This is an optimization exercise on Yosys and OpenROAD, whose aim is small area, not a production implementation.
Where RTL was checked, it was by simulation tests only, not by an equivalence proof against the original.
Some runs may be left out. An edit can pass the tests and still lose a function that they never use.
Function not checked in runs 6 and 7: the RTL went through the layout flow alone.

**config.mk**
```make
export PLATFORM = sky130hd
export DESIGN_NAME = main
export DESIGN_NICKNAME = main
export VERILOG_FILES = /design/flow/design.v
export SDC_FILE = /design/flow/constraint.sdc
export NUM_CORES = 4
export LEC_CHECK = 0
export CAP_MARGIN = 20
export CORE_MARGIN = 2
export CORE_UTILIZATION = 40
export PLACE_DENSITY = 0.6
export SLEW_MARGIN = 20
```
**constraint.sdc**
```tcl
create_clock -name core_clock -period 7.0 [get_ports {clk}]
set_input_delay 1.4000 -clock core_clock [delete_from_list [all_inputs] [get_ports {clk}]]
set_output_delay 1.4000 -clock core_clock [all_outputs]
set_load 0.01 [all_outputs]
```
**design.v**
```verilog
`timescale 1ns/1ps
`default_nettype none
module half_adder_1(a, b, sum, c_out);
input wire a, b;
output logic sum, c_out;
always_comb begin
  sum = a ^ b; 
  c_out = a & b;
end
endmodule
`timescale 1ns/1ps
`default_nettype none
module full_adder_1(a, b, c_in, sum, c_out);
input wire a, b, c_in;
output logic sum, c_out;
logic a_bar;
logic b_bar;
logic c_in_bar;
always_comb begin
  a_bar = ~a;
  b_bar = ~b;
  c_in_bar = ~c_in;
  sum = (a_bar & b_bar & c_in) | (a_bar & b & c_in_bar) | (a & b_bar & c_in_bar) | (a & b & c_in);
  c_out = (b & c_in) | (a & b) | (a & c_in);
end
endmodule
`timescale 1ns/1ps
`default_nettype none
module full_adder_2(a, b, sum, c_out);
input wire [1:0] a, b;
output logic [1:0] sum;
output logic c_out;
logic half_adder_1_0_c_out;
half_adder_1 HALF_ADDER_1_0 (.a(a[0]), .b(b[0]), .sum(sum[0]), .c_out(half_adder_1_0_c_out));
full_adder_1 FULL_ADDER_1_0 (.a(a[1]), .b(b[1]), .c_in(half_adder_1_0_c_out), .sum(sum[1]), .c_out(c_out));
endmodule
`timescale 1ns/1ps
`default_nettype none
module full_adder_3(a, b, c_in, sum, c_out);
input wire [2:0] a;
input wire b, c_in;
output logic [2:0] sum;
output logic c_out;
logic full_adder_1_0_c_out;
logic full_adder_1_1_c_out;
full_adder_1 FULL_ADDER_1_0 (.a(a[0]), .b(b), .c_in(c_in), .sum(sum[0]), .c_out(full_adder_1_0_c_out));
full_adder_1 FULL_ADDER_1_1 (.a(a[1]), .b(1'b0), .c_in(full_adder_1_0_c_out), .sum(sum[1]), .c_out(full_adder_1_1_c_out));
full_adder_1 FULL_ADDER_1_2 (.a(a[2]), .b(1'b0), .c_in(full_adder_1_1_c_out), .sum(sum[2]), .c_out(c_out));
endmodule
`timescale 1ns/1ps
`default_nettype none
module adder_8_1_bits(a, sum, c_out);
input wire [7:0] a;
output logic [2:0] sum;
output logic c_out;
logic full_adder_1_0_sum, full_adder_1_0_c_out, full_adder_1_1_sum, full_adder_1_1_c_out, full_adder_2_0_c_out;
logic [1:0] full_adder_2_0_sum;
full_adder_1 FULL_ADDER_1_0(.a(a[0]), .b(a[1]), .c_in(a[2]), .sum(full_adder_1_0_sum), .c_out(full_adder_1_0_c_out));
full_adder_1 FULL_ADDER_1_1(.a(a[3]), .b(a[4]), .c_in(a[5]), .sum(full_adder_1_1_sum), .c_out(full_adder_1_1_c_out));
full_adder_2 FULL_ADDER_2_0(.a({full_adder_1_0_c_out, full_adder_1_0_sum}), .b({full_adder_1_1_c_out, full_adder_1_1_sum}), .sum(full_adder_2_0_sum), .c_out(full_adder_2_0_c_out));
full_adder_3 FULL_ADDER_3_0(.a({full_adder_2_0_c_out, full_adder_2_0_sum}), .b(a[6]), .c_in(a[7]), .sum(sum), .c_out(c_out));
endmodule
`timescale 1ns/1ps
`default_nettype none
module comparator(live, neighbors, out);
input wire live;
input wire [2:0] neighbors;
output logic out;
always_comb begin
  out = (live & ~neighbors[2] & neighbors[1] & ~neighbors[0]) | (~neighbors[2] & neighbors[1] & neighbors[0]);
end
endmodule
`default_nettype none
`timescale 1ns/1ps
module conway_cell(clk, rst, ena, state_0, state_d, state_q, neighbors);
input wire clk;
input wire rst;
input wire ena;
input wire state_0;
output logic state_d;  
output logic state_q;
input wire [7:0] neighbors;
logic [2:0] sum;
logic c_out;
adder_8_1_bits ADDER_8_1(
    .a(neighbors),
    .sum(sum),
    .c_out(c_out)
    );
comparator COMPARATOR(
    .live(state_q),
    .neighbors(sum),
    .out(state_d)
    );
always_ff @(posedge clk ) begin
    if (rst == 1) begin
        state_q <= state_0;
    end
    else if (ena == 1) begin
        state_q <= state_d;
    end
end
endmodule
`timescale 1ns/1ps
module decoder_1_to_2(ena, in, out);
input wire ena;
input wire in;
output logic [1:0] out;
logic in_bar;
always_comb begin
  out[1] = in & ena;
  in_bar = ~ in;
  out[0] = in_bar & ena;
end
endmodule
`timescale 1ns/1ps
module decoder_2_to_4(ena, in, out);
input wire ena;
input wire [1:0] in;
output logic [3:0] out;
logic b_bar;
logic [1:0] decoder_0_out;
logic [1:0] decoder_1_out;
decoder_1_to_2 DECODER_0 (.ena(b_bar), .in(in[0]), .out(decoder_0_out[1:0]));
decoder_1_to_2 DECODER_1 (.ena(in[1]), .in(in[0]), .out(decoder_1_out[1:0]));
always_comb begin
    b_bar = ~ in[1];
    out[3] = decoder_1_out[1] & ena;
    out[2] = decoder_1_out[0] & ena;
    out[1] = decoder_0_out[1] & ena;
    out[0] = decoder_0_out[0] & ena;
end
endmodule
`timescale 1ns/1ps
module decoder_3_to_8(ena, in, out);
input wire ena;
input wire [2:0] in;
output logic [7:0] out;
logic c_bar;
logic [3:0] decoder_0_out;
logic [3:0] decoder_1_out;
decoder_2_to_4 DECODER_0 (.ena(c_bar), .in(in[1:0]), .out(decoder_0_out));
decoder_2_to_4 DECODER_1 (.ena(in[2]), .in(in[1:0]), .out(decoder_1_out));
always_comb begin
  c_bar = ~in[2];
  out[7] = decoder_1_out[3] & ena;
  out[6] = decoder_1_out[2] & ena;
  out[5] = decoder_1_out[1] & ena;
  out[4] = decoder_1_out[0] & ena;
  out[3] = decoder_0_out[3] & ena;
  out[2] = decoder_0_out[2] & ena;
  out[1] = decoder_0_out[1] & ena;
  out[0] = decoder_0_out[0] & ena;
end
endmodule
`default_nettype none
`timescale 1ns/1ps
module led_array_driver(ena, x, cells, rows, cols);
parameter N=8;  
parameter ROWS=N;
parameter COLS=N;
input wire ena;
input wire [$clog2(N):0] x;
input wire [N*N-1:0] cells;
output logic [N-1:0] rows;
output logic [N-1:0] cols;
initial begin
  if ((N <= 0) || (N > 8)) begin
    $error("N must be within 0 and 8.");
  end
  if (ROWS != COLS) begin
    $error("Non square led arrays are not supported. (%dx%d)", ROWS, COLS);
  end
  if (ROWS < N) begin
    $error("ROWS/COLS must be >= than the size of the Conway Grid.");
  end
end
wire [N-1:0] x_decoded;
decoder_3_to_8 COL_DECODER(ena, x[$clog2(N)-1:0], x_decoded);
always_comb begin
  cols = x_decoded;
  rows[0] = ~cells[x*ROWS];
  rows[1] = ~cells[x*ROWS + 1];
  rows[2] = ~cells[x*ROWS + 2];
  rows[3] = ~cells[x*ROWS + 3];
  rows[4] = ~cells[x*ROWS + 4];
  rows[5] = ~cells[x*ROWS + 5];
  rows[6] = ~cells[x*ROWS + 6];
  rows[7] = ~cells[x*ROWS + 7];
end
endmodule
`default_nettype none  
module main(clk, buttons, init_cells, leds, rgb, cols, rows);
parameter game_divider = 8;  
parameter display_divider = 2;  
parameter N = 8;  
parameter M = N + 2;  
initial if (N < 3) $error("N has to be >= 3 to make for interesting patterns.");
initial if (M !== (N+2)) $error("M must N+2=%d, not %d", N+2,M);  
input wire clk;
input wire [1:0] buttons;
logic rst; always_comb rst = buttons[0];  
input wire [N*N-1:0] init_cells;  
output logic [1:0] leds;
output logic [2:0] rgb;
output wire [N-1:0] cols;
output wire [N-1:0] rows;
logic [game_divider:0] game_counter;
logic [display_divider:0] display_counter;
logic rst_game; always_comb rst_game = buttons[0] | buttons[1];
logic step_game;
logic [$clog2(N):0] x;
wire [M*M-1:0] bordered_cells_q;  
wire [M*M-1:0] bordered_cells_d; 
logic [M*M-1:0] bordered_cells_0;  
logic [N*N-1:0] cells_q;  
logic [N*N-1:0] cells_0;  
always_comb begin : io_logic 
    leds[0] = buttons[0] ^ buttons[1];
    leds[1] = buttons[0] & buttons[1];
    rgb[0] = ~( buttons[0] & ~buttons[1]);
    rgb[1] = ~(~buttons[0] &  buttons[1]);
    rgb[2] = ~( buttons[0] &  buttons[1]);
end
led_array_driver #(.ROWS(N), .COLS(N), .N(N)) LED_DRIVER (
  .ena(1'b1),
  .cells(cells_q),
  .x(x),
  .rows(rows[N-1:0]),
  .cols(cols[N-1:0])
);
generate
  genvar r;
  for (r = 0; r < M; r = r + 1) begin : init_rows
    if ((r == 0) || (r == M-1)) begin : border_row
      always_comb bordered_cells_0[M*(r+1)-1:M*r] = 0;
    end else begin : inner_row
      always_comb bordered_cells_0[M*(r+1)-1:M*r] = {1'b0, init_cells[N*r-1:N*(r-1)], 1'b0};
    end
  end
endgenerate
function int cell_index(int i, int j);
  cell_index = M*j + i;
endfunction
generate
  genvar i;
  genvar j;
  for (i = 0; i < M; i = i + 1) begin : cells_x
    for (j = 0; j < M; j = j + 1) begin : cells_y
      if ( (i > 0) && (i < (M-1)) && (j > 0) && (j < (M-1)) ) begin
        conway_cell CELL(
          .clk(clk), .rst(rst_game), .ena(step_game),
          .neighbors({
            bordered_cells_q[cell_index(i-1, j-1)],
            bordered_cells_q[cell_index(i-1, j  )],
            bordered_cells_q[cell_index(i-1, j+1)],
            bordered_cells_q[cell_index(i  , j+1)],
            bordered_cells_q[cell_index(i+1, j+1)],
            bordered_cells_q[cell_index(i+1, j  )],
            bordered_cells_q[cell_index(i+1, j-1)],
            bordered_cells_q[cell_index(i  , j-1)]
          }),
          .state_0(bordered_cells_0[cell_index(i, j)]),
          .state_d(bordered_cells_d[cell_index(i, j)]),
          .state_q(bordered_cells_q[cell_index(i, j)])
        );
      end else begin  
        assign bordered_cells_q[cell_index(i,j)] = bordered_cells_0[cell_index(i,j)];
        assign bordered_cells_d[cell_index(i,j)] = 0;
      end
    end
  end
  for (i = 0; i < N; i = i + 1) begin
    always_comb begin
        cells_q[N*(i+1)-1:N*i] = bordered_cells_q[M*(i+2)-2:M*(i+1)+1];
        cells_0[N*(i+1)-1:N*i] = bordered_cells_0[M*(i+2)-2:M*(i+1)+1];
    end
  end
endgenerate
parameter faster_divider = 15;
always_ff @(posedge clk) begin : clocks_and_dividers  
  if (rst) begin
      game_counter <= 0;
      display_counter <= 0;
      x <= 0;
  end
  else begin
      if (game_counter[game_divider]) begin
        game_counter <= 0;
      end
      else begin 
        game_counter <= game_counter + 1;
      end
      if(display_counter[display_divider]) begin
        display_counter <= 0;
        if(x >= (N-1)) begin
          x <= 0;
        end
        else begin
          x <= x + 1;
        end
      end
      else begin
        display_counter <= display_counter + 1;
      end
  end
end  
always_comb step_game = game_counter[game_divider];  
endmodule
`default_nettype wire  
```
**run.sh**
```bash
#!/bin/bash
# synth_recipe.tcl (not shown) runs the flow's synth.tcl, then flattens the netlist and writes it again
# the make line also repeats each setting of config.mk as NAME=value (left out here)
make -C /OpenROAD-flow-scripts/flow DESIGN_CONFIG=/design/flow/config.mk WORK_HOME=/design/flow/orfs CLKGATE_MAP_FILE= SYNTH_SCRIPT=/design/flow/synth_recipe.tcl finish
```
**Run 1: sequential cells coloured by netlist name**

Bar = 50 µm.
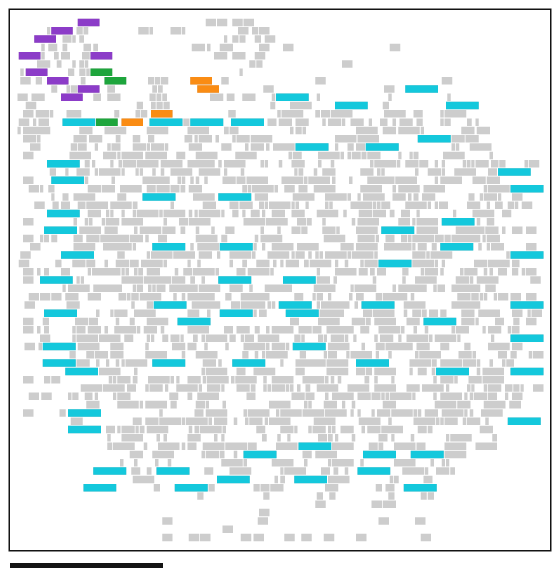
| colour | netlist name | flops |
|---|---|---|
| purple | game_counter | 9 |
| orange | x | 4 |
| green | display_counter | 3 |
| cyan | cells_x.cells_y.genblk1.CELL.state_q | 64 |
fraction of area in registers: 16.6%
sequential cell area: 2240 µm²
Final Util: 45.8%

**Run 1: signal wires by layer**

Only two layers are drawn.
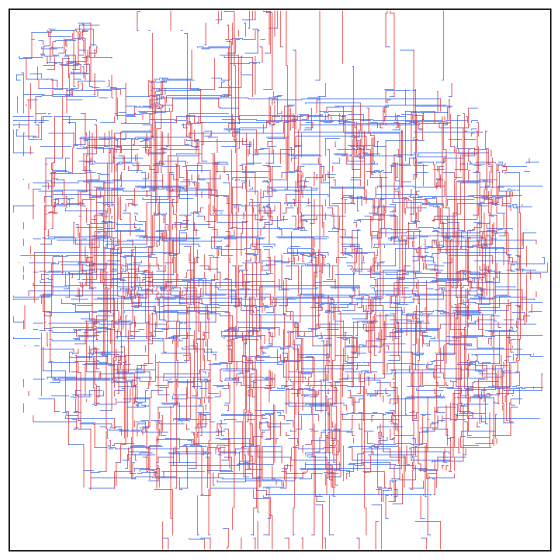
| colour | layer | wire length |
|---|---|---|
| blue | metal 1 | 11100 µm |
| red | metal 2 | 12600 µm |
GRT Overall Usage: 17.0%
routed via count: 7591
WL final: 24500 µm

**Run 1: clock nets**

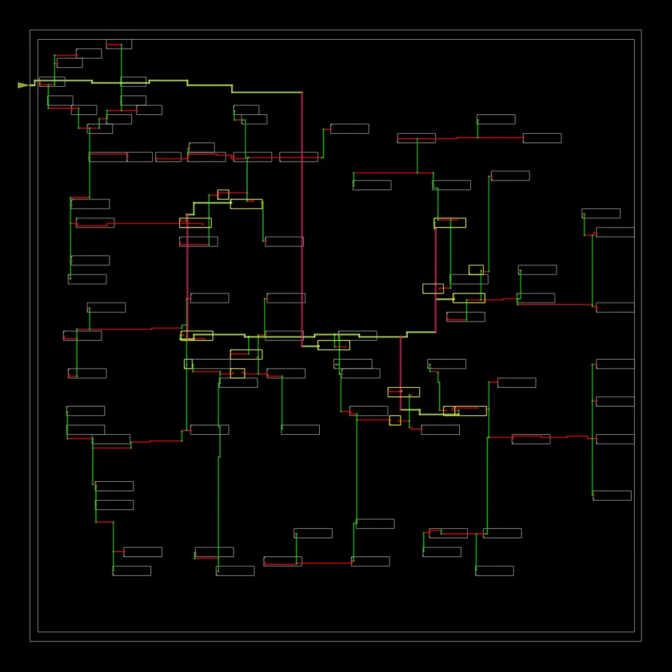
Seq cells: 80
CTS sink cnt: 80
worst skew pair latency: 0.36 ns
clock buffer count: 9

==> out/results.tsv, run 1 <==
metric	value	unit
layout.cells.non_filler	1605	
drv_cap	0	
synth-adder-area-share	48.7	%
endpoint	leds[0]	
path_common_cell	clkdlybuf4s50_1	
whs	0.423	ns
crit_start	buttons[0]	
placed_area	13200	µm²
ioPinCount	88	
worst_slew_pin_slew	0.768	ns
syn_avg_cell_area	10.6	µm²
multi_input_area	8200	µm²
finalMaxSlewViolations	0	
n_all_buffers	91	
die_height	177	µm
cpPeakStageDelay	0.72	ns
dieArea	31300	µm²
rr_endpoint	cells_x[7].cells_y[6].genblk1.CELL.state_q$_DFFE_PP_	
ys.flop_type	edfxtp_1	
async_flop_share	0	%
critical-path-top-delay-family	buffers and inverters	
cts_buffers	9	
synth_cell_types	40	
status	no timing/DRC/antenna violations	
hold_viol_final	0	
die_w	177	µm
htreeDepth	3	
setup_violations	0	
multi_input_area_share	60.6	%
run 1: layer usage:
metal  global-route usage [%]  vias up  share of wire [%]
met4                     2.79        0               0.81
met1                     22.7     3824                 45
met5                        0        -                  0
li1                         -     3650                  -
met3                     1.89       12                2.9
met2                     30.3      105                 51
run 1: how the worst min path moves through the flow:
stage	start	endpoint	slack [ns]	depth (start not counted)
2_1_floorplan	display_counter[0]$_SDFF_PP0_	display_counter[0]$_SDFF_PP0_	0.40	1
3_3_place_gp	display_counter[0]$_SDFF_PP0_	display_counter[0]$_SDFF_PP0_	0.41	1
3_5_place_dp	display_counter[0]$_SDFF_PP0_	display_counter[0]$_SDFF_PP0_	0.42	1
4_1_cts	display_counter[0]$_SDFF_PP0_	display_counter[0]$_SDFF_PP0_	0.43	1
5_1_grt	display_counter[0]$_SDFF_PP0_	display_counter[0]$_SDFF_PP0_	0.46	1
6_report	display_counter[0]$_SDFF_PP0_	display_counter[0]$_SDFF_PP0_	0.42	1
**Run 1: cells by drive strength**

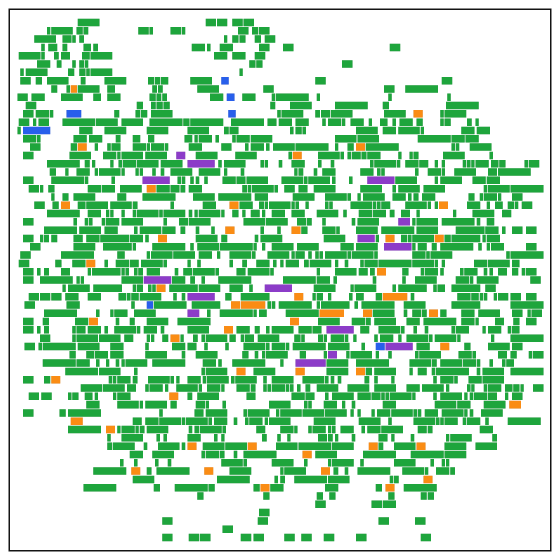

==> run 1 -> run 2 <==
==> design.v (replaced) <==
`default_nettype none
module main(clk, buttons, init_cells, leds, rgb, cols, rows);
input wire clk;
input wire [1:0] buttons;
input wire [63:0] init_cells;
output logic [1:0] leds;
output logic [2:0] rgb;
output logic [7:0] cols;
output logic [7:0] rows;
logic [63:0] cells;
logic [8:0] game_counter;
logic [2:0] display_counter;
logic [2:0] x;
logic pending;           
logic [2:0] first_row;   
logic [7:0] first_old;   
logic [7:0] prev_old;    
logic rst, load, step, adv;
always_comb begin
  rst = buttons[0];
  load = buttons[0] | buttons[1];
  step = game_counter[8];
  adv = display_counter[2];
end
always_comb begin
  leds[0] = buttons[0] ^ buttons[1];
  leds[1] = buttons[0] & buttons[1];
  rgb[0] = ~( buttons[0] & ~buttons[1]);
  rgb[1] = ~(~buttons[0] &  buttons[1]);
  rgb[2] = ~( buttons[0] &  buttons[1]);
end
logic [2:0] s, t, t1;
logic [7:0] w0, w1, w2;
always_comb begin
  s = x - 3'd1 + {2'd0, adv};
  t = s + 3'd1;
  t1 = s + 3'd2;
  w0 = cells[8*s +: 8];
  w1 = cells[8*t +: 8];
  w2 = cells[8*t1 +: 8];
  rows = ~(adv ? w0 : w1);
  cols = 8'd1 << x;
end
logic [7:0] above, below, center, next_row;
logic [1:0] v [0:9];
logic [3:0] tot;
integer k;
always_comb begin
  center = w1;
  if (t == 3'd0) above = 8'd0;
  else if (step) above = w0;
  else above = prev_old;
  if (t == 3'd7) below = 8'd0;
  else if (!step && (t1 == first_row)) below = first_old;
  else below = w2;
  v[0] = 2'd0;
  v[9] = 2'd0;
  for (k = 0; k < 8; k = k + 1)
    v[k+1] = {1'b0, above[k]} + {1'b0, center[k]} + {1'b0, below[k]};
  for (k = 0; k < 8; k = k + 1) begin
    tot = {2'd0, v[k]} + {2'd0, v[k+1]} + {2'd0, v[k+2]};
    next_row[k] = (tot == 4'd3) | (center[k] & (tot == 4'd4));
  end
end
logic upd;
always_comb upd = step | (pending & adv & (t != first_row));
integer y;
always_ff @(posedge clk) begin
  if (rst) begin
    game_counter <= 9'd0;
    display_counter <= 3'd0;
    x <= 3'd0;
  end else begin
    game_counter <= step ? 9'd0 : game_counter + 9'd1;
    display_counter <= adv ? 3'd0 : display_counter + 3'd1;
    if (adv) x <= x + 3'd1;
  end
  if (load) begin
    cells <= init_cells;
    pending <= 1'b0;
  end else begin
    if (upd) cells[8*t +: 8] <= next_row;
    if (step) pending <= 1'b1;
    else if (adv && (t == first_row)) pending <= 1'b0;
  end
  if (step) begin
    first_row <= t;
    first_old <= w1;
  end
  if (step | adv) prev_old <= w1;
end
endmodule
`default_nettype wire
**Run 2: cells by drive strength**

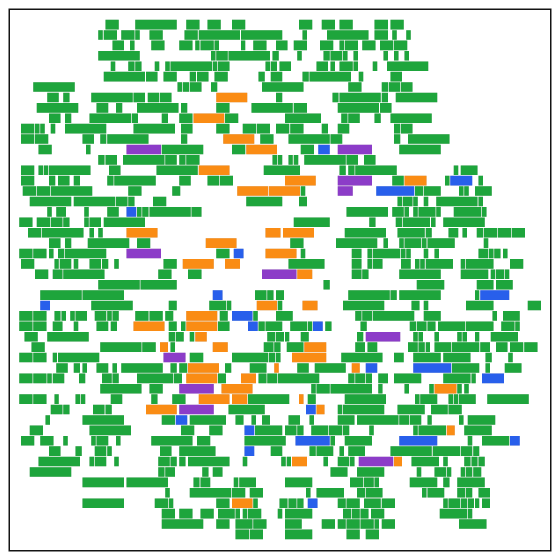
| colour | size | cells | share |
|---|---|---|---|
| blue | _3 and _4 cells | 22 | 2.9% |
| purple | _6 and larger | 11 | 1.5% |
| orange | _2 cells | 43 | 5.7% |
| green | _0 and _1 cells | 677 | 90% |
bufs w/o clock: 97
Final Instance Area: 8850 µm²
Layout area overhead: 17.6%

==> out/results.tsv, run 2 <==
metric	value	unit	change
status	no timing/DRC/antenna violations		
arrival	6.60	ns	
rsz0062_at_grt	false		
hold_viol_final	0		unchanged
netlist_area	7530	µm²	
layout.cells.non_filler	987		-39%
vias	5981		-21%
die_height	141	µm	-20%
routed.top_layer	met4		
insertion_delay	0.36	ns	about the same
cts_buffers	9		unchanged
rr_endpoint	cells[9]$_DFFE_PP_		
wl_met2	10700	µm	-15%
ioPinCount	88		unchanged
whs	0.429	ns	+0.00617 ns
postCtsSetupBuffers	0		
fin_util	47.6	%	+1.9 points
crit_start	x[0]$_SDFFE_PP0P_		
htreeDepth	3		unchanged
syn_avg_cell_area	11.1	µm²	+4.9%
final_cell_mix	inv_1 (102), clkdlybuf4s50_1 (87), edfxtp_1 (83)		
path_common_cell	inv_1		
finalMaxSlewViolations	0		unchanged
cpPeakStageDelay	0.63	ns	-0.09 ns
dieArea	19900	µm²	-36%
die_w	141	µm	-20%
whs_path_depth	1		unchanged
drtAntennaViolNets	0		
ys.flop_type	edfxtp_1		
rr_worst_depth	20		
wirelength	23000	µm	-6.1%
hold_end	display_counter[0]$_SDFF_PP0_		
use_met1	33.5	%	+11 points
worst-path-buf-inv	7		
track_usage	23.4	%	+6.4 points
hp-start	display_counter[0]$_SDFF_PP0_		
async_flop_share	0	%	unchanged
worst_slew_pin_slew	1.14	ns	+0.367 ns
placed_area	8560	µm²	-35%
critical-path-top-delay-family	adder cells		
endpoint	cells[9]$_DFFE_PP_		
slew_headroom	23.9	%	
synth-adder-area-share	11.2	%	-37 points
final_layout_size_suffix_gt1_share	10.1	%	
cts.sinks	99		+24%
firstDrtPassIters	7		
busiest_layer	met2		
drv_cap	0		unchanged
gr-usage-met3	3.19	%	+1.3 points
setup_violations	0		unchanged
met3_length	1420	µm	+98%
synth_cell_types	57		+43%
gp_congestion	1.01		
met2_usage	36.0	%	+5.7 points
dp.cells	971		
wl_met1	10200	µm	-8.1%
**Run 2: sequential cells coloured by netlist name**

Bar = 50 µm.
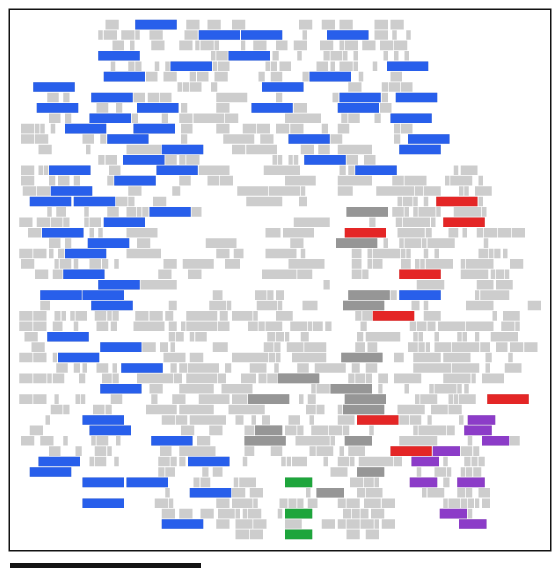
| colour | netlist name | flops |
|---|---|---|
| purple | game_counter | 9 |
| green | display_counter | 3 |
| blue | cells | 64 |
| red | prev_old | 8 |
not coloured: 15

==> run 2: final cells by class <==
| class | count | area (µm²) | share of cell area, % |
|---|---|---|---|
| Tap cell | 234 | 293 | 3.31 |
| Sequential cell | 99 | 2810 | 31.8 |
| Timing Repair Buffer | 97 | 946 | 10.7 |
| Inverter | 104 | 390 | 4.41 |
| Clock inverter | 7 | 65.1 | 0.735 |
| Clock buffer | 9 | 225 | 2.54 |
| Multi-Input combinational cell | 437 | 4120 | 46.5 |
==> run 2: logic make-up (layout without fill, tap and decap cells) <==
| group | count (synthesis) | after routing |
|---|---|---|
| XOR/XNOR | 12 | 12 |
| flip-flops | 99 | 99 |
| multiplexers | 74 | 74 |
| AND/OR/NAND/NOR | 171 | 171 |
| adder cells (fa/ha/maj) | 55 | 55 |
| AO/OA/AOI/OAI | 125 | 125 |
| buffers and inverters | 144 | 217 |
**Run 2: signal wires by layer**

Only two layers are drawn.
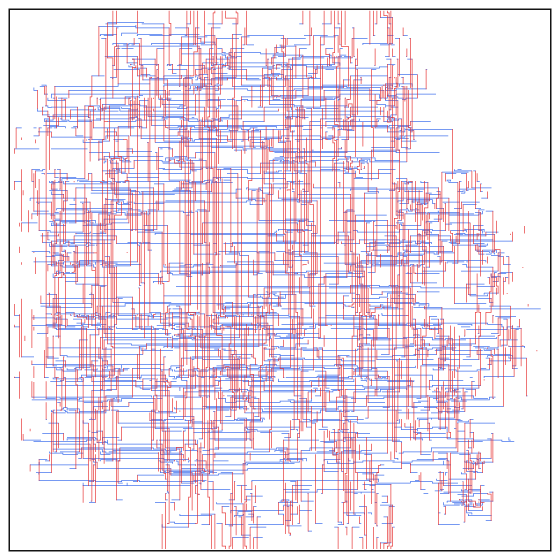

==> run 2 -> run 3 <==
--- a/config.mk
+++ b/config.mk
@@ -6,4 +6,5 @@
 export NUM_CORES = 4
 export LEC_CHECK = 0
+export ABC_AREA = 1
 export CAP_MARGIN = 20
 export CORE_MARGIN = 2
**Run 3: signal wires by layer**

Only two layers are drawn.
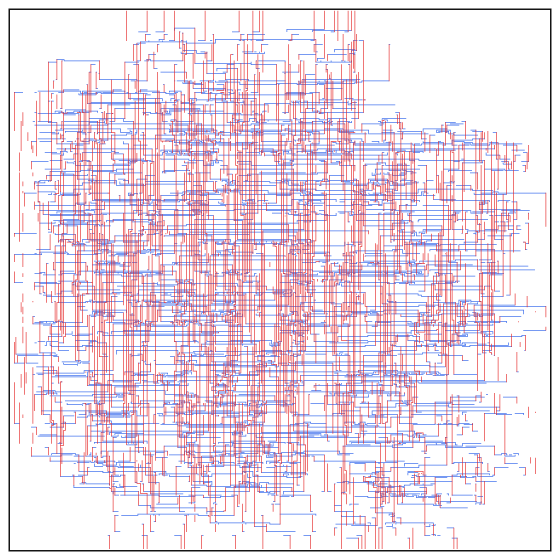
| colour | layer | wire length |
|---|---|---|
| red | metal 2 | 12200 µm |
| blue | metal 1 | 11100 µm |
routed via count: 7452
GRT Overall Usage: 24.3%
WL final: 25800 µm
DR WL/cell: 18.7 µm

**Run 3: M1 wires**

Supply wires on this layer in grey.
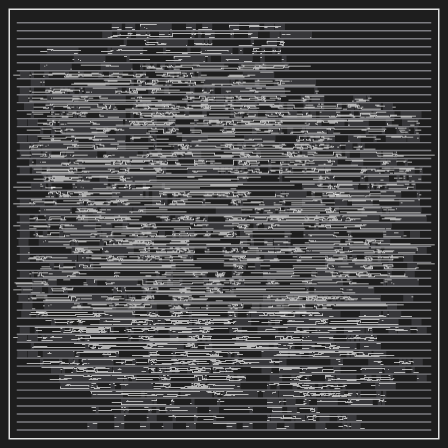
share of all routed wire: 43%
main direction: horizontal
wire length on this layer: 11100 µm
global routing usage on met1: 33.1%

==> out/results.tsv, run 3 <==
metric	value	unit	change
critical-path-top-delay-family	adder cells		
status	no timing/DRC/antenna violations		
path_common_cell	inv_1		
dieArea	21300	µm²	+6.7%
insertion_delay	0.36	ns	about the same
drtAntennaViolNets	0		unchanged
buffer_area_share	10.2	%	-0.50 points
drv_cap	0		unchanged
rsz0062_at_grt	false		
cts_buffers	9		unchanged
arrival	6.72	ns	+0.12 ns
hp-start	display_counter[0]$_SDFF_PP0_		
rr_worst_depth	28		+40%
whs_path_depth	1		unchanged
worst_slew_pin_slew	0.896	ns	-0.240 ns
dominant_cells	multi-input combinational cells		
area_growth	16.3	%	
cts.sinks	99		unchanged
setup_violations	0		unchanged
firstDrtPassIters	6		-1
sh_seq_area	30.1	%	-1.7 points
gr-usage-met3	3.23	%	+0.036 points
synth_top_area_share	31.0	%	
clk_share	3.34	%	+0.064 points
multi_input_area	4540	µm²	+10%
endpoint	cells[49]$_DFFE_PP_		
syn_avg_cell_area	7.62	µm²	-31%
die_height	146	µm	+3.3%
rr_endpoint	cells[49]$_DFFE_PP_		
inverters	104		unchanged
cpPeakStageDelay	0.61	ns	-0.02 ns
gp_congestion	0.964		-4.7%
finalMaxSlewViolations	0		unchanged
ys.flop_type	edfxtp_1		
nMultiInputCombCells	798		+83%
slew_headroom	40.3	%	+16 points
postCtsSetupBuffers	0		unchanged
worst-path-buf-inv	6		-1
ioPinCount	88		unchanged
final_cell_mix	nand2_1 (238), a21oi_1 (123), nor2_1 (120)		
final_layout_size_suffix_gt1_share	9.33	%	-0.77 points
async_flop_share	0	%	unchanged
multi_input_area_share	48.5	%	+1.9 points
busiest_layer	met2		
whs	0.423	ns	-0.00627 ns
die_w	146	µm	+3.3%
synth-edff-count	83		
flops_and_latches	99		unchanged
netlist_area	8040	µm²	+6.9%
hold_end	display_counter[0]$_SDFF_PP0_		
crit_start	display_counter[2]$_SDFF_PP0_		
ff_latch_area	2810	µm²	unchanged
nClkBuffers	11		+2
met2_usage	40.5	%	+4.5 points
==> run 3: cell families after synthesis <==
group / Yosys count / synth area share [%]
fa+ha+maj: 55 / 10.5
flops: 99 / 35.0
compound gates: 214 / 14.7
xor+xnor: 5 / 0.638
simple gates: 524 / 30.3
buf+inv: 158 / 8.88
==> run 3: stage by stage <==
stage / utilization, % / area (µm²) / cells / setup WS [ns]
finish: 47.8 / 9360 / 1380 / 0.495
global route: 47.8 / 9360 / 1380 / 0.0202
CTS: 47.8 / 9360 / 1380 / 0.525
detailed placement: 46.2 / 9040 / 1364 / 0.554
global placement: 46.2 / 9040 / 1364 / 0.683
floorplan: - / 8040 / 1055 / 0.790
==> run 3: layer usage <==
metal,up-vias,wire length (µm)
li1,3630,-
met1,3477,11100
met2,306,12200
met3,39,1840
met4,0,597
met5,-,0
**Run 3: sequential cells coloured by netlist name**

Bar = 50 µm.
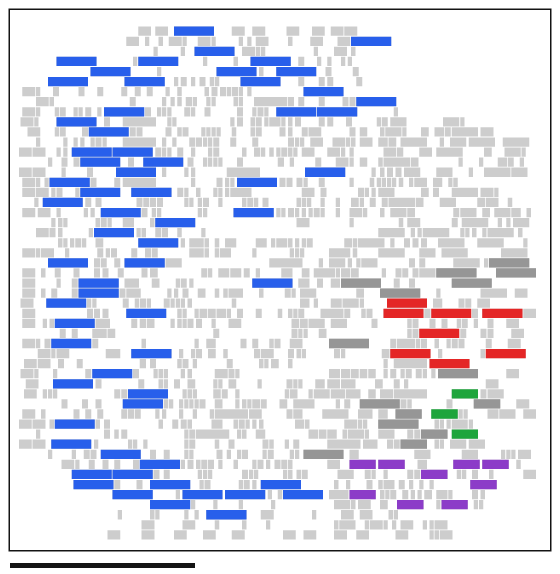

==> run 3 -> run 4 <==
--- a/design.v
+++ b/design.v
@@ -30,40 +30,46 @@
   rgb[2] = ~( buttons[0] &  buttons[1]);
 end
-logic [2:0] s, t, t1;
+logic [2:0] t;
+logic [7:0] dt;
 logic [7:0] w0, w1, w2;
+integer j;
 always_comb begin
-  s = x - 3'd1 + {2'd0, adv};
-  t = s + 3'd1;
-  t1 = s + 3'd2;
-  w0 = cells[8*s +: 8];
-  w1 = cells[8*t +: 8];
-  w2 = cells[8*t1 +: 8];
+  t = x + {2'd0, adv};
+  dt = 8'd1 << t;
+  w0 = 8'd0; w1 = 8'd0; w2 = 8'd0;
+  for (j = 0; j < 8; j = j + 1) begin
+    w0 = w0 | ({8{dt[(j+1)%8]}} & cells[8*j +: 8]);
+    w1 = w1 | ({8{dt[j]}} & cells[8*j +: 8]);
+    w2 = w2 | ({8{dt[(j+7)%8]}} & cells[8*j +: 8]);
+  end
   rows = ~(adv ? w0 : w1);
   cols = 8'd1 << x;
 end
 logic [7:0] above, below, center, next_row;
-logic [1:0] v [0:9];
-logic [3:0] tot;
+logic [7:0] u0, u1;      
+logic [9:0] v0, v1;      
+logic l0, lc, hs, hc;
 integer k;
 always_comb begin
   center = w1;
-  if (t == 3'd0) above = 8'd0;
+  if (dt[0]) above = 8'd0;
   else if (step) above = w0;
   else above = prev_old;
-  if (t == 3'd7) below = 8'd0;
-  else if (!step && (t1 == first_row)) below = first_old;
+  if (dt[7]) below = 8'd0;
+  else if (!step && (t + 3'd1 == first_row)) below = first_old;
   else below = w2;
-  v[0] = 2'd0;
-  v[9] = 2'd0;
-  for (k = 0; k < 8; k = k + 1)
-    v[k+1] = {1'b0, above[k]} + {1'b0, center[k]} + {1'b0, below[k]};
+  v0[0] = 1'b0; v1[0] = 1'b0; v0[9] = 1'b0; v1[9] = 1'b0;
   for (k = 0; k < 8; k = k + 1) begin
-    tot = {2'd0, v[k]} + {2'd0, v[k+1]} + {2'd0, v[k+2]};
-    next_row[k] = (tot == 4'd3) | (center[k] & (tot == 4'd4));
+    {u1[k], u0[k]} = {1'b0, above[k]} + {1'b0, below[k]};
+    {v1[k+1], v0[k+1]} = {1'b0, above[k]} + {1'b0, center[k]} + {1'b0, below[k]};
+  end
+  for (k = 0; k < 8; k = k + 1) begin
+    {lc, l0} = {1'b0, v0[k]} + {1'b0, v0[k+2]} + {1'b0, u0[k]};
+    {hc, hs} = {1'b0, v1[k]} + {1'b0, v1[k+2]} + {1'b0, u1[k]};
+    next_row[k] = ~hc & (hs ^ lc) & (l0 | center[k]);
   end
 end
 logic upd;
 always_comb upd = step | (pending & adv & (t != first_row));
-integer y;
 always_ff @(posedge clk) begin
   if (rst) begin
@@ -74,5 +80,5 @@
     game_counter <= step ? 9'd0 : game_counter + 9'd1;
     display_counter <= adv ? 3'd0 : display_counter + 3'd1;
-    if (adv) x <= x + 3'd1;
+    x <= t;
   end
   if (load) begin
@@ -80,5 +86,6 @@
     pending <= 1'b0;
   end else begin
-    if (upd) cells[8*t +: 8] <= next_row;
+    for (int y = 0; y < 8; y++)
+      if (upd & dt[y]) cells[8*y +: 8] <= next_row;
     if (step) pending <= 1'b1;
     else if (adv && (t == first_row)) pending <= 1'b0;
--- a/config.mk
+++ b/config.mk
@@ -6,5 +6,4 @@
 export NUM_CORES = 4
 export LEC_CHECK = 0
-export ABC_AREA = 1
 export CAP_MARGIN = 20
 export CORE_MARGIN = 2
**Run 4: sequential cells coloured by netlist name**

Bar = 50 µm.
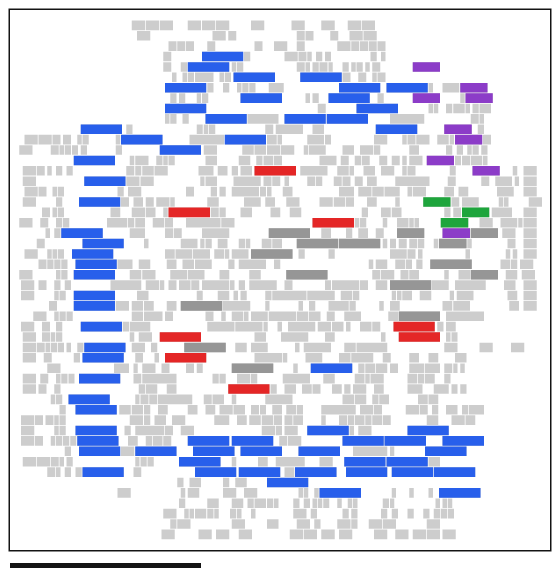
| colour | netlist name | flops |
|---|---|---|
| purple | game_counter | 9 |
| blue | cells | 64 |
| red | prev_old | 8 |
| green | display_counter | 3 |
not coloured: 15

**Run 4: M1 wires**

Supply wires on this layer in grey.
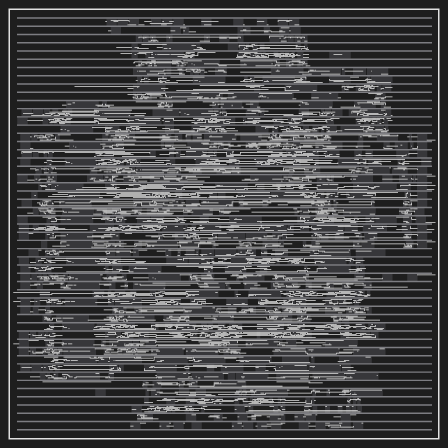
longest straight run: 40.9 µm
share of all routed wire: 43%
nets with wire on the layer: 893
main direction: horizontal

==> out/results.tsv, run 4 <==
metric	value	unit	change
status	no timing/DRC/antenna violations		
synth-adder-area-share	8.95	%	-1.6 points
track_usage	22.3	%	-2.0 points
ys.flop_type	edfxtp_1		
vias	6556		-12%
final_area	8950	µm²	-4.4%
avgRoutedWirePerCell	19.7	µm	+5.5%
multi_input_area_share	48.7	%	+0.27 points
dp_slack	1.42	ns	+0.870 ns
synth-compound-area-share	18.3	%	+3.7 points
final_cell_mix	clkdlybuf4s50_1 (87), edfxtp_1 (83), nor3_1 (68)		
flops_and_latches	99		unchanged
whs_path_depth	1		unchanged
endpoint	rows[4]		
syn_avg_cell_area	9.41	µm²	+23%
buffer_area_share	12.1	%	+1.9 points
insertion_delay	0.35	ns	about the same
hold_end	display_counter[0]$_SDFF_PP0_		
fin_util	48.0	%	+0.24 points
worst_slew_pin_slew	1.05	ns	+0.159 ns
ff_latch_area	2810	µm²	unchanged
cts.sinks	99		unchanged
cts_buffers	9		unchanged
multi_input_area	4360	µm²	-3.8%
cpPeakStageDelay	0.84	ns	+0.23 ns
nClkBuffers	12		+1
async_flop_share	0	%	unchanged
crit_start	display_counter[2]$_SDFF_PP0_		
ioPinCount	88		unchanged
hp-start	display_counter[0]$_SDFF_PP0_		
dp.cells	1086		-20%
critical-path-top-delay-family	adder cells		
clk_share	3.13	%	-0.21 points
sh_seq_area	31.4	%	+1.4 points
slew_headroom	29.1	%	-11 points
worst-path-buf-inv	4		-2
layout.cells.non_filler	1102		-20%
setup_slack	1.17	ns	+0.678 ns
netlist_area	7550	µm²	-6.1%
arrival	4.43	ns	-2.29 ns
nMultiInputCombCells	606		-24%
yosys.area_share.simple	20.9	%	-9.4 points
firstDrtPassIters	5		-1
path_common_cell	ha_1		
dominant_cells	multi-input combinational cells		
finalMaxSlewViolations	0		unchanged
synth_top_family_by_area	simple AND/OR/NAND/NOR gates		
rsz0062_at_grt	false		
placed_area	8670	µm²	-4.1%
gp_congestion	0.897		-7.0%
-- run 4: changes by cell type in the layout (fill, tap and decap cells not counted), sizes merged, moves of 31 or more --
cell / previous run / this run
nor2b: 0 / 47
a21oi: 123 / 62
nor2: 131 / 63
o21ai: 59 / 25
nand2: 267 / 42
inv: 106 / 33
nand3: 95 / 13
mux2i: 0 / 31
nor3: 19 / 68
-- run 4: layer usage --
metal,vias to the layer above,GRT usage [%],share of wire [%]
li1,3107,-,-
met1,3118,30.5,43
met2,285,35.3,46
met3,44,3.85,7.2
met4,2,9.11,3.3
met5,-,0,0.060
-- run 4: worst register-to-register path: cells and delay by family (launching register included) --
family / cells / cell delay [ns]
compound gates: 4 / 0.94
simple gates: 3 / 1.03
flops: 1 / 0.30
fa+ha+maj: 5 / 2.79
xor+xnor: 1 / 0.14
buf+inv: 2 / 0.33
**Run 4: clock nets**

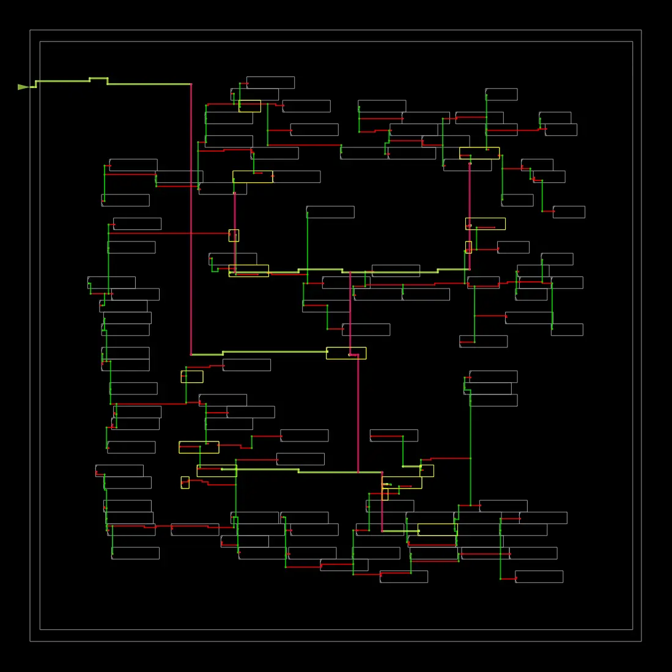

==> run 4 -> run 5 <==
==> flow/run.sh (new file) <==
#!/bin/bash
# Layout flow: the standard flow (standard.sh), with two changes:
#  - synthesis maps the logic with the area-oriented ABC script in
#    flow/abc_area.script instead of ORFS's speed script (the registers are
#    mapped before ABC runs, so they are the standard synthesis's);
#  - the port buffers are sky130_fd_sc_hd__buf_1 cells.
# Each step's full output goes to a log file in the work folder.
set -euo pipefail
W=$PWD
cat > "$W/area_synth.tcl" <<EOF
proc abc {args} {
  set i [lsearch -exact \$args -script]
  if {\$i >= 0} { set args [lreplace \$args \$i [expr {\$i + 1}] -script $W/flow/abc_area.script] }
  yosys abc {*}\$args
}
source $W/synth_recipe.tcl
EOF
sed "s#SYNTH_SCRIPT=[^ ]*#SYNTH_SCRIPT=$W/area_synth.tcl#" standard.sh > area_standard.sh
grep -q "SYNTH_SCRIPT=$W/area_synth.tcl" area_standard.sh
export BUFFER_PORTS_ARGS="-buffer_cell sky130_fd_sc_hd__buf_1"
bash area_standard.sh synth > "$W/synth.log" 2>&1
bash area_standard.sh > "$W/layout.log" 2>&1
test -f out/final.def
==> flow/abc_area.script (new file) <==
strash
dch
map -a
strash
dch
map -a
topo
stime -c
==> standard.sh (new file) <==
#!/bin/bash
# synth_recipe.tcl (not shown) runs the flow's synth.tcl, then flattens the netlist and writes it again
# the make line also repeats each setting of config.mk as NAME=value (left out here)
make -C /OpenROAD-flow-scripts/flow DESIGN_CONFIG=/design/flow/config.mk WORK_HOME=/design/flow/orfs CLKGATE_MAP_FILE= SYNTH_SCRIPT=/design/flow/synth_recipe.tcl "${@:-finish}"
removed: run.sh
**Run 5: clock nets**

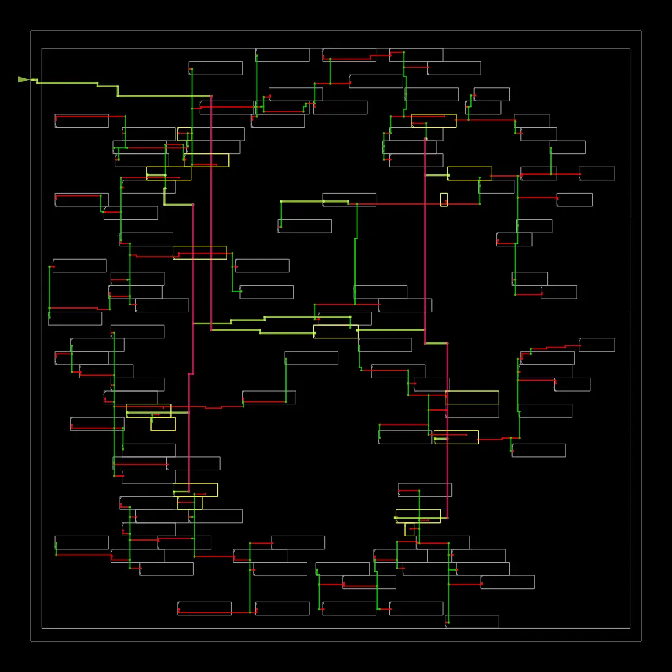
cts bufs inserted: 9
CTS sink cnt: 99
clk_skew: 0.0102 ns
clock buffer count: 12

==> out/results.tsv, run 5 <==
metric	value	unit	change
ys.flop_type	edfxtp_1		
met3_length	1680	µm	+7.4%
netlist_area	5960	µm²	-21%
avgRoutedWirePerCell	19.3	µm	-2.2%
setup_slack	1.08	ns	-0.0924 ns
multi_input_area_share	39.5	%	-9.3 points
gp_congestion	0.965		+7.6%
rsz0062_at_grt	false		
wl_met2	8540	µm	-15%
syn_avg_cell_area	9.04	µm²	-3.9%
dominant_cells	flip-flops and latches		
vias	5368		-18%
fin_util	48.3	%	+0.26 points
status	no timing/DRC/antenna violations		
dp_slack	1.23	ns	-0.193 ns
worst-path-buf-inv	7		+3
multi_input_area	2770	µm²	-37%
placed_area	6690	µm²	-23%
track_usage	23.8	%	+1.5 points
finalMaxSlewViolations	0		unchanged
routed.top_layer	met4		
layout.cells.non_filler	968		-12%
async_flop_share	0	%	unchanged
insertion_delay	0.36	ns	about the same
wl_met1	7930	µm	-16%
cpPeakStageDelay	0.62	ns	-0.22 ns
buffer_area_share	7.12	%	-5.0 points
path_common_cell	nand2_1		
arrival	4.52	ns	+0.09 ns
flops_and_latches	99		unchanged
firstDrtPassIters	7		+2
sh_seq_area	40.1	%	+8.7 points
met2_usage	37.8	%	+2.5 points
critical-path-top-delay-family	buffers and inverters		
ioPinCount	88		unchanged
ff_latch_area	2810	µm²	unchanged
busiest_layer	met2		
final_area	7020	µm²	-22%
**Run 5: signal wires by layer**

Only two layers are drawn.
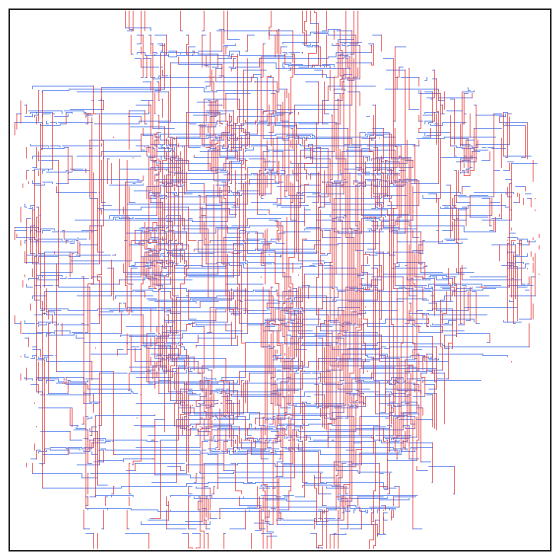
| colour | layer | wire length |
|---|---|---|
| red | metal 2 | 8540 µm |
| blue | metal 1 | 7930 µm |

-- run 5: logic make-up after synthesis --
kind of cell / Yosys count / share of synthesized area [%]
DFF: 99 / 47.2
AOI/OAI and AO/OA: 147 / 16.4
xor gates and xnor gates: 7 / 1.03
adders and majority gates: 42 / 11.3
buffers and inverters: 101 / 6.36
and+or+nand+nor: 263 / 17.7
-- run 5: final timing paths --
check	start	end	slack, ns	depth (start not counted)
worst max-delay path	display_counter[2]$_SDFF_PP0_	rows[2]	1.08	16
worst min register to register	display_counter[0]$_SDFF_PP0_	display_counter[0]$_SDFF_PP0_	0.43	1
worst max register to register	display_counter[2]$_SDFF_PP0_	cells[45]$_DFFE_PP_	1.09	20
worst min-delay path	display_counter[0]$_SDFF_PP0_	display_counter[0]$_SDFF_PP0_	0.43	1
**Run 5: cells by drive strength**

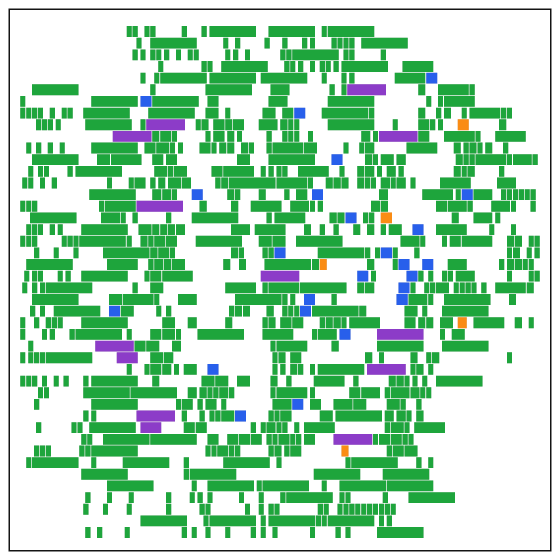

==> run 5 -> run 6 <==
--- a/design.v
+++ b/design.v
@@ -8,17 +8,17 @@
 output logic [7:0] cols;
 output logic [7:0] rows;
-logic [63:0] cells;
-logic [8:0] game_counter;
+logic [63:0] dead;         
+logic [7:0] game_lo;       
+logic game_hi;             
 logic [2:0] display_counter;
 logic [2:0] x;
-logic pending;           
-logic [2:0] first_row;   
-logic [7:0] first_old;   
-logic [7:0] prev_old;    
+logic [2:0] todo;          
+logic [7:0] first_old;     
+logic [7:0] prev_old;      
 logic rst, load, step, adv;
 always_comb begin
   rst = buttons[0];
   load = buttons[0] | buttons[1];
-  step = game_counter[8];
+  step = game_hi;
   adv = display_counter[2];
 end
@@ -39,7 +39,7 @@
   w0 = 8'd0; w1 = 8'd0; w2 = 8'd0;
   for (j = 0; j < 8; j = j + 1) begin
-    w0 = w0 | ({8{dt[(j+1)%8]}} & cells[8*j +: 8]);
-    w1 = w1 | ({8{dt[j]}} & cells[8*j +: 8]);
-    w2 = w2 | ({8{dt[(j+7)%8]}} & cells[8*j +: 8]);
+    w0 = w0 | ({8{dt[(j+1)%8]}} & ~dead[8*j +: 8]);
+    w1 = w1 | ({8{dt[j]}} & ~dead[8*j +: 8]);
+    w2 = w2 | ({8{dt[(j+7)%8]}} & ~dead[8*j +: 8]);
   end
   rows = ~(adv ? w0 : w1);
@@ -57,5 +57,5 @@
   else above = prev_old;
   if (dt[7]) below = 8'd0;
-  else if (!step && (t + 3'd1 == first_row)) below = first_old;
+  else if (!step && (todo == 3'd1)) below = first_old;
   else below = w2;
   v0[0] = 1'b0; v1[0] = 1'b0; v0[9] = 1'b0; v1[9] = 1'b0;
@@ -70,29 +70,35 @@
   end
 end
+logic [7:0] game_lo_next;
+logic game_lo_last;
+always_comb begin
+  game_lo_next = {game_lo[6:0], game_lo[7] ^ game_lo[5] ^ game_lo[4] ^ game_lo[3] ^ (game_lo[6:0] == 7'd0)};
+  game_lo_last = (game_lo == 8'h80);
+end
 logic upd;
-always_comb upd = step | (pending & adv & (t != first_row));
+logic [7:0] we;
+always_comb begin
+  upd = ~load & (step | (adv & (todo != 3'd0)));
+  we = dt & {8{upd}};
+end
 always_ff @(posedge clk) begin
   if (rst) begin
-    game_counter <= 9'd0;
+    game_lo <= 8'd0;
+    game_hi <= 1'b0;
     display_counter <= 3'd0;
     x <= 3'd0;
   end else begin
-    game_counter <= step ? 9'd0 : game_counter + 9'd1;
+    game_lo <= step ? 8'd0 : game_lo_next;
+    game_hi <= ~step & game_lo_last;
     display_counter <= adv ? 3'd0 : display_counter + 3'd1;
     x <= t;
   end
-  if (load) begin
-    cells <= init_cells;
-    pending <= 1'b0;
-  end else begin
-    for (int y = 0; y < 8; y++)
-      if (upd & dt[y]) cells[8*y +: 8] <= next_row;
-    if (step) pending <= 1'b1;
-    else if (adv && (t == first_row)) pending <= 1'b0;
-  end
-  if (step) begin
-    first_row <= t;
-    first_old <= w1;
-  end
+  for (int y = 0; y < 8; y++)
+    if (load | we[y])
+      dead[8*y +: 8] <= ~((init_cells[8*y +: 8] & {8{load}}) | (next_row & {8{we[y]}}));
+  if (load) todo <= 3'd0;
+  else if (step) todo <= 3'd7;
+  else if (adv && (todo != 3'd0)) todo <= todo - 3'd1;
+  if (step) first_old <= w1;
   if (step | adv) prev_old <= w1;
 end
--- a/config.mk
+++ b/config.mk
@@ -9,4 +9,5 @@
 export CORE_MARGIN = 2
 export CORE_UTILIZATION = 40
+export CTS_BUF_LIST = sky130_fd_sc_hd__clkbuf_8
 export PLACE_DENSITY = 0.6
 export SLEW_MARGIN = 20
**Run 6: cells by drive strength**

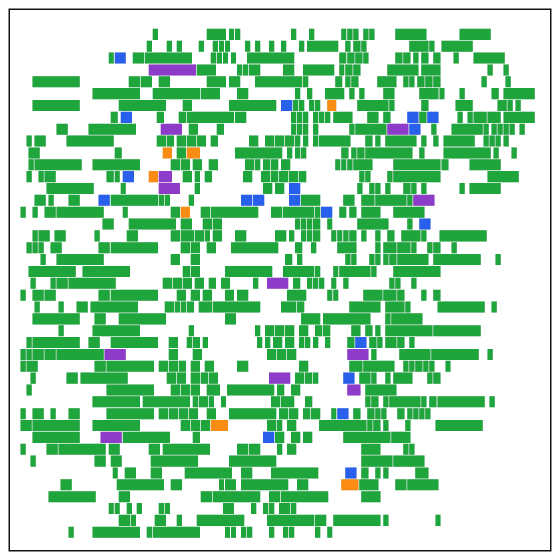
| colour | size | cells | share |
|---|---|---|---|
| green | _0 and _1 cells | 663 | 95% |
| purple | _6 and larger | 12 | 1.7% |
| orange | _2 cells | 7 | 1.0% |
| blue | _3 and _4 cells | 19 | 2.7% |

**Run 6: M1 wires**

Supply wires on this layer in grey.
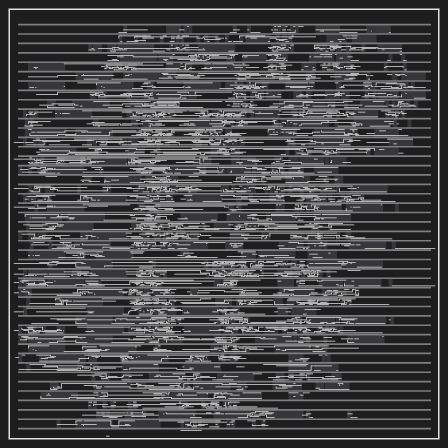
main direction: horizontal
wire length on this layer: 8110 µm
share of all routed wire: 44%
nets with wire on the layer: 754
longest straight run: 41.9 µm

==> out/results.tsv, run 6 <==
metric	value	unit	change
final_area	6630	µm²	-5.6%
nClkBuffers	9		-3
cpPeakStageDelay	0.86	ns	+0.24 ns
synth_top_family_by_area	compound AO/OA/AOI/OAI gates		
rsz0062_at_grt	false		
critical-path-top-delay-family	simple AND/OR/NAND/NOR gates		
synth-adder-area-share	10.8	%	-0.55 points
skew	0.0142	ns	+0.00408 ns
worst-path-buf-inv	5		-2
flops_and_latches	98		-1.0%
firstDrtPassIters	7		unchanged
track_usage	24.7	%	+0.88 points
cts.sinks	98		-1.0%
status	no timing/DRC/antenna violations		
wl_met2	8310	µm	-2.7%
syn_avg_cell_area	9.90	µm²	+9.5%
async_flop_share	0	%	unchanged
gp_congestion	0.931		-3.5%
synth_mux_area_share	0	%	unchanged
placed_area	6430	µm²	-3.8%
yosys.area_share.simple	11.8	%	-5.8 points
netlist_area	5750	µm²	-3.5%
dominant_cells	flip-flops and latches		
met2_usage	37.7	%	-0.12 points
routed.top_layer	met4		
finalMaxSlewViolations	0		unchanged
ioPinCount	88		unchanged
hp-start	game_lo[6]$_SDFF_PP0_		
busiest_layer	met2		
cts_buffers	9		unchanged
timing.rr.start	display_counter[2]$_SDFF_PP0_		
synth-compound-area-share	23.1	%	+6.7 points
multi_input_area_share	40.6	%	+1.2 points
ff_latch_area	2760	µm²	-1.8%
layout.cells.non_filler	881		-9.0%
run 6: cell count changes after synthesis, sizes merged, moves of 4 or more:
cell,change
clkinv,-21
nor4,+15
a22oi,+35
o221ai,-5
o2111ai,-5
a221oi,-8
fa,-4
o211ai,-6
nand2,-153
a2111oi,-4
nor2,+27
a21oi,-4
o22ai,+56
run 6: logic make-up after synthesis:
logic type      Yosys count
xor+xnor                  7
simple gates            153
flops                    98
compound gates          204
fa+ha+maj                40
buf+inv                  79
run 6: path summary, 6_finish.rpt:
kind,end,slack [ns],cells past startpoint
max,rows[5],1.20,13
min,game_lo[7]$_SDFF_PP0_,0.43,2
max reg2reg,dead[1]$_DFFE_PP_,1.38,22
min reg2reg,game_lo[7]$_SDFF_PP0_,0.43,2
**Run 6: signal wires by layer**

Only two layers are drawn.
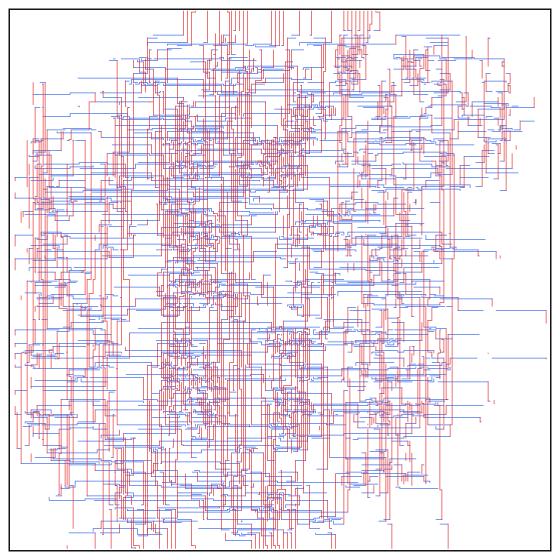

==> run 6 -> run 7 <==
--- a/config.mk
+++ b/config.mk
@@ -8,6 +8,8 @@
 export CAP_MARGIN = 20
 export CORE_MARGIN = 2
-export CORE_UTILIZATION = 40
-export CTS_BUF_LIST = sky130_fd_sc_hd__clkbuf_8
-export PLACE_DENSITY = 0.6
+export CORE_UTILIZATION = 60
+export CTS_BUF_LIST = sky130_fd_sc_hd__clkbuf_4 sky130_fd_sc_hd__clkbuf_8
+export CTS_CLUSTER_DIAMETER = 40
+export CTS_CLUSTER_SIZE = 10
+export PLACE_DENSITY = 0.7
 export SLEW_MARGIN = 20
**Run 7: signal wires by layer**

Only two layers are drawn.
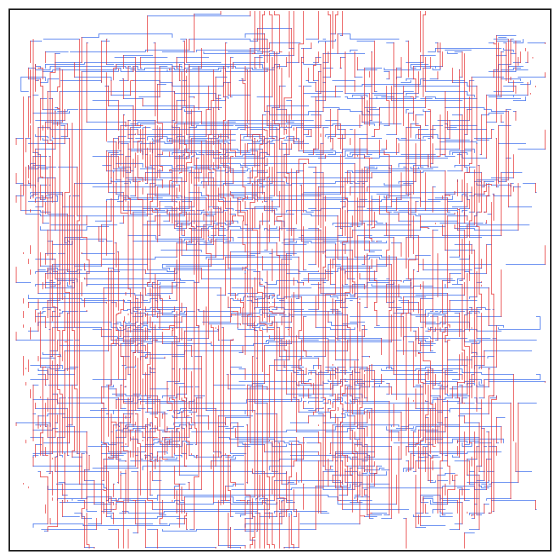
| colour | layer | wire length |
|---|---|---|
| red | metal 2 | 8170 µm |
| blue | metal 1 | 6810 µm |

==> out/results.tsv, run 7 <==
metric	value	unit	change
cp.required	5.60	ns	
multi_input_area_share	41.3	%	+0.65 points
cts_buffers	9		unchanged
cts.sinks	98		unchanged
ys.flop_type	edfxtp_1		
whs_path_depth	2		unchanged
skew	0.0201	ns	+0.00584 ns
rr_endpoint	dead[17]$_DFFE_PP_		
cpPeakStageDelay	0.79	ns	-0.07 ns
dominant_cells	flip-flops and latches		
synth_top_family_by_area	compound AO/OA/AOI/OAI gates		
reg2reg_slack	0.96	ns	-0.42 ns
track_usage	35.7	%	+11 points
status	no timing/DRC/antenna violations		
ioPinCount	88		unchanged
placed_area	6340	µm²	-1.5%
largest_register_ffs	64		
hold_end	game_lo[3]$_SDFF_PP0_		
synth_mux_area_share	0	%	unchanged
timing.rr.start	display_counter[2]$_SDFF_PP0_		
yosys.area_share.simple	11.8	%	unchanged
rsz0062_at_grt	false		
wirelength	17900	µm	
netlist_area	5750	µm²	unchanged
synth-edff-count	80		
synth-adder-area-share	10.8	%	unchanged
firstDrtPassIters	6		-1
hp-start	game_lo[2]$_SDFF_PP0_		
gp_congestion	0.931		about the same
min_period	6.04	ns	
drc_errors	0		
layout.cells.non_filler	826		-6.2%
synth-compound-area-share	23.1	%	unchanged
inverters	79		
finalMaxSlewViolations	0		unchanged
syn_avg_cell_area	9.90	µm²	unchanged
rr_worst_depth	24		+9.1%
final_area	6520	µm²	-1.6%
setup_slack	0.958	ns	
critical_path_class	flip-flop to primary output		
ff_latch_area	2760	µm²	unchanged
final_layout_size_suffix_gt1_share	5.16	%	
**Run 7: clock nets**

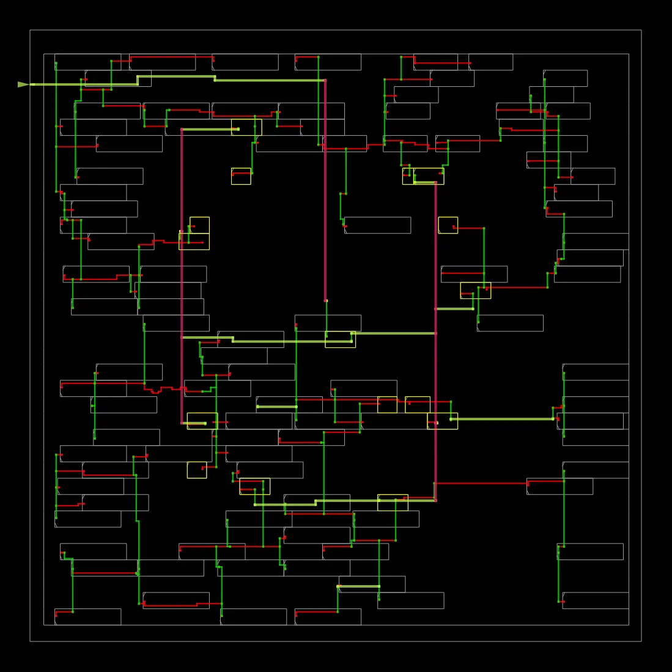
Seq cells: 98
worst skew pair latency: 0.40 ns

run 7: worst max-delay path, delay by kind of cell, from the launching register on:
family          cells  cell delay (ns)
fa+ha+maj           2             0.51
buf+inv             4             0.89
compound gates      2             0.30
flops               1             0.55
simple gates        4             2.00
run 7: layer usage:
| layer | GRT usage [%] | vias to the layer above | wire length (µm) |
|---|---|---|---|
| met2 | 54.6 | 456 | 8170 |
| met1 | 49.3 | 2503 | 6810 |
| li1 | - | 2443 | - |
| met3 | 9.03 | 47 | 2470 |
| met5 | 0 | - | 0 |
| met4 | 13.8 | 0 | 450 |
run 7: logic make-up (layout without fill, tap and decap cells):
logic type                 after synthesis  count (layout)
DFF                                     98              98
buffers and inverters                   79             195
AOI/OAI and AO/OA                      204             204
and+or+nand+nor                        153             153
adders and majority gates               40              40
xor gates and xnor gates                 7               7
run 7: how the worst max path moves through the flow:
stage                                    end
final                                rows[6]
after global routing      dead[33]$_DFFE_PP_
after CTS                            rows[6]
after detailed placement  dead[33]$_DFFE_PP_
after global placement    dead[25]$_DFFE_PP_
after floorplan           dead[17]$_DFFE_PP_
**Run 7: M1 wires**

Supply wires on this layer in grey.
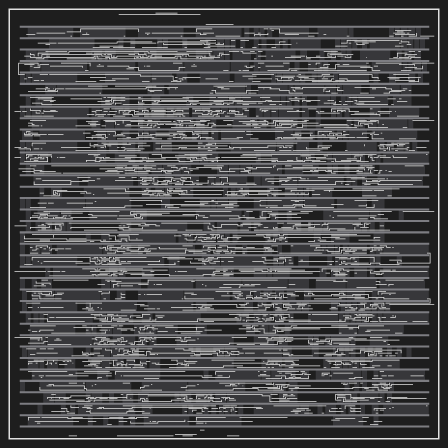

==> run 7 -> run 8 <==
--- a/design.v
+++ b/design.v
@@ -8,5 +8,5 @@
 output logic [7:0] cols;
 output logic [7:0] rows;
-logic [63:0] dead;         
+logic [63:0] cells;
 logic [7:0] game_lo;       
 logic game_hi;             
@@ -39,7 +39,7 @@
   w0 = 8'd0; w1 = 8'd0; w2 = 8'd0;
   for (j = 0; j < 8; j = j + 1) begin
-    w0 = w0 | ({8{dt[(j+1)%8]}} & ~dead[8*j +: 8]);
-    w1 = w1 | ({8{dt[j]}} & ~dead[8*j +: 8]);
-    w2 = w2 | ({8{dt[(j+7)%8]}} & ~dead[8*j +: 8]);
+    w0 = w0 | ({8{dt[(j+1)%8]}} & cells[8*j +: 8]);
+    w1 = w1 | ({8{dt[j]}} & cells[8*j +: 8]);
+    w2 = w2 | ({8{dt[(j+7)%8]}} & cells[8*j +: 8]);
   end
   rows = ~(adv ? w0 : w1);
@@ -77,8 +77,9 @@
 end
 logic upd;
-logic [7:0] we;
+logic [7:0] we, hold;
 always_comb begin
   upd = ~load & (step | (adv & (todo != 3'd0)));
   we = dt & {8{upd}};
+  hold = ~we & {8{~load}};
 end
 always_ff @(posedge clk) begin
@@ -95,6 +96,6 @@
   end
   for (int y = 0; y < 8; y++)
-    if (load | we[y])
-      dead[8*y +: 8] <= ~((init_cells[8*y +: 8] & {8{load}}) | (next_row & {8{we[y]}}));
+    cells[8*y +: 8] <= (init_cells[8*y +: 8] & {8{load}}) | (next_row & {8{we[y]}})
+                     | (cells[8*y +: 8] & {8{hold[y]}});
   if (load) todo <= 3'd0;
   else if (step) todo <= 3'd7;
==> config.mk (replaced) <==
export PLATFORM = sky130hd
export DESIGN_NAME = main
export DESIGN_NICKNAME = main
export VERILOG_FILES = /design/flow/design.v
export SDC_FILE = /design/flow/constraint.sdc
export NUM_CORES = 4
export LEC_CHECK = 0
export CAP_MARGIN = 5
export CORE_MARGIN = 2
export CORE_UTILIZATION = 40
export CTS_BUF_LIST = sky130_fd_sc_hd__clkbuf_8
export GPL_TIMING_DRIVEN = 0
export PLACE_DENSITY = 0.6
export SLEW_MARGIN = 5
**Run 8: M1 wires**

Supply wires on this layer in grey.
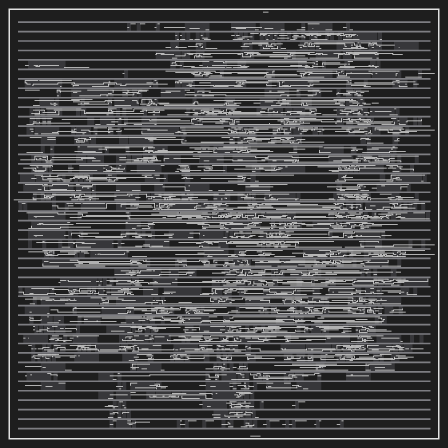
wire length on this layer: 8580 µm
main direction: horizontal
longest straight run: 52.0 µm
share of all routed wire: 42%

==> out/results.tsv, run 8 <==
metric	value	unit	change
placed_area	6260	µm²	-1.2%
final_area	6440	µm²	-1.2%
timing.rr.start	display_counter[2]$_SDFF_PP0_		
status	no timing/DRC/antenna violations		
cts_buffers	9		unchanged
cp.required	7.32	ns	+1.72 ns
synth-edff-count	16		-80%
hold_end	display_counter[0]$_SDFF_PP0_		
wirelength	20600	µm	+15%
synth_top_family_by_area	compound AO/OA/AOI/OAI gates		
ys.flop_type	dfxtp_1		
cts.sinks	98		unchanged
rr_endpoint	cells[39]$_DFF_P_		
crit_cells	22		+10
whs_path_depth	1		-1
final_layout_size_suffix_gt1_share	3.11	%	-2.1 points
firstDrtPassIters	8		+2
gp_congestion	0.967		+3.9%
inverters	136		+72%
insertion_delay	0.40	ns	about the same
netlist_area	5680	µm²	-1.2%
ioPinCount	88		unchanged
ff_latch_area	2120	µm²	-23%
critical-path-top-delay-family	compound AO/OA/AOI/OAI gates		
**Run 8: signal wires by layer**

Only two layers are drawn.
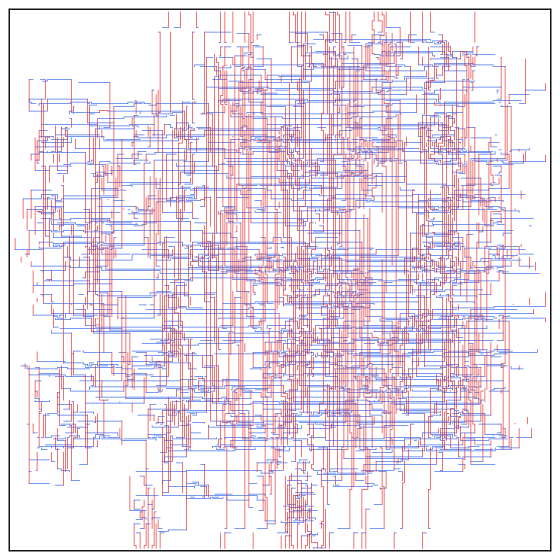
| colour | layer | wire length |
|---|---|---|
| blue | metal 1 | 8580 µm |
| red | metal 2 | 9300 µm |

-- run 8: cell count changes after synthesis, sizes merged, moves of 15 or more --
| cell | before | now |
|---|---|---|
| o22ai | 74 | 42 |
| o221ai | 4 | 20 |
| nand2 | 29 | 46 |
| clkinv | 79 | 136 |
| edfxtp | 80 | 16 |
| a22oi | 64 | 79 |
| dfxtp | 18 | 82 |
| o21ai | 36 | 85 |
-- run 8: per-layer routing --
metal | track usage, % | wire length (µm) | vias to the layer above
li1 | - | - | 2738
met4 | 10.8 | 569 | 0
met5 | 0 | 0 | -
met2 | 43.0 | 9300 | 318
met1 | 36.7 | 8580 | 2771
met3 | 8.30 | 2180 | 49
**Run 8: clock nets**

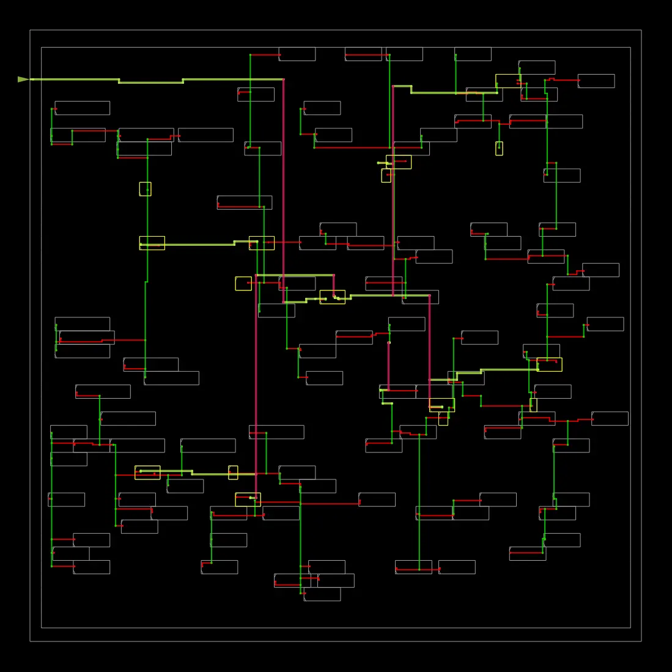

==> run 8 -> run 9 <==
--- a/config.mk
+++ b/config.mk
@@ -6,9 +6,8 @@
 export NUM_CORES = 4
 export LEC_CHECK = 0
-export CAP_MARGIN = 5
+export CAP_MARGIN = 20
 export CORE_MARGIN = 2
 export CORE_UTILIZATION = 40
 export CTS_BUF_LIST = sky130_fd_sc_hd__clkbuf_8
-export GPL_TIMING_DRIVEN = 0
 export PLACE_DENSITY = 0.6
-export SLEW_MARGIN = 5
+export SLEW_MARGIN = 20
**Run 9: clock nets**

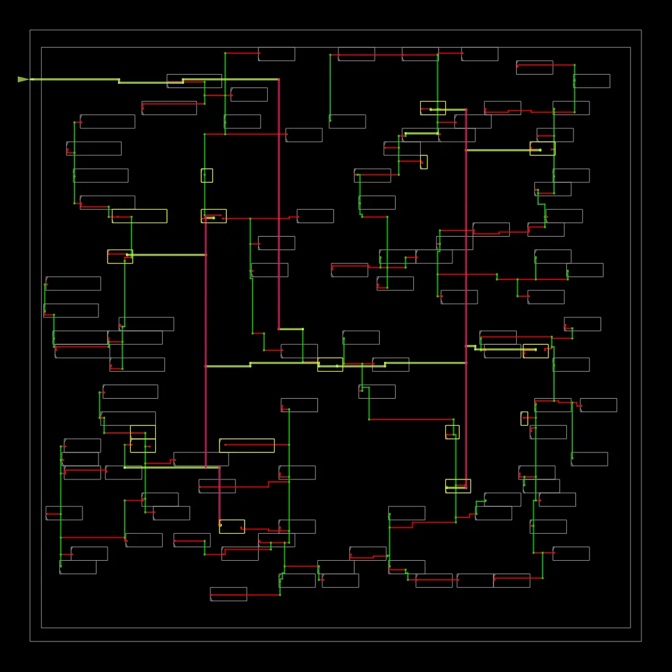
clock buffer count: 10
clk_skew: 0.0157 ns

**Run 9: cells by drive strength**

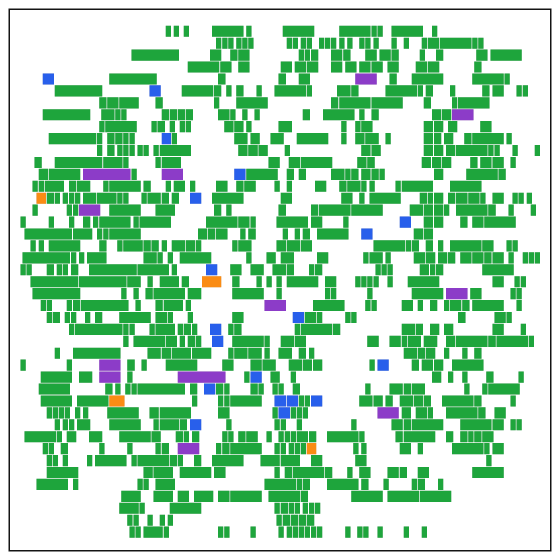
| colour | size | cells | share |
|---|---|---|---|
| orange | _2 cells | 4 | 0.49% |
| blue | _3 and _4 cells | 19 | 2.3% |
| green | _0 and _1 cells | 783 | 96% |
| purple | _6 and larger | 12 | 1.5% |

==> out/results.tsv, run 9 <==
metric	value	unit	change
synth-edff-count	16		unchanged
status	no timing/DRC/antenna violations		
end_kind	primary output		
final_area	6580	µm²	+2.2%
ys.flop_type	dfxtp_1		
wl_met1	8560	µm	-0.15%
firstDrtPassIters	9		+1
largest_register_ffs	64		
placed_area	6360	µm²	+1.6%
wl_met2	9510	µm	+2.3%
rsz0062_at_grt	false		
rr_worst_depth	21		
whs_path_depth	2		+1
inverters	136		unchanged
ff_latch_area	2120	µm²	unchanged
critical-path-top-delay-family	simple AND/OR/NAND/NOR gates		
seq_area_frac_synth	37.4	%	
routed.top_layer	met4		
gp_congestion	0.913		-5.6%
cts_buffers	9		unchanged
insertion_delay	0.40	ns	about the same
synth_top_family_by_area	compound AO/OA/AOI/OAI gates		
busiest_layer	met2		
gr-usage-met3	7.01	%	-1.3 points
cts_resized	0		
antenna_found_initial	1		
first_global_vias	5671		
cp.required	5.60	ns	-1.72 ns
tap-cell-count	180		
async_flop_share	0	%	
netlist_area	5680	µm²	unchanged
worst-path-buf-inv	3		
met3_length	2330	µm	+7.0%
crit_cells	12		-45%
ioPinCount	88		unchanged
final_layout_size_suffix_gt1_share	4.28	%	+1.2 points
met2_usage	44.3	%	+1.4 points
cts.sinks	98		unchanged
use_met1	38.5	%	+1.7 points
tritoncts	done		
wirelength	21200	µm	+2.6%
-- run 9: cell counts after synthesis --
Identical to the previous run, type by type.
-- run 9: logic make-up (layout without fill, tap and decap cells) --
logic type      count (synthesis)  in the layout
xor+xnor                        9              9
compound gates                260            260
fa+ha+maj                      40             40
flops                          98             98
simple gates                  155            155
buf+inv                       136            256
-- run 9: final timing paths --
kind | from | end | slack [ns]
min reg2reg | game_lo[1]$_SDFF_PP0_ | game_lo[2]$_SDFF_PP0_ | 0.43
max | display_counter[2]$_SDFF_PP0_ | rows[0] | 1.36
min | game_lo[1]$_SDFF_PP0_ | game_lo[2]$_SDFF_PP0_ | 0.43
max reg2reg | display_counter[2]$_SDFF_PP0_ | cells[29]$_DFF_P_ | 1.38
-- run 9: through the flow --
stage	worst slack [ns]	hold WS (ns)	utilization (%)
after floorplan	2.09	0.396	-
after global placement	1.40	0.410	45.8
after detailed placement	1.17	0.416	45.8
after CTS	1.19	0.430	47.4
after global routing	0.856	0.444	47.4
final	1.36	0.425	47.4
**Run 9: sequential cells coloured by netlist name**

Bar = 20 µm.
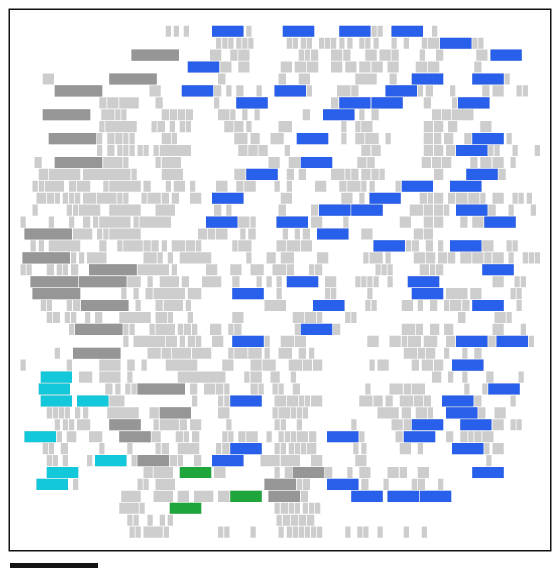

==> run 9 -> run 10 <==
--- a/flow/run.sh
+++ b/flow/run.sh
@@ -4,4 +4,5 @@
 #    flow/abc_area.script instead of ORFS's speed script (the registers are
 #    mapped before ABC runs, so they are the standard synthesis's);
+#  - synthesis leaves the adders to ABC (no full/half-adder cell extraction);
 #  - the port buffers are sky130_fd_sc_hd__buf_1 cells.
 # Each step's full output goes to a log file in the work folder.
@@ -18,4 +19,5 @@
 sed "s#SYNTH_SCRIPT=[^ ]*#SYNTH_SCRIPT=$W/area_synth.tcl#" standard.sh > area_standard.sh
 grep -q "SYNTH_SCRIPT=$W/area_synth.tcl" area_standard.sh
+export ADDER_MAP_FILE=
 export BUFFER_PORTS_ARGS="-buffer_cell sky130_fd_sc_hd__buf_1"
 bash area_standard.sh synth > "$W/synth.log" 2>&1
==> flow/abc_area.script (replaced) <==
strash
dc2
dc2
dch -f
map -a
strash
dch -f
map -a
topo
--- a/config.mk
+++ b/config.mk
@@ -6,8 +6,11 @@
 export NUM_CORES = 4
 export LEC_CHECK = 0
-export CAP_MARGIN = 20
+export CAP_MARGIN = 5
 export CORE_MARGIN = 2
 export CORE_UTILIZATION = 40
 export CTS_BUF_LIST = sky130_fd_sc_hd__clkbuf_8
+export CTS_CLUSTER_DIAMETER = 300
+export CTS_CLUSTER_SIZE = 30
+export GPL_TIMING_DRIVEN = 0
 export PLACE_DENSITY = 0.6
-export SLEW_MARGIN = 20
+export SLEW_MARGIN = 5
**Run 10: sequential cells coloured by netlist name**

Bar = 20 µm.
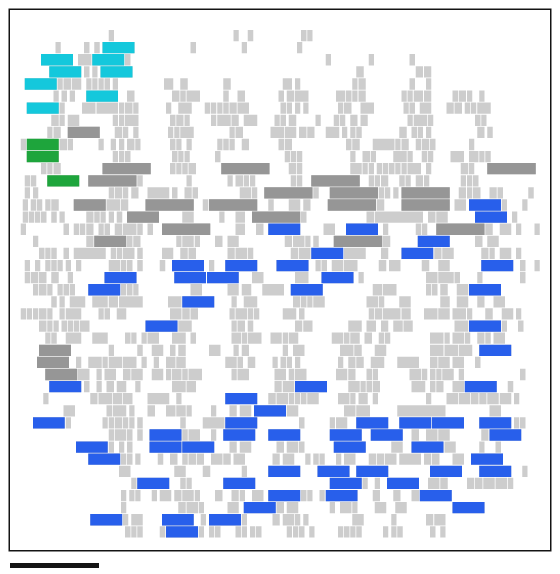
| colour | netlist name | flops |
|---|---|---|
| cyan | game_lo | 8 |
| blue | cells | 64 |
| green | display_counter | 3 |

==> out/results.tsv, run 10 <==
metric	value	unit	change
status	no timing/DRC/antenna violations		
ys.flop_type	dfxtp_1		
antenna_found_initial	0		-1
busiest_layer	met2		
whs	0.425	ns	+0.000202 ns
first_global_vias	5871		+3.5%
gr-usage-met3	4.18	%	-2.8 points
final_area	6370	µm²	-3.2%
crit_start	display_counter[2]$_SDFF_PP0_		
rr_endpoint	cells[28]$_DFF_P_		
timing.rr.start	display_counter[2]$_SDFF_PP0_		
reg2reg_slack	0.75	ns	-0.63 ns
firstDrtPassIters	8		-1
crit_cells	21		+9
placed_area	6160	µm²	-3.2%
largest_register_ffs	64		unchanged
met2_usage	44.0	%	-0.37 points
whs_path_depth	2		unchanged
dp_slack	0.166	ns	-1.00 ns
wl_met2	9050	µm	-4.9%
seq_area_frac_synth	38.5	%	+1.2 points
async_flop_share	0	%	unchanged
fin_util	47.7	%	+0.30 points
setup_slack	0.751	ns	-0.607 ns
cts.sinks	98		unchanged
rr_worst_depth	21		unchanged
cp.required	7.23	ns	+1.63 ns
**Run 10: clock nets**

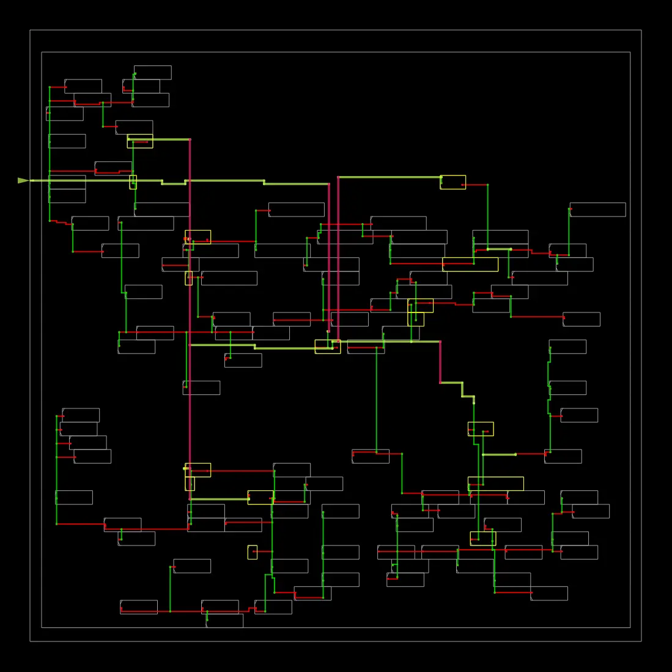
worst skew pair latency: 0.39 ns

[run 10: changes by cell type after synthesis, sizes merged, moves of 15 or more]
cell,change
nand2,+62
o221ai,-15
clkinv,-25
a21oi,+17
ha,-24
nor2,+52
o22ai,-25
a22oi,+15
fa,-16
[run 10: area by class of cell]
class | count | area [µm²] | share of cell area, %
clock buffers | 9 | 124 | 1.94
clock inverters | 7 | 86.3 | 1.36
inverters | 111 | 418 | 6.56
repair buffers | 94 | 399 | 6.26
well taps | 176 | 220 | 3.46
multi-input cells | 553 | 3000 | 47.1
flip-flops and latches | 98 | 2120 | 33.3
[run 10: logic make-up (layout without fill, tap and decap cells)]
| group | Yosys count | after routing | synth area share (%) |
|---|---|---|---|
| DFF | 98 | 98 | 38.5 |
| buffers and inverters | 111 | 221 | 7.56 |
| AOI/OAI and AO/OA | 267 | 267 | 31.6 |
| and+or+nand+nor | 270 | 270 | 19.8 |
| xor gates and xnor gates | 16 | 16 | 2.54 |
[run 10: what timing repair did]
| item | 4_1_cts | 5_1_grt |
|---|---|---|
| setup buffers | 0 | 0 |
| gates resized for setup | 0 | 1 |
| endpoints found under the setup margin | 0 | 4 |
==> run 10 -> run 11 <==
--- a/config.mk
+++ b/config.mk
@@ -10,6 +10,4 @@
 export CORE_UTILIZATION = 40
 export CTS_BUF_LIST = sky130_fd_sc_hd__clkbuf_8
-export CTS_CLUSTER_DIAMETER = 300
-export CTS_CLUSTER_SIZE = 30
 export GPL_TIMING_DRIVEN = 0
 export PLACE_DENSITY = 0.6
**Run 11: signal wires by layer**

Only two layers are drawn.
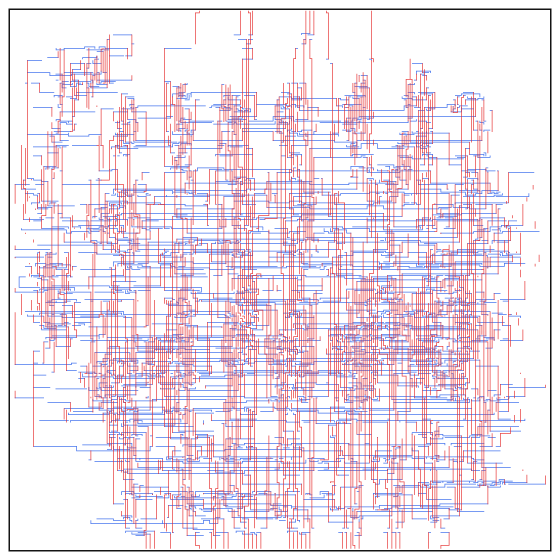
| colour | layer | wire length |
|---|---|---|
| blue | metal 1 | 7980 µm |
| red | metal 2 | 9050 µm |
DR WL/cell: 18.5 µm
WL final: 19400 µm
routed via count: 6273
GRT Overall Usage: 26.3%

==> out/results.tsv, run 11 <==
metric	value	unit	change
rows	42		
insertion_delay	0.39	ns	about the same
postCtsSetupBuffers	0		unchanged
netlist_area	5510	µm²	
cp_cell_sequence	clkinv_1 -> nor2_1 -> nor2_1 -> clkinv_1 -> nand2_1 -> nor2_2 -> clkinv_1 -> nor2_1 -> a2111oi_0 -> a211oi_1 -> clkinv_1 -> nor2_1 -> clkinv_1 -> nand2_1 -> xor2_1 -> nand2_1 -> nand2_1 -> nand2_1 -> xor2_1 -> o21ai_1 -> o21ai_0		
yosys.area_share.simple	19.8	%	unchanged
cts.sinks	98		unchanged
fin_crit_sh	89.3	%	
largest_register_ffs	64		unchanged
slew_headroom	37.4	%	
cts_resized	0		unchanged
cp.required	7.23	ns	about the same
drc_errors	0		
rr_worst_depth	21		unchanged
diodes	0		
rr_endpoint	cells[28]$_DFF_P_		
clock_path_buffers	2		
final_layout_size_suffix_gt1_share	4.24	%	
synth_top_area_share	29.8	%	
syn_avg_cell_area	7.23	µm²	
antenna_found_initial	0		unchanged
first_global_vias	5871		unchanged
vias_per_cell	5.99		
ys.flop_type	dfxtp_1		
whs	0.425	ns	unchanged
cpMaxStageDelayCell	dfxtp_1		
endpoint	cells[28]$_DFF_P_		
synth-xor-area-share	2.54	%	unchanged
whs_path_depth	2		unchanged
crit_start	display_counter[2]$_SDFF_PP0_		
cpPeakStageDelay	0.74	ns	
dp_slack	0.166	ns	unchanged
reg2reg_slack	0.75	ns	about the same
cts_buffers	9		
firstDrtPassIters	8		unchanged
numPortBuffers	87		
synth-edff-count	16		
status	no timing/DRC/antenna violations		
timing.rr.start	display_counter[2]$_SDFF_PP0_		
synth_top_family_by_area	compound AO/OA/AOI/OAI gates		
async_flop_share	0	%	unchanged
syn_nets	829		
synth_mux_area_share	0	%	unchanged
synth-adder-area-share	0	%	unchanged
fin_util	47.7	%	unchanged
dp.cells	1032		
synth_top_cell_by_area	dfxtp_1		
synth-compound-area-share	31.6	%	unchanged
gp_congestion	0.916		
crit_cells	21		unchanged
seq_area_frac_synth	38.5	%	unchanged
**Run 11: cells by drive strength**

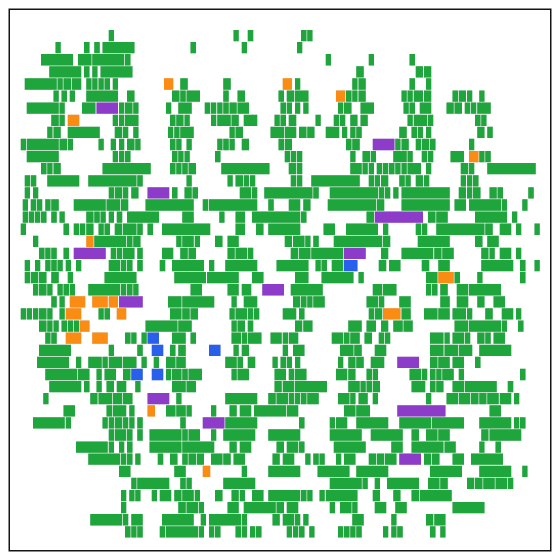
| colour | size | cells | share |
|---|---|---|---|
| orange | _2 cells | 18 | 2.1% |
| blue | _3 and _4 cells | 6 | 0.69% |
| purple | _6 and larger | 13 | 1.5% |
| green | _0 and _1 cells | 835 | 96% |
Layout area overhead: 15.7%
Worst Slack Setup Final: 0.751 ns
Final Instance Area: 6370 µm²
bufs w/o clock: 94

## run 11: layout make-up
class                      instances  area (µm²)
clock buffer                       9         124
clock inverter                     7        86.3
inverter                         111         418
fill                            1407        6980
timing repair buffer              94         399
sequential                        98        2120
tap                              176         220
multi-input combinational        553        3000
## run 11: metrics by stage
stage	cell area, µm²
floorplan	5510
global placement	6050
detailed placement	6160
CTS	6370
global route	6370
finish	6370
## run 11: metal layers
metal | vias up | GRT usage (%) | wire length, µm
met5 | - | 0 | 0
met4 | 0 | 12.4 | 743
met3 | 61 | 4.18 | 1660
met2 | 358 | 44.0 | 9050
met1 | 2906 | 33.2 | 7980
li1 | 2948 | - | -
**Run 11: M1 wires**

Supply wires on this layer in grey.
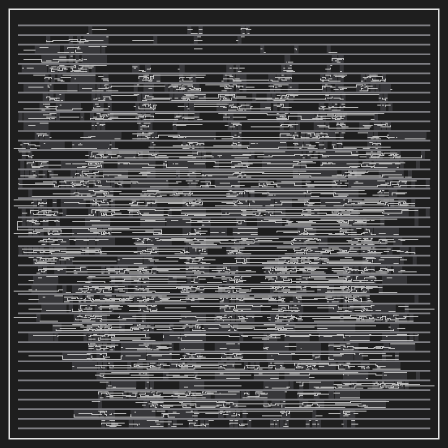

==> run 11 -> run 12 <==
--- a/design.v
+++ b/design.v
@@ -50,4 +50,5 @@
 logic [9:0] v0, v1;      
 logic l0, lc, hs, hc;
+logic [3:0] tot, nb;
 integer k;
 always_comb begin
@@ -61,10 +62,14 @@
   v0[0] = 1'b0; v1[0] = 1'b0; v0[9] = 1'b0; v1[9] = 1'b0;
   for (k = 0; k < 8; k = k + 1) begin
-    {u1[k], u0[k]} = {1'b0, above[k]} + {1'b0, below[k]};
-    {v1[k+1], v0[k+1]} = {1'b0, above[k]} + {1'b0, center[k]} + {1'b0, below[k]};
+    u0[k] = above[k] ^ below[k];
+    u1[k] = above[k] & below[k];
+    v0[k+1] = u0[k] ^ center[k];
+    v1[k+1] = u1[k] | (u0[k] & center[k]);
   end
   for (k = 0; k < 8; k = k + 1) begin
-    {lc, l0} = {1'b0, v0[k]} + {1'b0, v0[k+2]} + {1'b0, u0[k]};
-    {hc, hs} = {1'b0, v1[k]} + {1'b0, v1[k+2]} + {1'b0, u1[k]};
+    l0 = v0[k] ^ v0[k+2] ^ u0[k];
+    lc = (v0[k] & v0[k+2]) | (u0[k] & (v0[k] ^ v0[k+2]));
+    hs = v1[k] ^ v1[k+2] ^ u1[k];
+    hc = (v1[k] & v1[k+2]) | (u1[k] & (v1[k] ^ v1[k+2]));
     next_row[k] = ~hc & (hs ^ lc) & (l0 | center[k]);
   end
--- a/flow/run.sh
+++ b/flow/run.sh
@@ -20,4 +20,5 @@
 grep -q "SYNTH_SCRIPT=$W/area_synth.tcl" area_standard.sh
 export ADDER_MAP_FILE=
+export CTS_ARGS="-sink_clustering_enable -repair_clock_nets -dont_use_dummy_load -buf_list sky130_fd_sc_hd__clkbuf_8"
 export BUFFER_PORTS_ARGS="-buffer_cell sky130_fd_sc_hd__buf_1"
 bash area_standard.sh synth > "$W/synth.log" 2>&1
**Run 12: M1 wires**

Supply wires on this layer in grey.
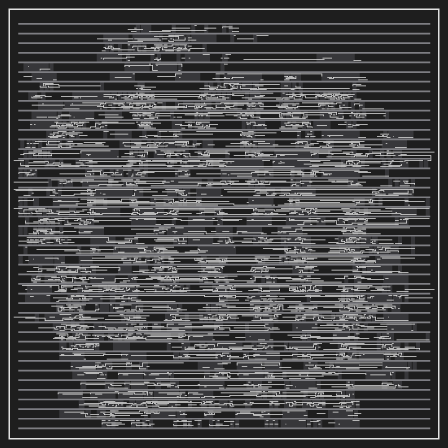
wire length on this layer: 8390 µm
main direction: horizontal
share of all routed wire: 43%

==> out/results.tsv, run 12 <==
metric	value	unit	change
antenna_found_initial	0		unchanged
gr-usage-met3	4.79	%	+0.61 points
drv_cap	0		
slew_headroom	27.5	%	-9.8 points
syn_nets	813		-1.9%
routed.top_layer	met4		
cts.sinks	98		unchanged
fin_crit_sh	90.5	%	+1.3 points
met2_usage	42.7	%	-1.3 points
ys.flop_type	dfxtp_1		
cp.required	7.22	ns	about the same
netlist_area	5470	µm²	-0.77%
vias	6112		-2.6%
whs	0.424	ns	-0.00167 ns
synth_top_area_share	30.0	%	+0.23 points
numPortBuffers	87		unchanged
synth_top_family_by_area	compound AO/OA/AOI/OAI gates		
yosys.area_share.simple	18.7	%	-1.1 points
synth-edff-count	16		unchanged
syn_avg_cell_area	7.33	µm²	+1.4%
setup_slack	0.662	ns	-0.0898 ns
cts_buffers	9		unchanged
first_global_vias	5670		-3.4%
synth_mux_area_share	0	%	unchanged
drc_errors	0		unchanged
fin_util	47.0	%	-0.77 points
wl_met2	8980	µm	-0.80%
dp_slack	0.271	ns	+0.104 ns
track_usage	26.6	%	+0.29 points
busiest_layer	met2		
cp_cell_sequence	clkinv_1 -> nor2_1 -> nand2_1 -> nand2_1 -> nand2_1 -> nor2_2 -> clkinv_1 -> o22ai_1 -> a221oi_1 -> o2111a_1 -> a21oi_1 -> o21ai_0 -> nor2_1 -> clkinv_1 -> nand2_1 -> nor2_1 -> nor2_1 -> clkinv_1 -> nand2_1 -> nand2_1 -> o21ai_0 -> xor2_1 -> o221ai_1 -> o21ai_0		
use_met1	36.1	%	+2.9 points
postCtsSetupBuffers	0		unchanged
worst_slew_pin_slew	1.09	ns	
wirelength	19300	µm	-0.61%
dp.cells	1015		-1.6%
synth_top_cell_by_area	dfxtp_1		
cpPeakStageDelay	0.70	ns	-0.04 ns
status	no timing/DRC/antenna violations		
synth-xor-area-share	3.04	%	+0.50 points
final_nets	917		
avgRoutedWirePerCell	18.9	µm	+1.7%
final_layout_size_suffix_gt1_share	3.30	%	-0.94 points
cts_resized	0		unchanged
gp_congestion	0.931		+1.7%
met3_length	1470	µm	-11%
rows	42		unchanged
largest_register_ffs	64		unchanged
cpMaxStageDelayCell	nor2_2		
seq_area_frac_synth	38.8	%	+0.30 points
firstDrtPassIters	8		unchanged
synth-compound-area-share	32.2	%	+0.63 points
final_area	6240	µm²	-2.0%
placed_area	6110	µm²	-0.81%
**Run 12: signal wires by layer**

Only two layers are drawn.
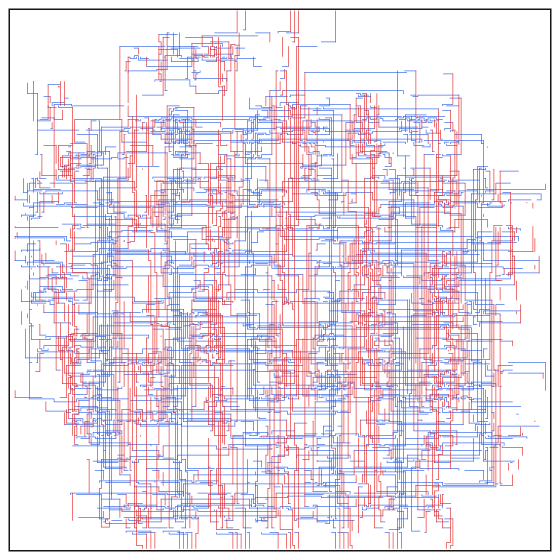
| colour | layer | wire length |
|---|---|---|
| red | metal 2 | 8980 µm |
| blue | metal 1 | 8390 µm |

==> run 12: worst min-delay path, stage by stage (launching register included) <==
cell      delay [ns]
dfxtp_1         0.32
clkinv_1        0.04
nor2_1          0.03
==> run 12: worst paths after layout <==
kind                                                     from               endpoint  slack (ns)  depth (start not counted)
worst max-delay path            display_counter[2]$_SDFF_PP0_      cells[49]$_DFF_P_        0.66                         24
worst min-delay path                    game_lo[6]$_SDFF_PP0_  game_lo[7]$_SDFF_PP0_        0.42                          2
worst max register to register  display_counter[2]$_SDFF_PP0_      cells[49]$_DFF_P_        0.66                         24
worst min register to register          game_lo[6]$_SDFF_PP0_  game_lo[7]$_SDFF_PP0_        0.42                          2
==> run 12: cell type report <==
class,instances,area (µm²)
Tap cell,176,220
Sequential cell,98,2120
Multi-Input combinational cell,543,2990
Timing Repair Buffer,93,392
Fill cell,1347,7050
Inverter,105,399
Clock buffer,9,124
**Run 12: cells by drive strength**

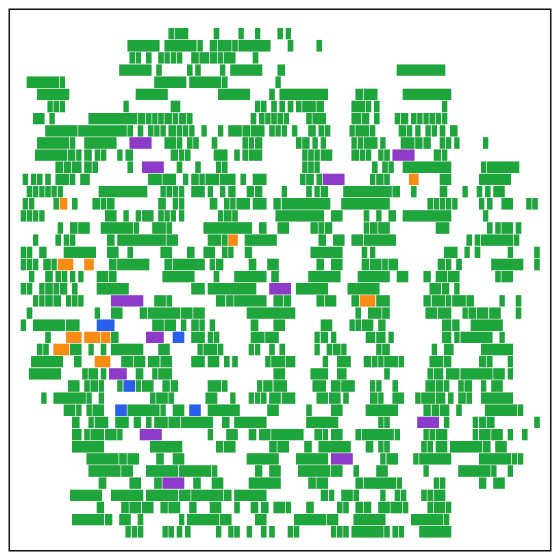

==> run 12 -> run 13 <==
--- a/flow/run.sh
+++ b/flow/run.sh
@@ -20,5 +20,5 @@
 grep -q "SYNTH_SCRIPT=$W/area_synth.tcl" area_standard.sh
 export ADDER_MAP_FILE=
-export CTS_ARGS="-sink_clustering_enable -repair_clock_nets -dont_use_dummy_load -buf_list sky130_fd_sc_hd__clkbuf_8"
+export CTS_ARGS="-sink_clustering_enable -repair_clock_nets -dont_use_dummy_load -buf_list \"sky130_fd_sc_hd__clkbuf_4 sky130_fd_sc_hd__clkbuf_8 sky130_fd_sc_hd__clkbuf_16\""
 export BUFFER_PORTS_ARGS="-buffer_cell sky130_fd_sc_hd__buf_1"
 bash area_standard.sh synth > "$W/synth.log" 2>&1
**Run 13: cells by drive strength**

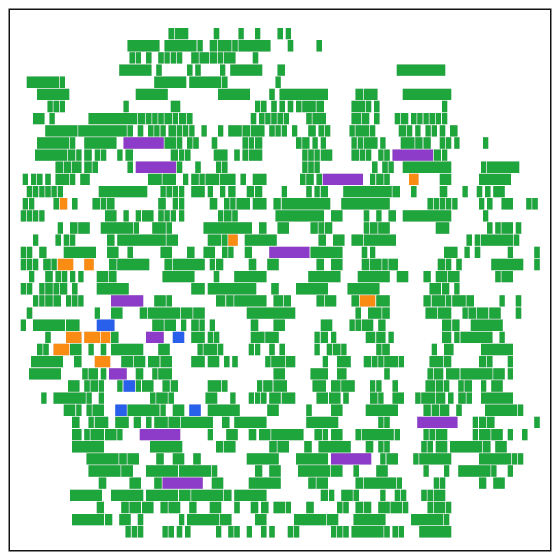
| colour | size | cells | share |
|---|---|---|---|
| orange | _2 cells | 11 | 1.3% |
| blue | _3 and _4 cells | 5 | 0.59% |
| purple | _6 and larger | 12 | 1.4% |
| green | _0 and _1 cells | 820 | 97% |

**Run 13: clock nets**

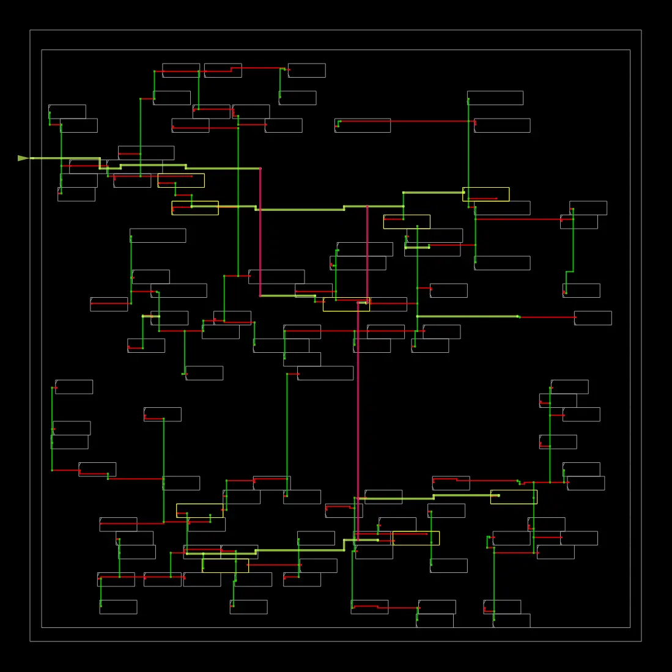
CTS sink cnt: 98
worst skew pair latency: 0.35 ns
clk_skew: 0.0146 ns

==> out/results.tsv, run 13 <==
metric	value	unit	change
status	no timing/DRC/antenna violations		
cp.required	7.19	ns	-0.03 ns
cpMaxStageDelayCell	nor2_2		
multi_input_area	2990	µm²	unchanged
synth_top_area_share	30.0	%	unchanged
whs	0.420	ns	-0.00341 ns
hp-start	game_lo[6]$_SDFF_PP0_		
dp_slack	0.271	ns	unchanged
synth_top_cell_by_area	dfxtp_1		
placed_area	6110	µm²	unchanged
setup_slack	0.626	ns	-0.0353 ns
cts_resized	0		unchanged
cts_buffers	9		unchanged
firstDrtPassIters	6		-2
fin_crit_sh	91.1	%	+0.50 points
ys.flop_type	dfxtp_1		
crit_start	display_counter[2]$_SDFF_PP0_		
fin_util	47.7	%	+0.76 points
ff_latch_area	2120	µm²	unchanged
netlist_area	5470	µm²	unchanged
track_usage	26.6	%	about the same
syn_nets	813		unchanged
drc_errors	0		unchanged
dp.cells	1015		unchanged
final_nets	917		unchanged
drv_cap	0		unchanged
avgRoutedWirePerCell	18.9	µm	about the same
numPortBuffers	87		unchanged
antenna_found_initial	0		unchanged
final_layout_size_suffix_gt1_share	3.30	%	unchanged
[run 13: final timing paths]
kind	endpoint	slack, ns	cells past startpoint
setup / recovery	cells[49]$_DFF_P_	0.63	24
hold / removal	game_lo[7]$_SDFF_PP0_	0.42	2
setup reg to reg	cells[49]$_DFF_P_	0.63	24
hold reg to reg	game_lo[7]$_SDFF_PP0_	0.42	2
[run 13: cells by family (layout without fill, tap and decap cells)]
kind of cell    after synthesis  in the layout  share of synthesized area (%)
compound gates              268            268                           32.2
xor+xnor                     19             19                           3.04
flops                        98             98                           38.8
buf+inv                     105            207                           7.21
simple gates                256            256                           18.7
[run 13: metal layers]
metal  vias to the layer above  global-route usage, %  wire length [µm]
met5                         -                      0                 0
met4                         0                   8.65               393
met3                        28                   4.61              1450
met2                       290                   42.9              8980
met1                      2911                   36.1              8490
li1                       2894                      -                 -
[run 13: area by class of cell]
type	count	area share, %
sequential	98	33.4
inverter	105	6.29
tap	176	3.47
multi-input combinational	543	47.1
timing repair buffer	93	6.17
clock buffer	9	3.55
[run 13: critical path, delay by kind of cell, from the launching register on]
family          cells  cell delay [ns]
xor+xnor            1             0.11
compound gates      8             1.80
buf+inv             4             1.40
flops               1             0.64
simple gates       11             2.26
**Run 13: signal wires by layer**

Only two layers are drawn.
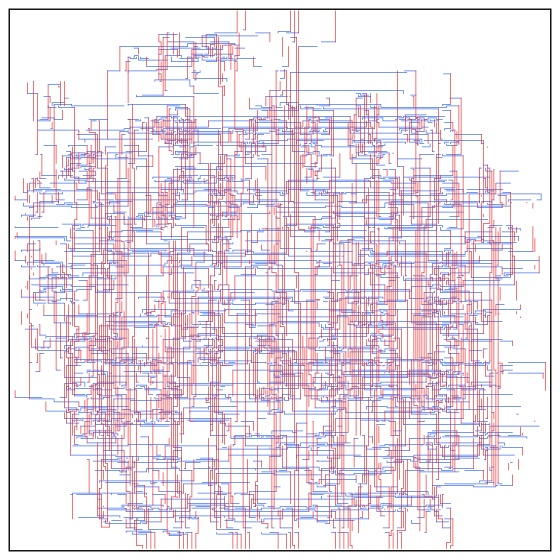

==> run 13 -> run 14 <==
--- a/flow/run.sh
+++ b/flow/run.sh
@@ -1,9 +1,10 @@
 #!/bin/bash
-# Layout flow: the standard flow (standard.sh), with two changes:
+# Layout flow: the standard flow (standard.sh), with these changes:
 #  - synthesis maps the logic with the area-oriented ABC script in
 #    flow/abc_area.script instead of ORFS's speed script (the registers are
 #    mapped before ABC runs, so they are the standard synthesis's);
 #  - synthesis leaves the adders to ABC (no full/half-adder cell extraction);
-#  - the port buffers are sky130_fd_sc_hd__buf_1 cells.
+#  - the port buffers are sky130_fd_sc_hd__buf_1 cells;
+#  - clock tree synthesis adds no dummy loads.
 # Each step's full output goes to a log file in the work folder.
 set -euo pipefail
@@ -20,5 +21,5 @@
 grep -q "SYNTH_SCRIPT=$W/area_synth.tcl" area_standard.sh
 export ADDER_MAP_FILE=
-export CTS_ARGS="-sink_clustering_enable -repair_clock_nets -dont_use_dummy_load -buf_list \"sky130_fd_sc_hd__clkbuf_4 sky130_fd_sc_hd__clkbuf_8 sky130_fd_sc_hd__clkbuf_16\""
+export CTS_ARGS="-sink_clustering_enable -repair_clock_nets -dont_use_dummy_load -buf_list sky130_fd_sc_hd__clkbuf_8"
 export BUFFER_PORTS_ARGS="-buffer_cell sky130_fd_sc_hd__buf_1"
 bash area_standard.sh synth > "$W/synth.log" 2>&1
--- a/config.mk
+++ b/config.mk
@@ -8,7 +8,7 @@
 export CAP_MARGIN = 5
 export CORE_MARGIN = 2
-export CORE_UTILIZATION = 40
+export CORE_UTILIZATION = 55
 export CTS_BUF_LIST = sky130_fd_sc_hd__clkbuf_8
 export GPL_TIMING_DRIVEN = 0
-export PLACE_DENSITY = 0.6
+export PLACE_DENSITY = 0.7
 export SLEW_MARGIN = 5
**Run 14: signal wires by layer**

Only two layers are drawn.
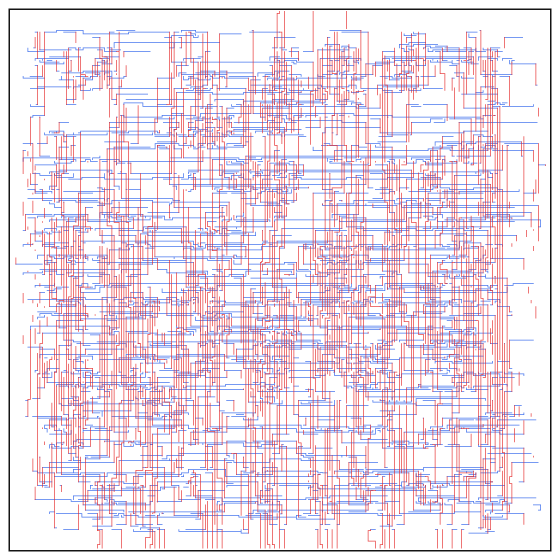
| colour | layer | wire length |
|---|---|---|
| blue | metal 1 | 7390 µm |
| red | metal 2 | 8370 µm |
DR WL/cell: 18.8 µm
GRT Overall Usage: 33.9%
WL final: 18500 µm
routed via count: 6210

**Run 14: cells by drive strength**

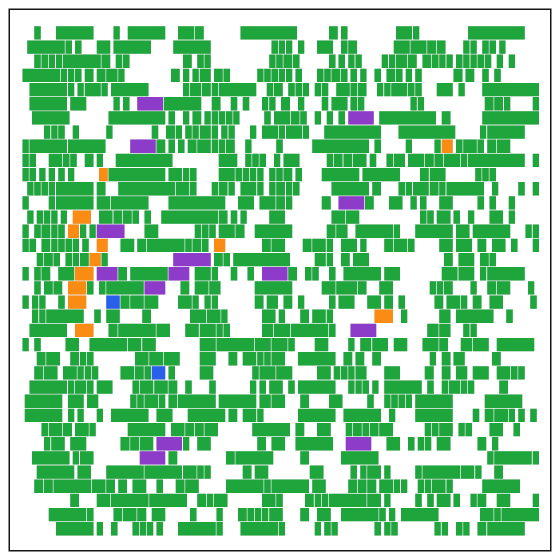
| colour | size | cells | share |
|---|---|---|---|
| orange | _2 cells | 12 | 1.4% |
| blue | _3 and _4 cells | 2 | 0.24% |
| purple | _6 and larger | 14 | 1.6% |
| green | _0 and _1 cells | 821 | 97% |

==> out/results.tsv, run 14 <==
metric	value	unit	change
status	no timing/DRC/antenna violations		
insertion_delay	0.37	ns	+0.02 ns
numPortBuffers	87		unchanged
setup_slack	0.653	ns	+0.0262 ns
cp.required	7.22	ns	+0.03 ns
placed_area	6070	µm²	-0.57%
whs	0.430	ns	+0.00953 ns
die_height	104	µm	
final_layout_size_suffix_gt1_share	3.30	%	-0.0039 points
cts.sinks	98		unchanged
drv_cap	0		unchanged
hp-start	game_lo[0]$_SDFF_PP0_		
critical-path-top-delay-family	simple AND/OR/NAND/NOR gates		
cpMaxStageDelayCell	nor2_2		
netlist_area	5470	µm²	unchanged
antenna_found_initial	0		unchanged
dp.cells	973		-4.1%
worst-path-buf-inv	4		unchanged
synth_top_area_share	30.0	%	unchanged
fin_util	63.7	%	+16 points
multi_input_area	2980	µm²	-0.17%
cts_buffers	9		unchanged
dp_slack	0.400	ns	+0.129 ns
synth_top_cell_by_area	dfxtp_1		
drc_errors	0		unchanged
skew	0.0205	ns	+0.00593 ns
fin_crit_sh	90.7	%	-0.37 points
crit_start	display_counter[2]$_SDFF_PP0_		
ys.flop_type	dfxtp_1		
## run 14: tightest hold or removal path, stage by stage, from the launching register on
cell      delay, ns
dfxtp_1        0.32
clkinv_1       0.05
nor2_1         0.03
## run 14: area by class of cell
type	instances	area share (%)
tap	133	2.68
multi-input combinational	543	48.1
inverter	105	6.38
clock buffer	9	2.00
timing repair buffer	94	6.62
sequential	98	34.2
## run 14: layer usage
layer | global-route usage (%) | wire length (µm)
met4 | 16.0 | 830
met1 | 43.8 | 7390
met3 | 6.42 | 1870
met5 | 0 | 0
met2 | 54.9 | 8370
## run 14: timing repair
action,CTS,global route
setup endpoints to repair,0,21
hold buffers,0,0
resized for setup,0,2
endpoints found under the hold margin,0,0
## run 14: worst paths after layout
check,endpoint,slack (ns),cells past startpoint
setup / recovery,cells[41]$_DFF_P_,0.65,24
hold / removal,game_lo[1]$_SDFF_PP0_,0.43,2
setup reg to reg,cells[41]$_DFF_P_,0.65,24
hold reg to reg,game_lo[1]$_SDFF_PP0_,0.43,2
## run 14: cells by family after synthesis
group	Yosys count	share of synthesized area (%)
compound gates	268	32.2
simple gates	256	18.7
buf+inv	105	7.21
flops	98	38.8
xor+xnor	19	3.04
**Run 14: clock nets**

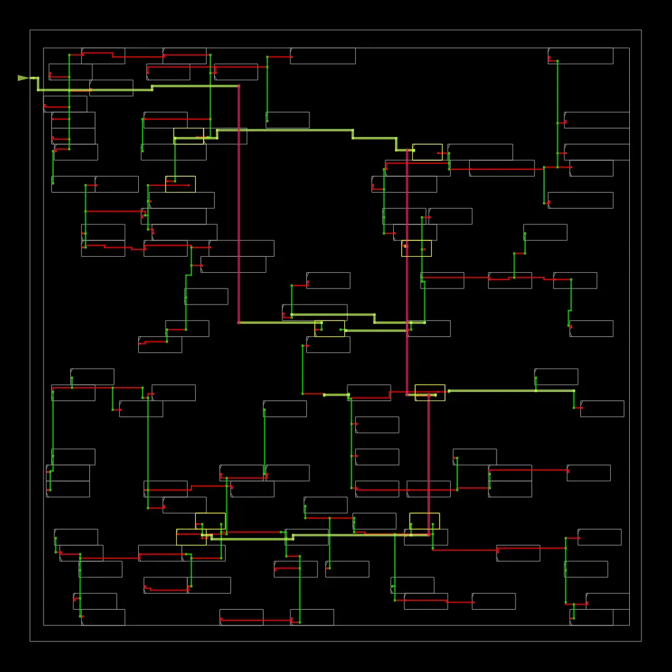

==> run 14 -> run 15 <==
--- a/config.mk
+++ b/config.mk
@@ -8,7 +8,7 @@
 export CAP_MARGIN = 5
 export CORE_MARGIN = 2
-export CORE_UTILIZATION = 55
+export CORE_UTILIZATION = 40
 export CTS_BUF_LIST = sky130_fd_sc_hd__clkbuf_8
 export GPL_TIMING_DRIVEN = 0
-export PLACE_DENSITY = 0.7
+export PLACE_DENSITY = 0.6
 export SLEW_MARGIN = 5
**Run 15: clock nets**

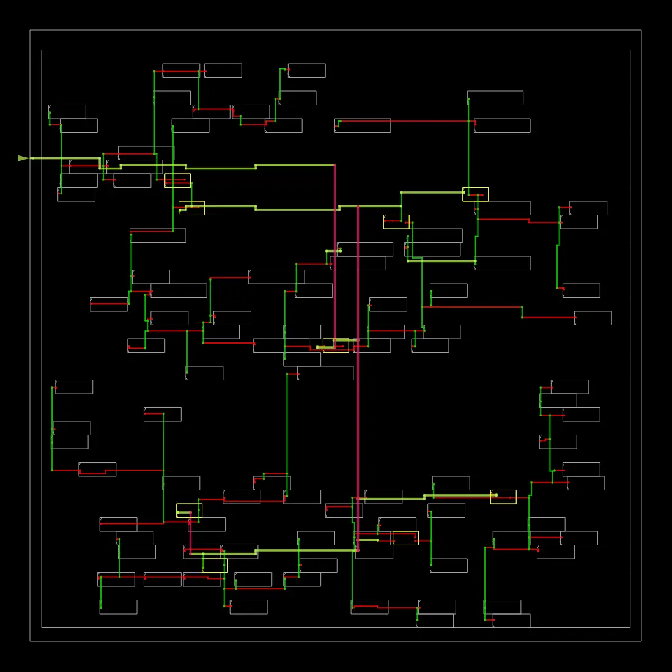
clock buffer count: 9

==> out/results.tsv, run 15 <==
metric	value	unit	change
busiest_layer	met2		
whs_path_depth	2		unchanged
wl_met1	8390	µm	+14%
wl_met2	8980	µm	+7.2%
placed_area	6110	µm²	+0.58%
rr_endpoint	cells[49]$_DFF_P_		
routed.top_layer	met4		
die_height	121	µm	+17%
hold_buffers	0		unchanged
reg2reg_slack	0.66	ns	about the same
drv_cap	0		unchanged
drc_errors	0		unchanged
dp.cells	1015		+4.3%
synth_top_cell_by_area	dfxtp_1		
rr_worst_depth	24		unchanged
hp-start	game_lo[6]$_SDFF_PP0_		
final_layout_size_suffix_gt1_share	3.30	%	+0.0039 points
dp_slack	0.271	ns	-0.129 ns
antenna_found_initial	0		unchanged
hold_end	game_lo[7]$_SDFF_PP0_		
setup_slack	0.662	ns	+0.00912 ns
crit_start	display_counter[2]$_SDFF_PP0_		
status	no timing/DRC/antenna violations		
fin_crit_sh	90.5	%	-0.13 points
whs	0.424	ns	-0.00612 ns
netlist_area	5470	µm²	unchanged
gp_congestion	0.931		
cp.required	7.22	ns	about the same
avgRoutedWirePerCell	18.9	µm	+0.30%
cts.sinks	98		unchanged
cpMaxStageDelayCell	nor2_2		
cts_resized	0		unchanged
synth_top_area_share	30.0	%	unchanged
finalSetupTns	0	ns	
cts_buffers	9		unchanged
track_usage	26.6	%	-7.3 points
vias	6112		-1.6%
wirelength	19300	µm	+4.6%
endpoint	cells[49]$_DFF_P_		
met2_usage	42.7	%	-12 points
skew	0.0197	ns	-0.000813 ns
**Run 15: sequential cells coloured by netlist name**

Bar = 20 µm.
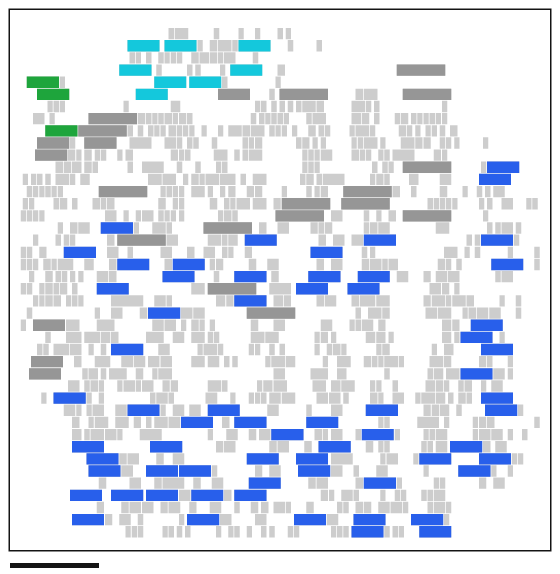
| colour | netlist name | flops |
|---|---|---|
| green | display_counter | 3 |
| cyan | game_lo | 8 |
| blue | cells | 64 |
sequential cell area: 2120 µm²

[run 15: cell types whose count changed in the layout (fill, tap and decap cells not counted)]
| cell | previous run | this run |
|---|---|---|
| clkinv_1 | 104 | 103 |
| buf_6 | 3 | 2 |
| buf_8 | 1 | 0 |
| nor2_2 | 3 | 2 |
| buf_4 | 2 | 3 |
| clkinvlp_4 | 0 | 1 |
| nor2_4 | 0 | 1 |
[run 15: critical path, delay by kind of cell, from the launching register on]
kind / cells / cell delay, ns
compound gates: 8 / 1.79
xor+xnor: 1 / 0.11
buf+inv: 4 / 1.40
flops: 1 / 0.63
simple gates: 11 / 2.24
[run 15: logic make-up after synthesis]
group	count (synthesis)	synth area share (%)
DFF	98	38.8
and+or+nand+nor	256	18.7
buffers and inverters	105	7.21
xor gates and xnor gates	19	3.04
AOI/OAI and AO/OA	268	32.2
[run 15: area by class of cell]
cell class                      instances  area, µm²
Tap cell                              176        220
Inverter                              105        399
Sequential cell                        98       2120
Clock buffer                            9        124
Multi-Input combinational cell        543       2990
Fill cell                            1347       7050
Timing Repair Buffer                   93        392
==> run 15 -> run 16 <==
--- a/config.mk
+++ b/config.mk
@@ -6,5 +6,5 @@
 export NUM_CORES = 4
 export LEC_CHECK = 0
-export CAP_MARGIN = 5
+export CAP_MARGIN = 0
 export CORE_MARGIN = 2
 export CORE_UTILIZATION = 40
@@ -12,3 +12,3 @@
 export GPL_TIMING_DRIVEN = 0
 export PLACE_DENSITY = 0.6
-export SLEW_MARGIN = 5
+export SLEW_MARGIN = 0
**Run 16: sequential cells coloured by netlist name**

Bar = 20 µm.
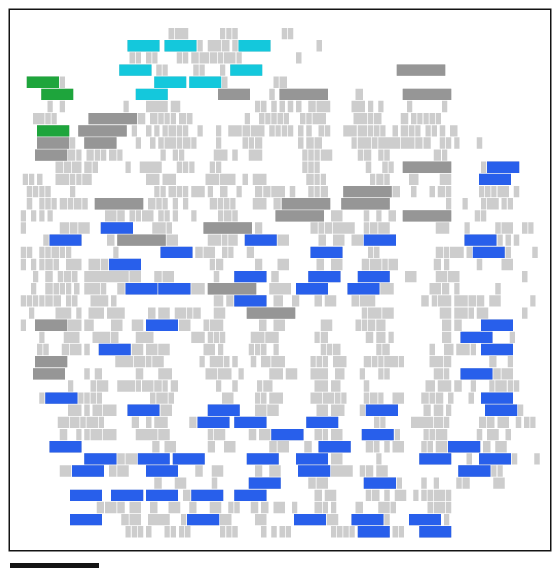
| colour | netlist name | flops |
|---|---|---|
| green | display_counter | 3 |
| blue | cells | 64 |
| cyan | game_lo | 8 |
not coloured: 23

**Run 16: clock nets**

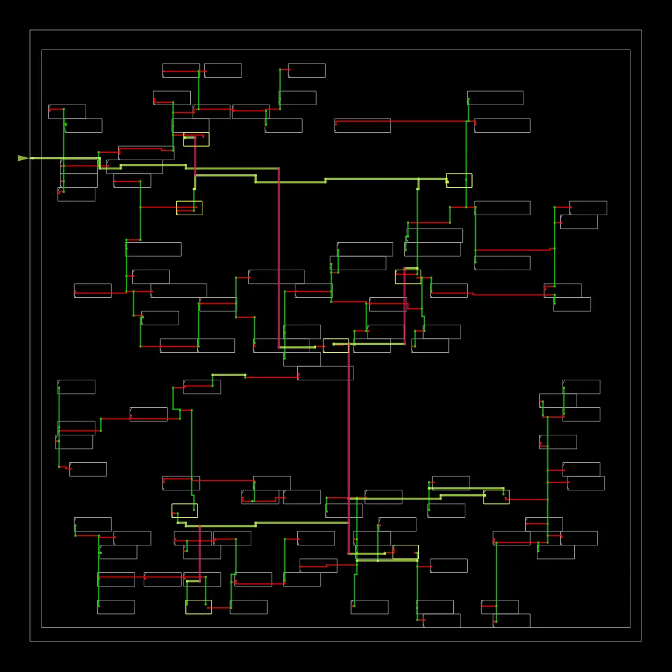
clk_skew: 0.0208 ns
worst skew pair latency: 0.39 ns

==> out/results.tsv, run 16 <==
metric	value	unit	change
gp_congestion	0.931		unchanged
initial_utilization	41.1	%	
crit_cells	24		unchanged
layout.cells.non_filler	1024		
rr_endpoint	cells[49]$_DFF_P_		
crit_start	display_counter[2]$_SDFF_PP0_		
synth_top_cell_by_area	dfxtp_1		
netlist_area	5470	µm²	unchanged
hp-class	flip-flop to flip-flop		
dp.cells	1015		unchanged
synth-adder-area-share	0	%	unchanged
vias	6079		-0.54%
final_area	6260	µm²	
whs_path_depth	2		unchanged
synth_top_family_by_area	compound AO/OA/AOI/OAI gates		
final_layout_size_suffix_gt1_share	3.30	%	unchanged
wl_met2	8960	µm	-0.12%
busiest_layer	met2		
die_height	121	µm	unchanged
finalSetupTns	0	ns	unchanged
placed_area	6120	µm²	+0.31%
yosysMostFrequentCell	nor2_1		
drc_errors	0		unchanged
hp-start	game_lo[6]$_SDFF_PP0_		
reg2reg_slack	0.51	ns	-0.15 ns
met2_usage	42.9	%	+0.18 points
track_usage	27.0	%	+0.36 points
worst-path-buf-inv	4		unchanged
synth_mux_area_share	0	%	unchanged
dieArea	14600	µm²	
synth_cell_types	28		
cts_buffers	9		unchanged
status	no timing/DRC/antenna violations		
ys.flop_type	dfxtp_1		
avgRoutedWirePerCell	19.0	µm	+0.89%
synthTopCellsByArea	dfxtp_1 (30%), a22oi_1 (12%), edfxtp_1 (8.8%), o21ai_0 (8.6%), nor2_1 (7.9%)		
drv_cap	0		unchanged
cpMaxStageDelayCell	nor2_2		
antenna_found_initial	0		unchanged
wl_met1	8350	µm	-0.44%
synth-xor-area-share	3.04	%	unchanged
rsz0062_at_grt	false		
startpoint_type	flip-flop		
routed.top_layer	met4		
wirelength	19500	µm	+0.89%
fin_crit_sh	92.7	%	+2.2 points
drtAntennaViolNets	0		
yosys.area_share.simple	18.7	%	unchanged
endpoint	cells[49]$_DFF_P_		
synth-compound-area-share	32.2	%	unchanged
cp.required	7.22	ns	about the same
critical-path-top-delay-family	simple AND/OR/NAND/NOR gates		
n_fill_cell	1315		-2.4%
hold_buffers	0		unchanged
synth_top_area_share	30.0	%	unchanged
[run 16: cell count changes in the layout (fill, tap and decap cells not counted)]
cell,delta
buf_12,-1
buf_16,+1
buf_6,+3
buf_4,-3
[run 16: through the flow]
stage	setup slack [ns]	hold WS, ns
final	0.509	0.427
after global routing	0.0898	0.444
after CTS	0.173	0.428
after detailed placement	0.225	0.414
after global placement	-0.114	0.407
after floorplan	2.12	0.402
[run 16: what timing repair did]
item / in CTS / in global routing
hold endpoints to repair: 0 / 0
gates resized for setup: 0 / 3
setup endpoints to repair: 0 / 35
[run 16: layout make-up]
class                      count  area (µm²)  area share (%)
clock buffer                   9         124            1.98
tap                          176         220            3.52
inverter                     105         399            6.37
sequential                    98        2120            33.9
timing repair buffer          93         410            6.55
multi-input combinational    543        2990            47.7

==> static timing again, ports no longer ideal <==
The flow's constraints put no driver on any port. The routed layouts listed below were extracted and timed again, unchanged, in two steps. Step 1 (the two cells are an assumption about what drives the block):
set clk [get_ports {clk}]
set_driving_cell -lib_cell sky130_fd_sc_hd__clkbuf_16 $clk
set_driving_cell -lib_cell sky130_fd_sc_hd__buf_2 [delete_from_list [all_inputs] $clk]
Step 2 also shifts input and output timing later by t, the mid clock arrival at the registers, as if the neighbouring blocks saw the same clock. Three values: ideal ports, drivers, drivers and shift; two values: the first two.
run | t, ns | setup WS [ns] | worst slew at a driven data input, ns
run 1 | 0.403 | 2.502 / 2.479 / 2.479 | 0.06
run 2 | 0.396 | 0.577 / 0.577 / 0.577 | 0.04
run 3 | 0.400 | 0.495 / 0.495 / 0.495 | 0.04
run 4 | 0.397 | 1.173 / 1.127 / 1.311 | 0.04
run 5 | 0.396 | 1.081 / 1.040 / 1.086 | 0.04
run 6 | 0.421 | 1.197 / 1.162 / 1.383 | 0.05
run 7 | 0.420 | 0.958 / 0.922 / 0.962 | 0.04
run 8 | 0.430 | 0.604 / 0.604 / 0.604 | 0.04
run 9 | 0.433 | 1.358 / 1.321 / 1.384 | 0.03
run 10 | 0.418 | 0.751 / 0.751 / 0.751 | 0.04
run 11 | 0.418 | 0.751 / 0.751 / 0.751 | 0.04
run 12 | 0.403 | 0.662 / 0.662 / 0.662 | 0.04
run 13 | 0.379 | 0.626 / 0.626 / 0.626 | 0.04
run 14 | 0.395 | 0.653 / 0.653 / 0.653 | 0.04
run 15 | 0.403 | 0.662 / 0.662 / 0.662 | 0.04
run 16 | 0.412 | 0.509 / 0.509 / 0.509 | 0.04
After both steps every run listed still meets setup and hold. The setup slack of run 1, which loses most, moves by -0.023 ns with the drivers and by -0.023 ns with both steps.
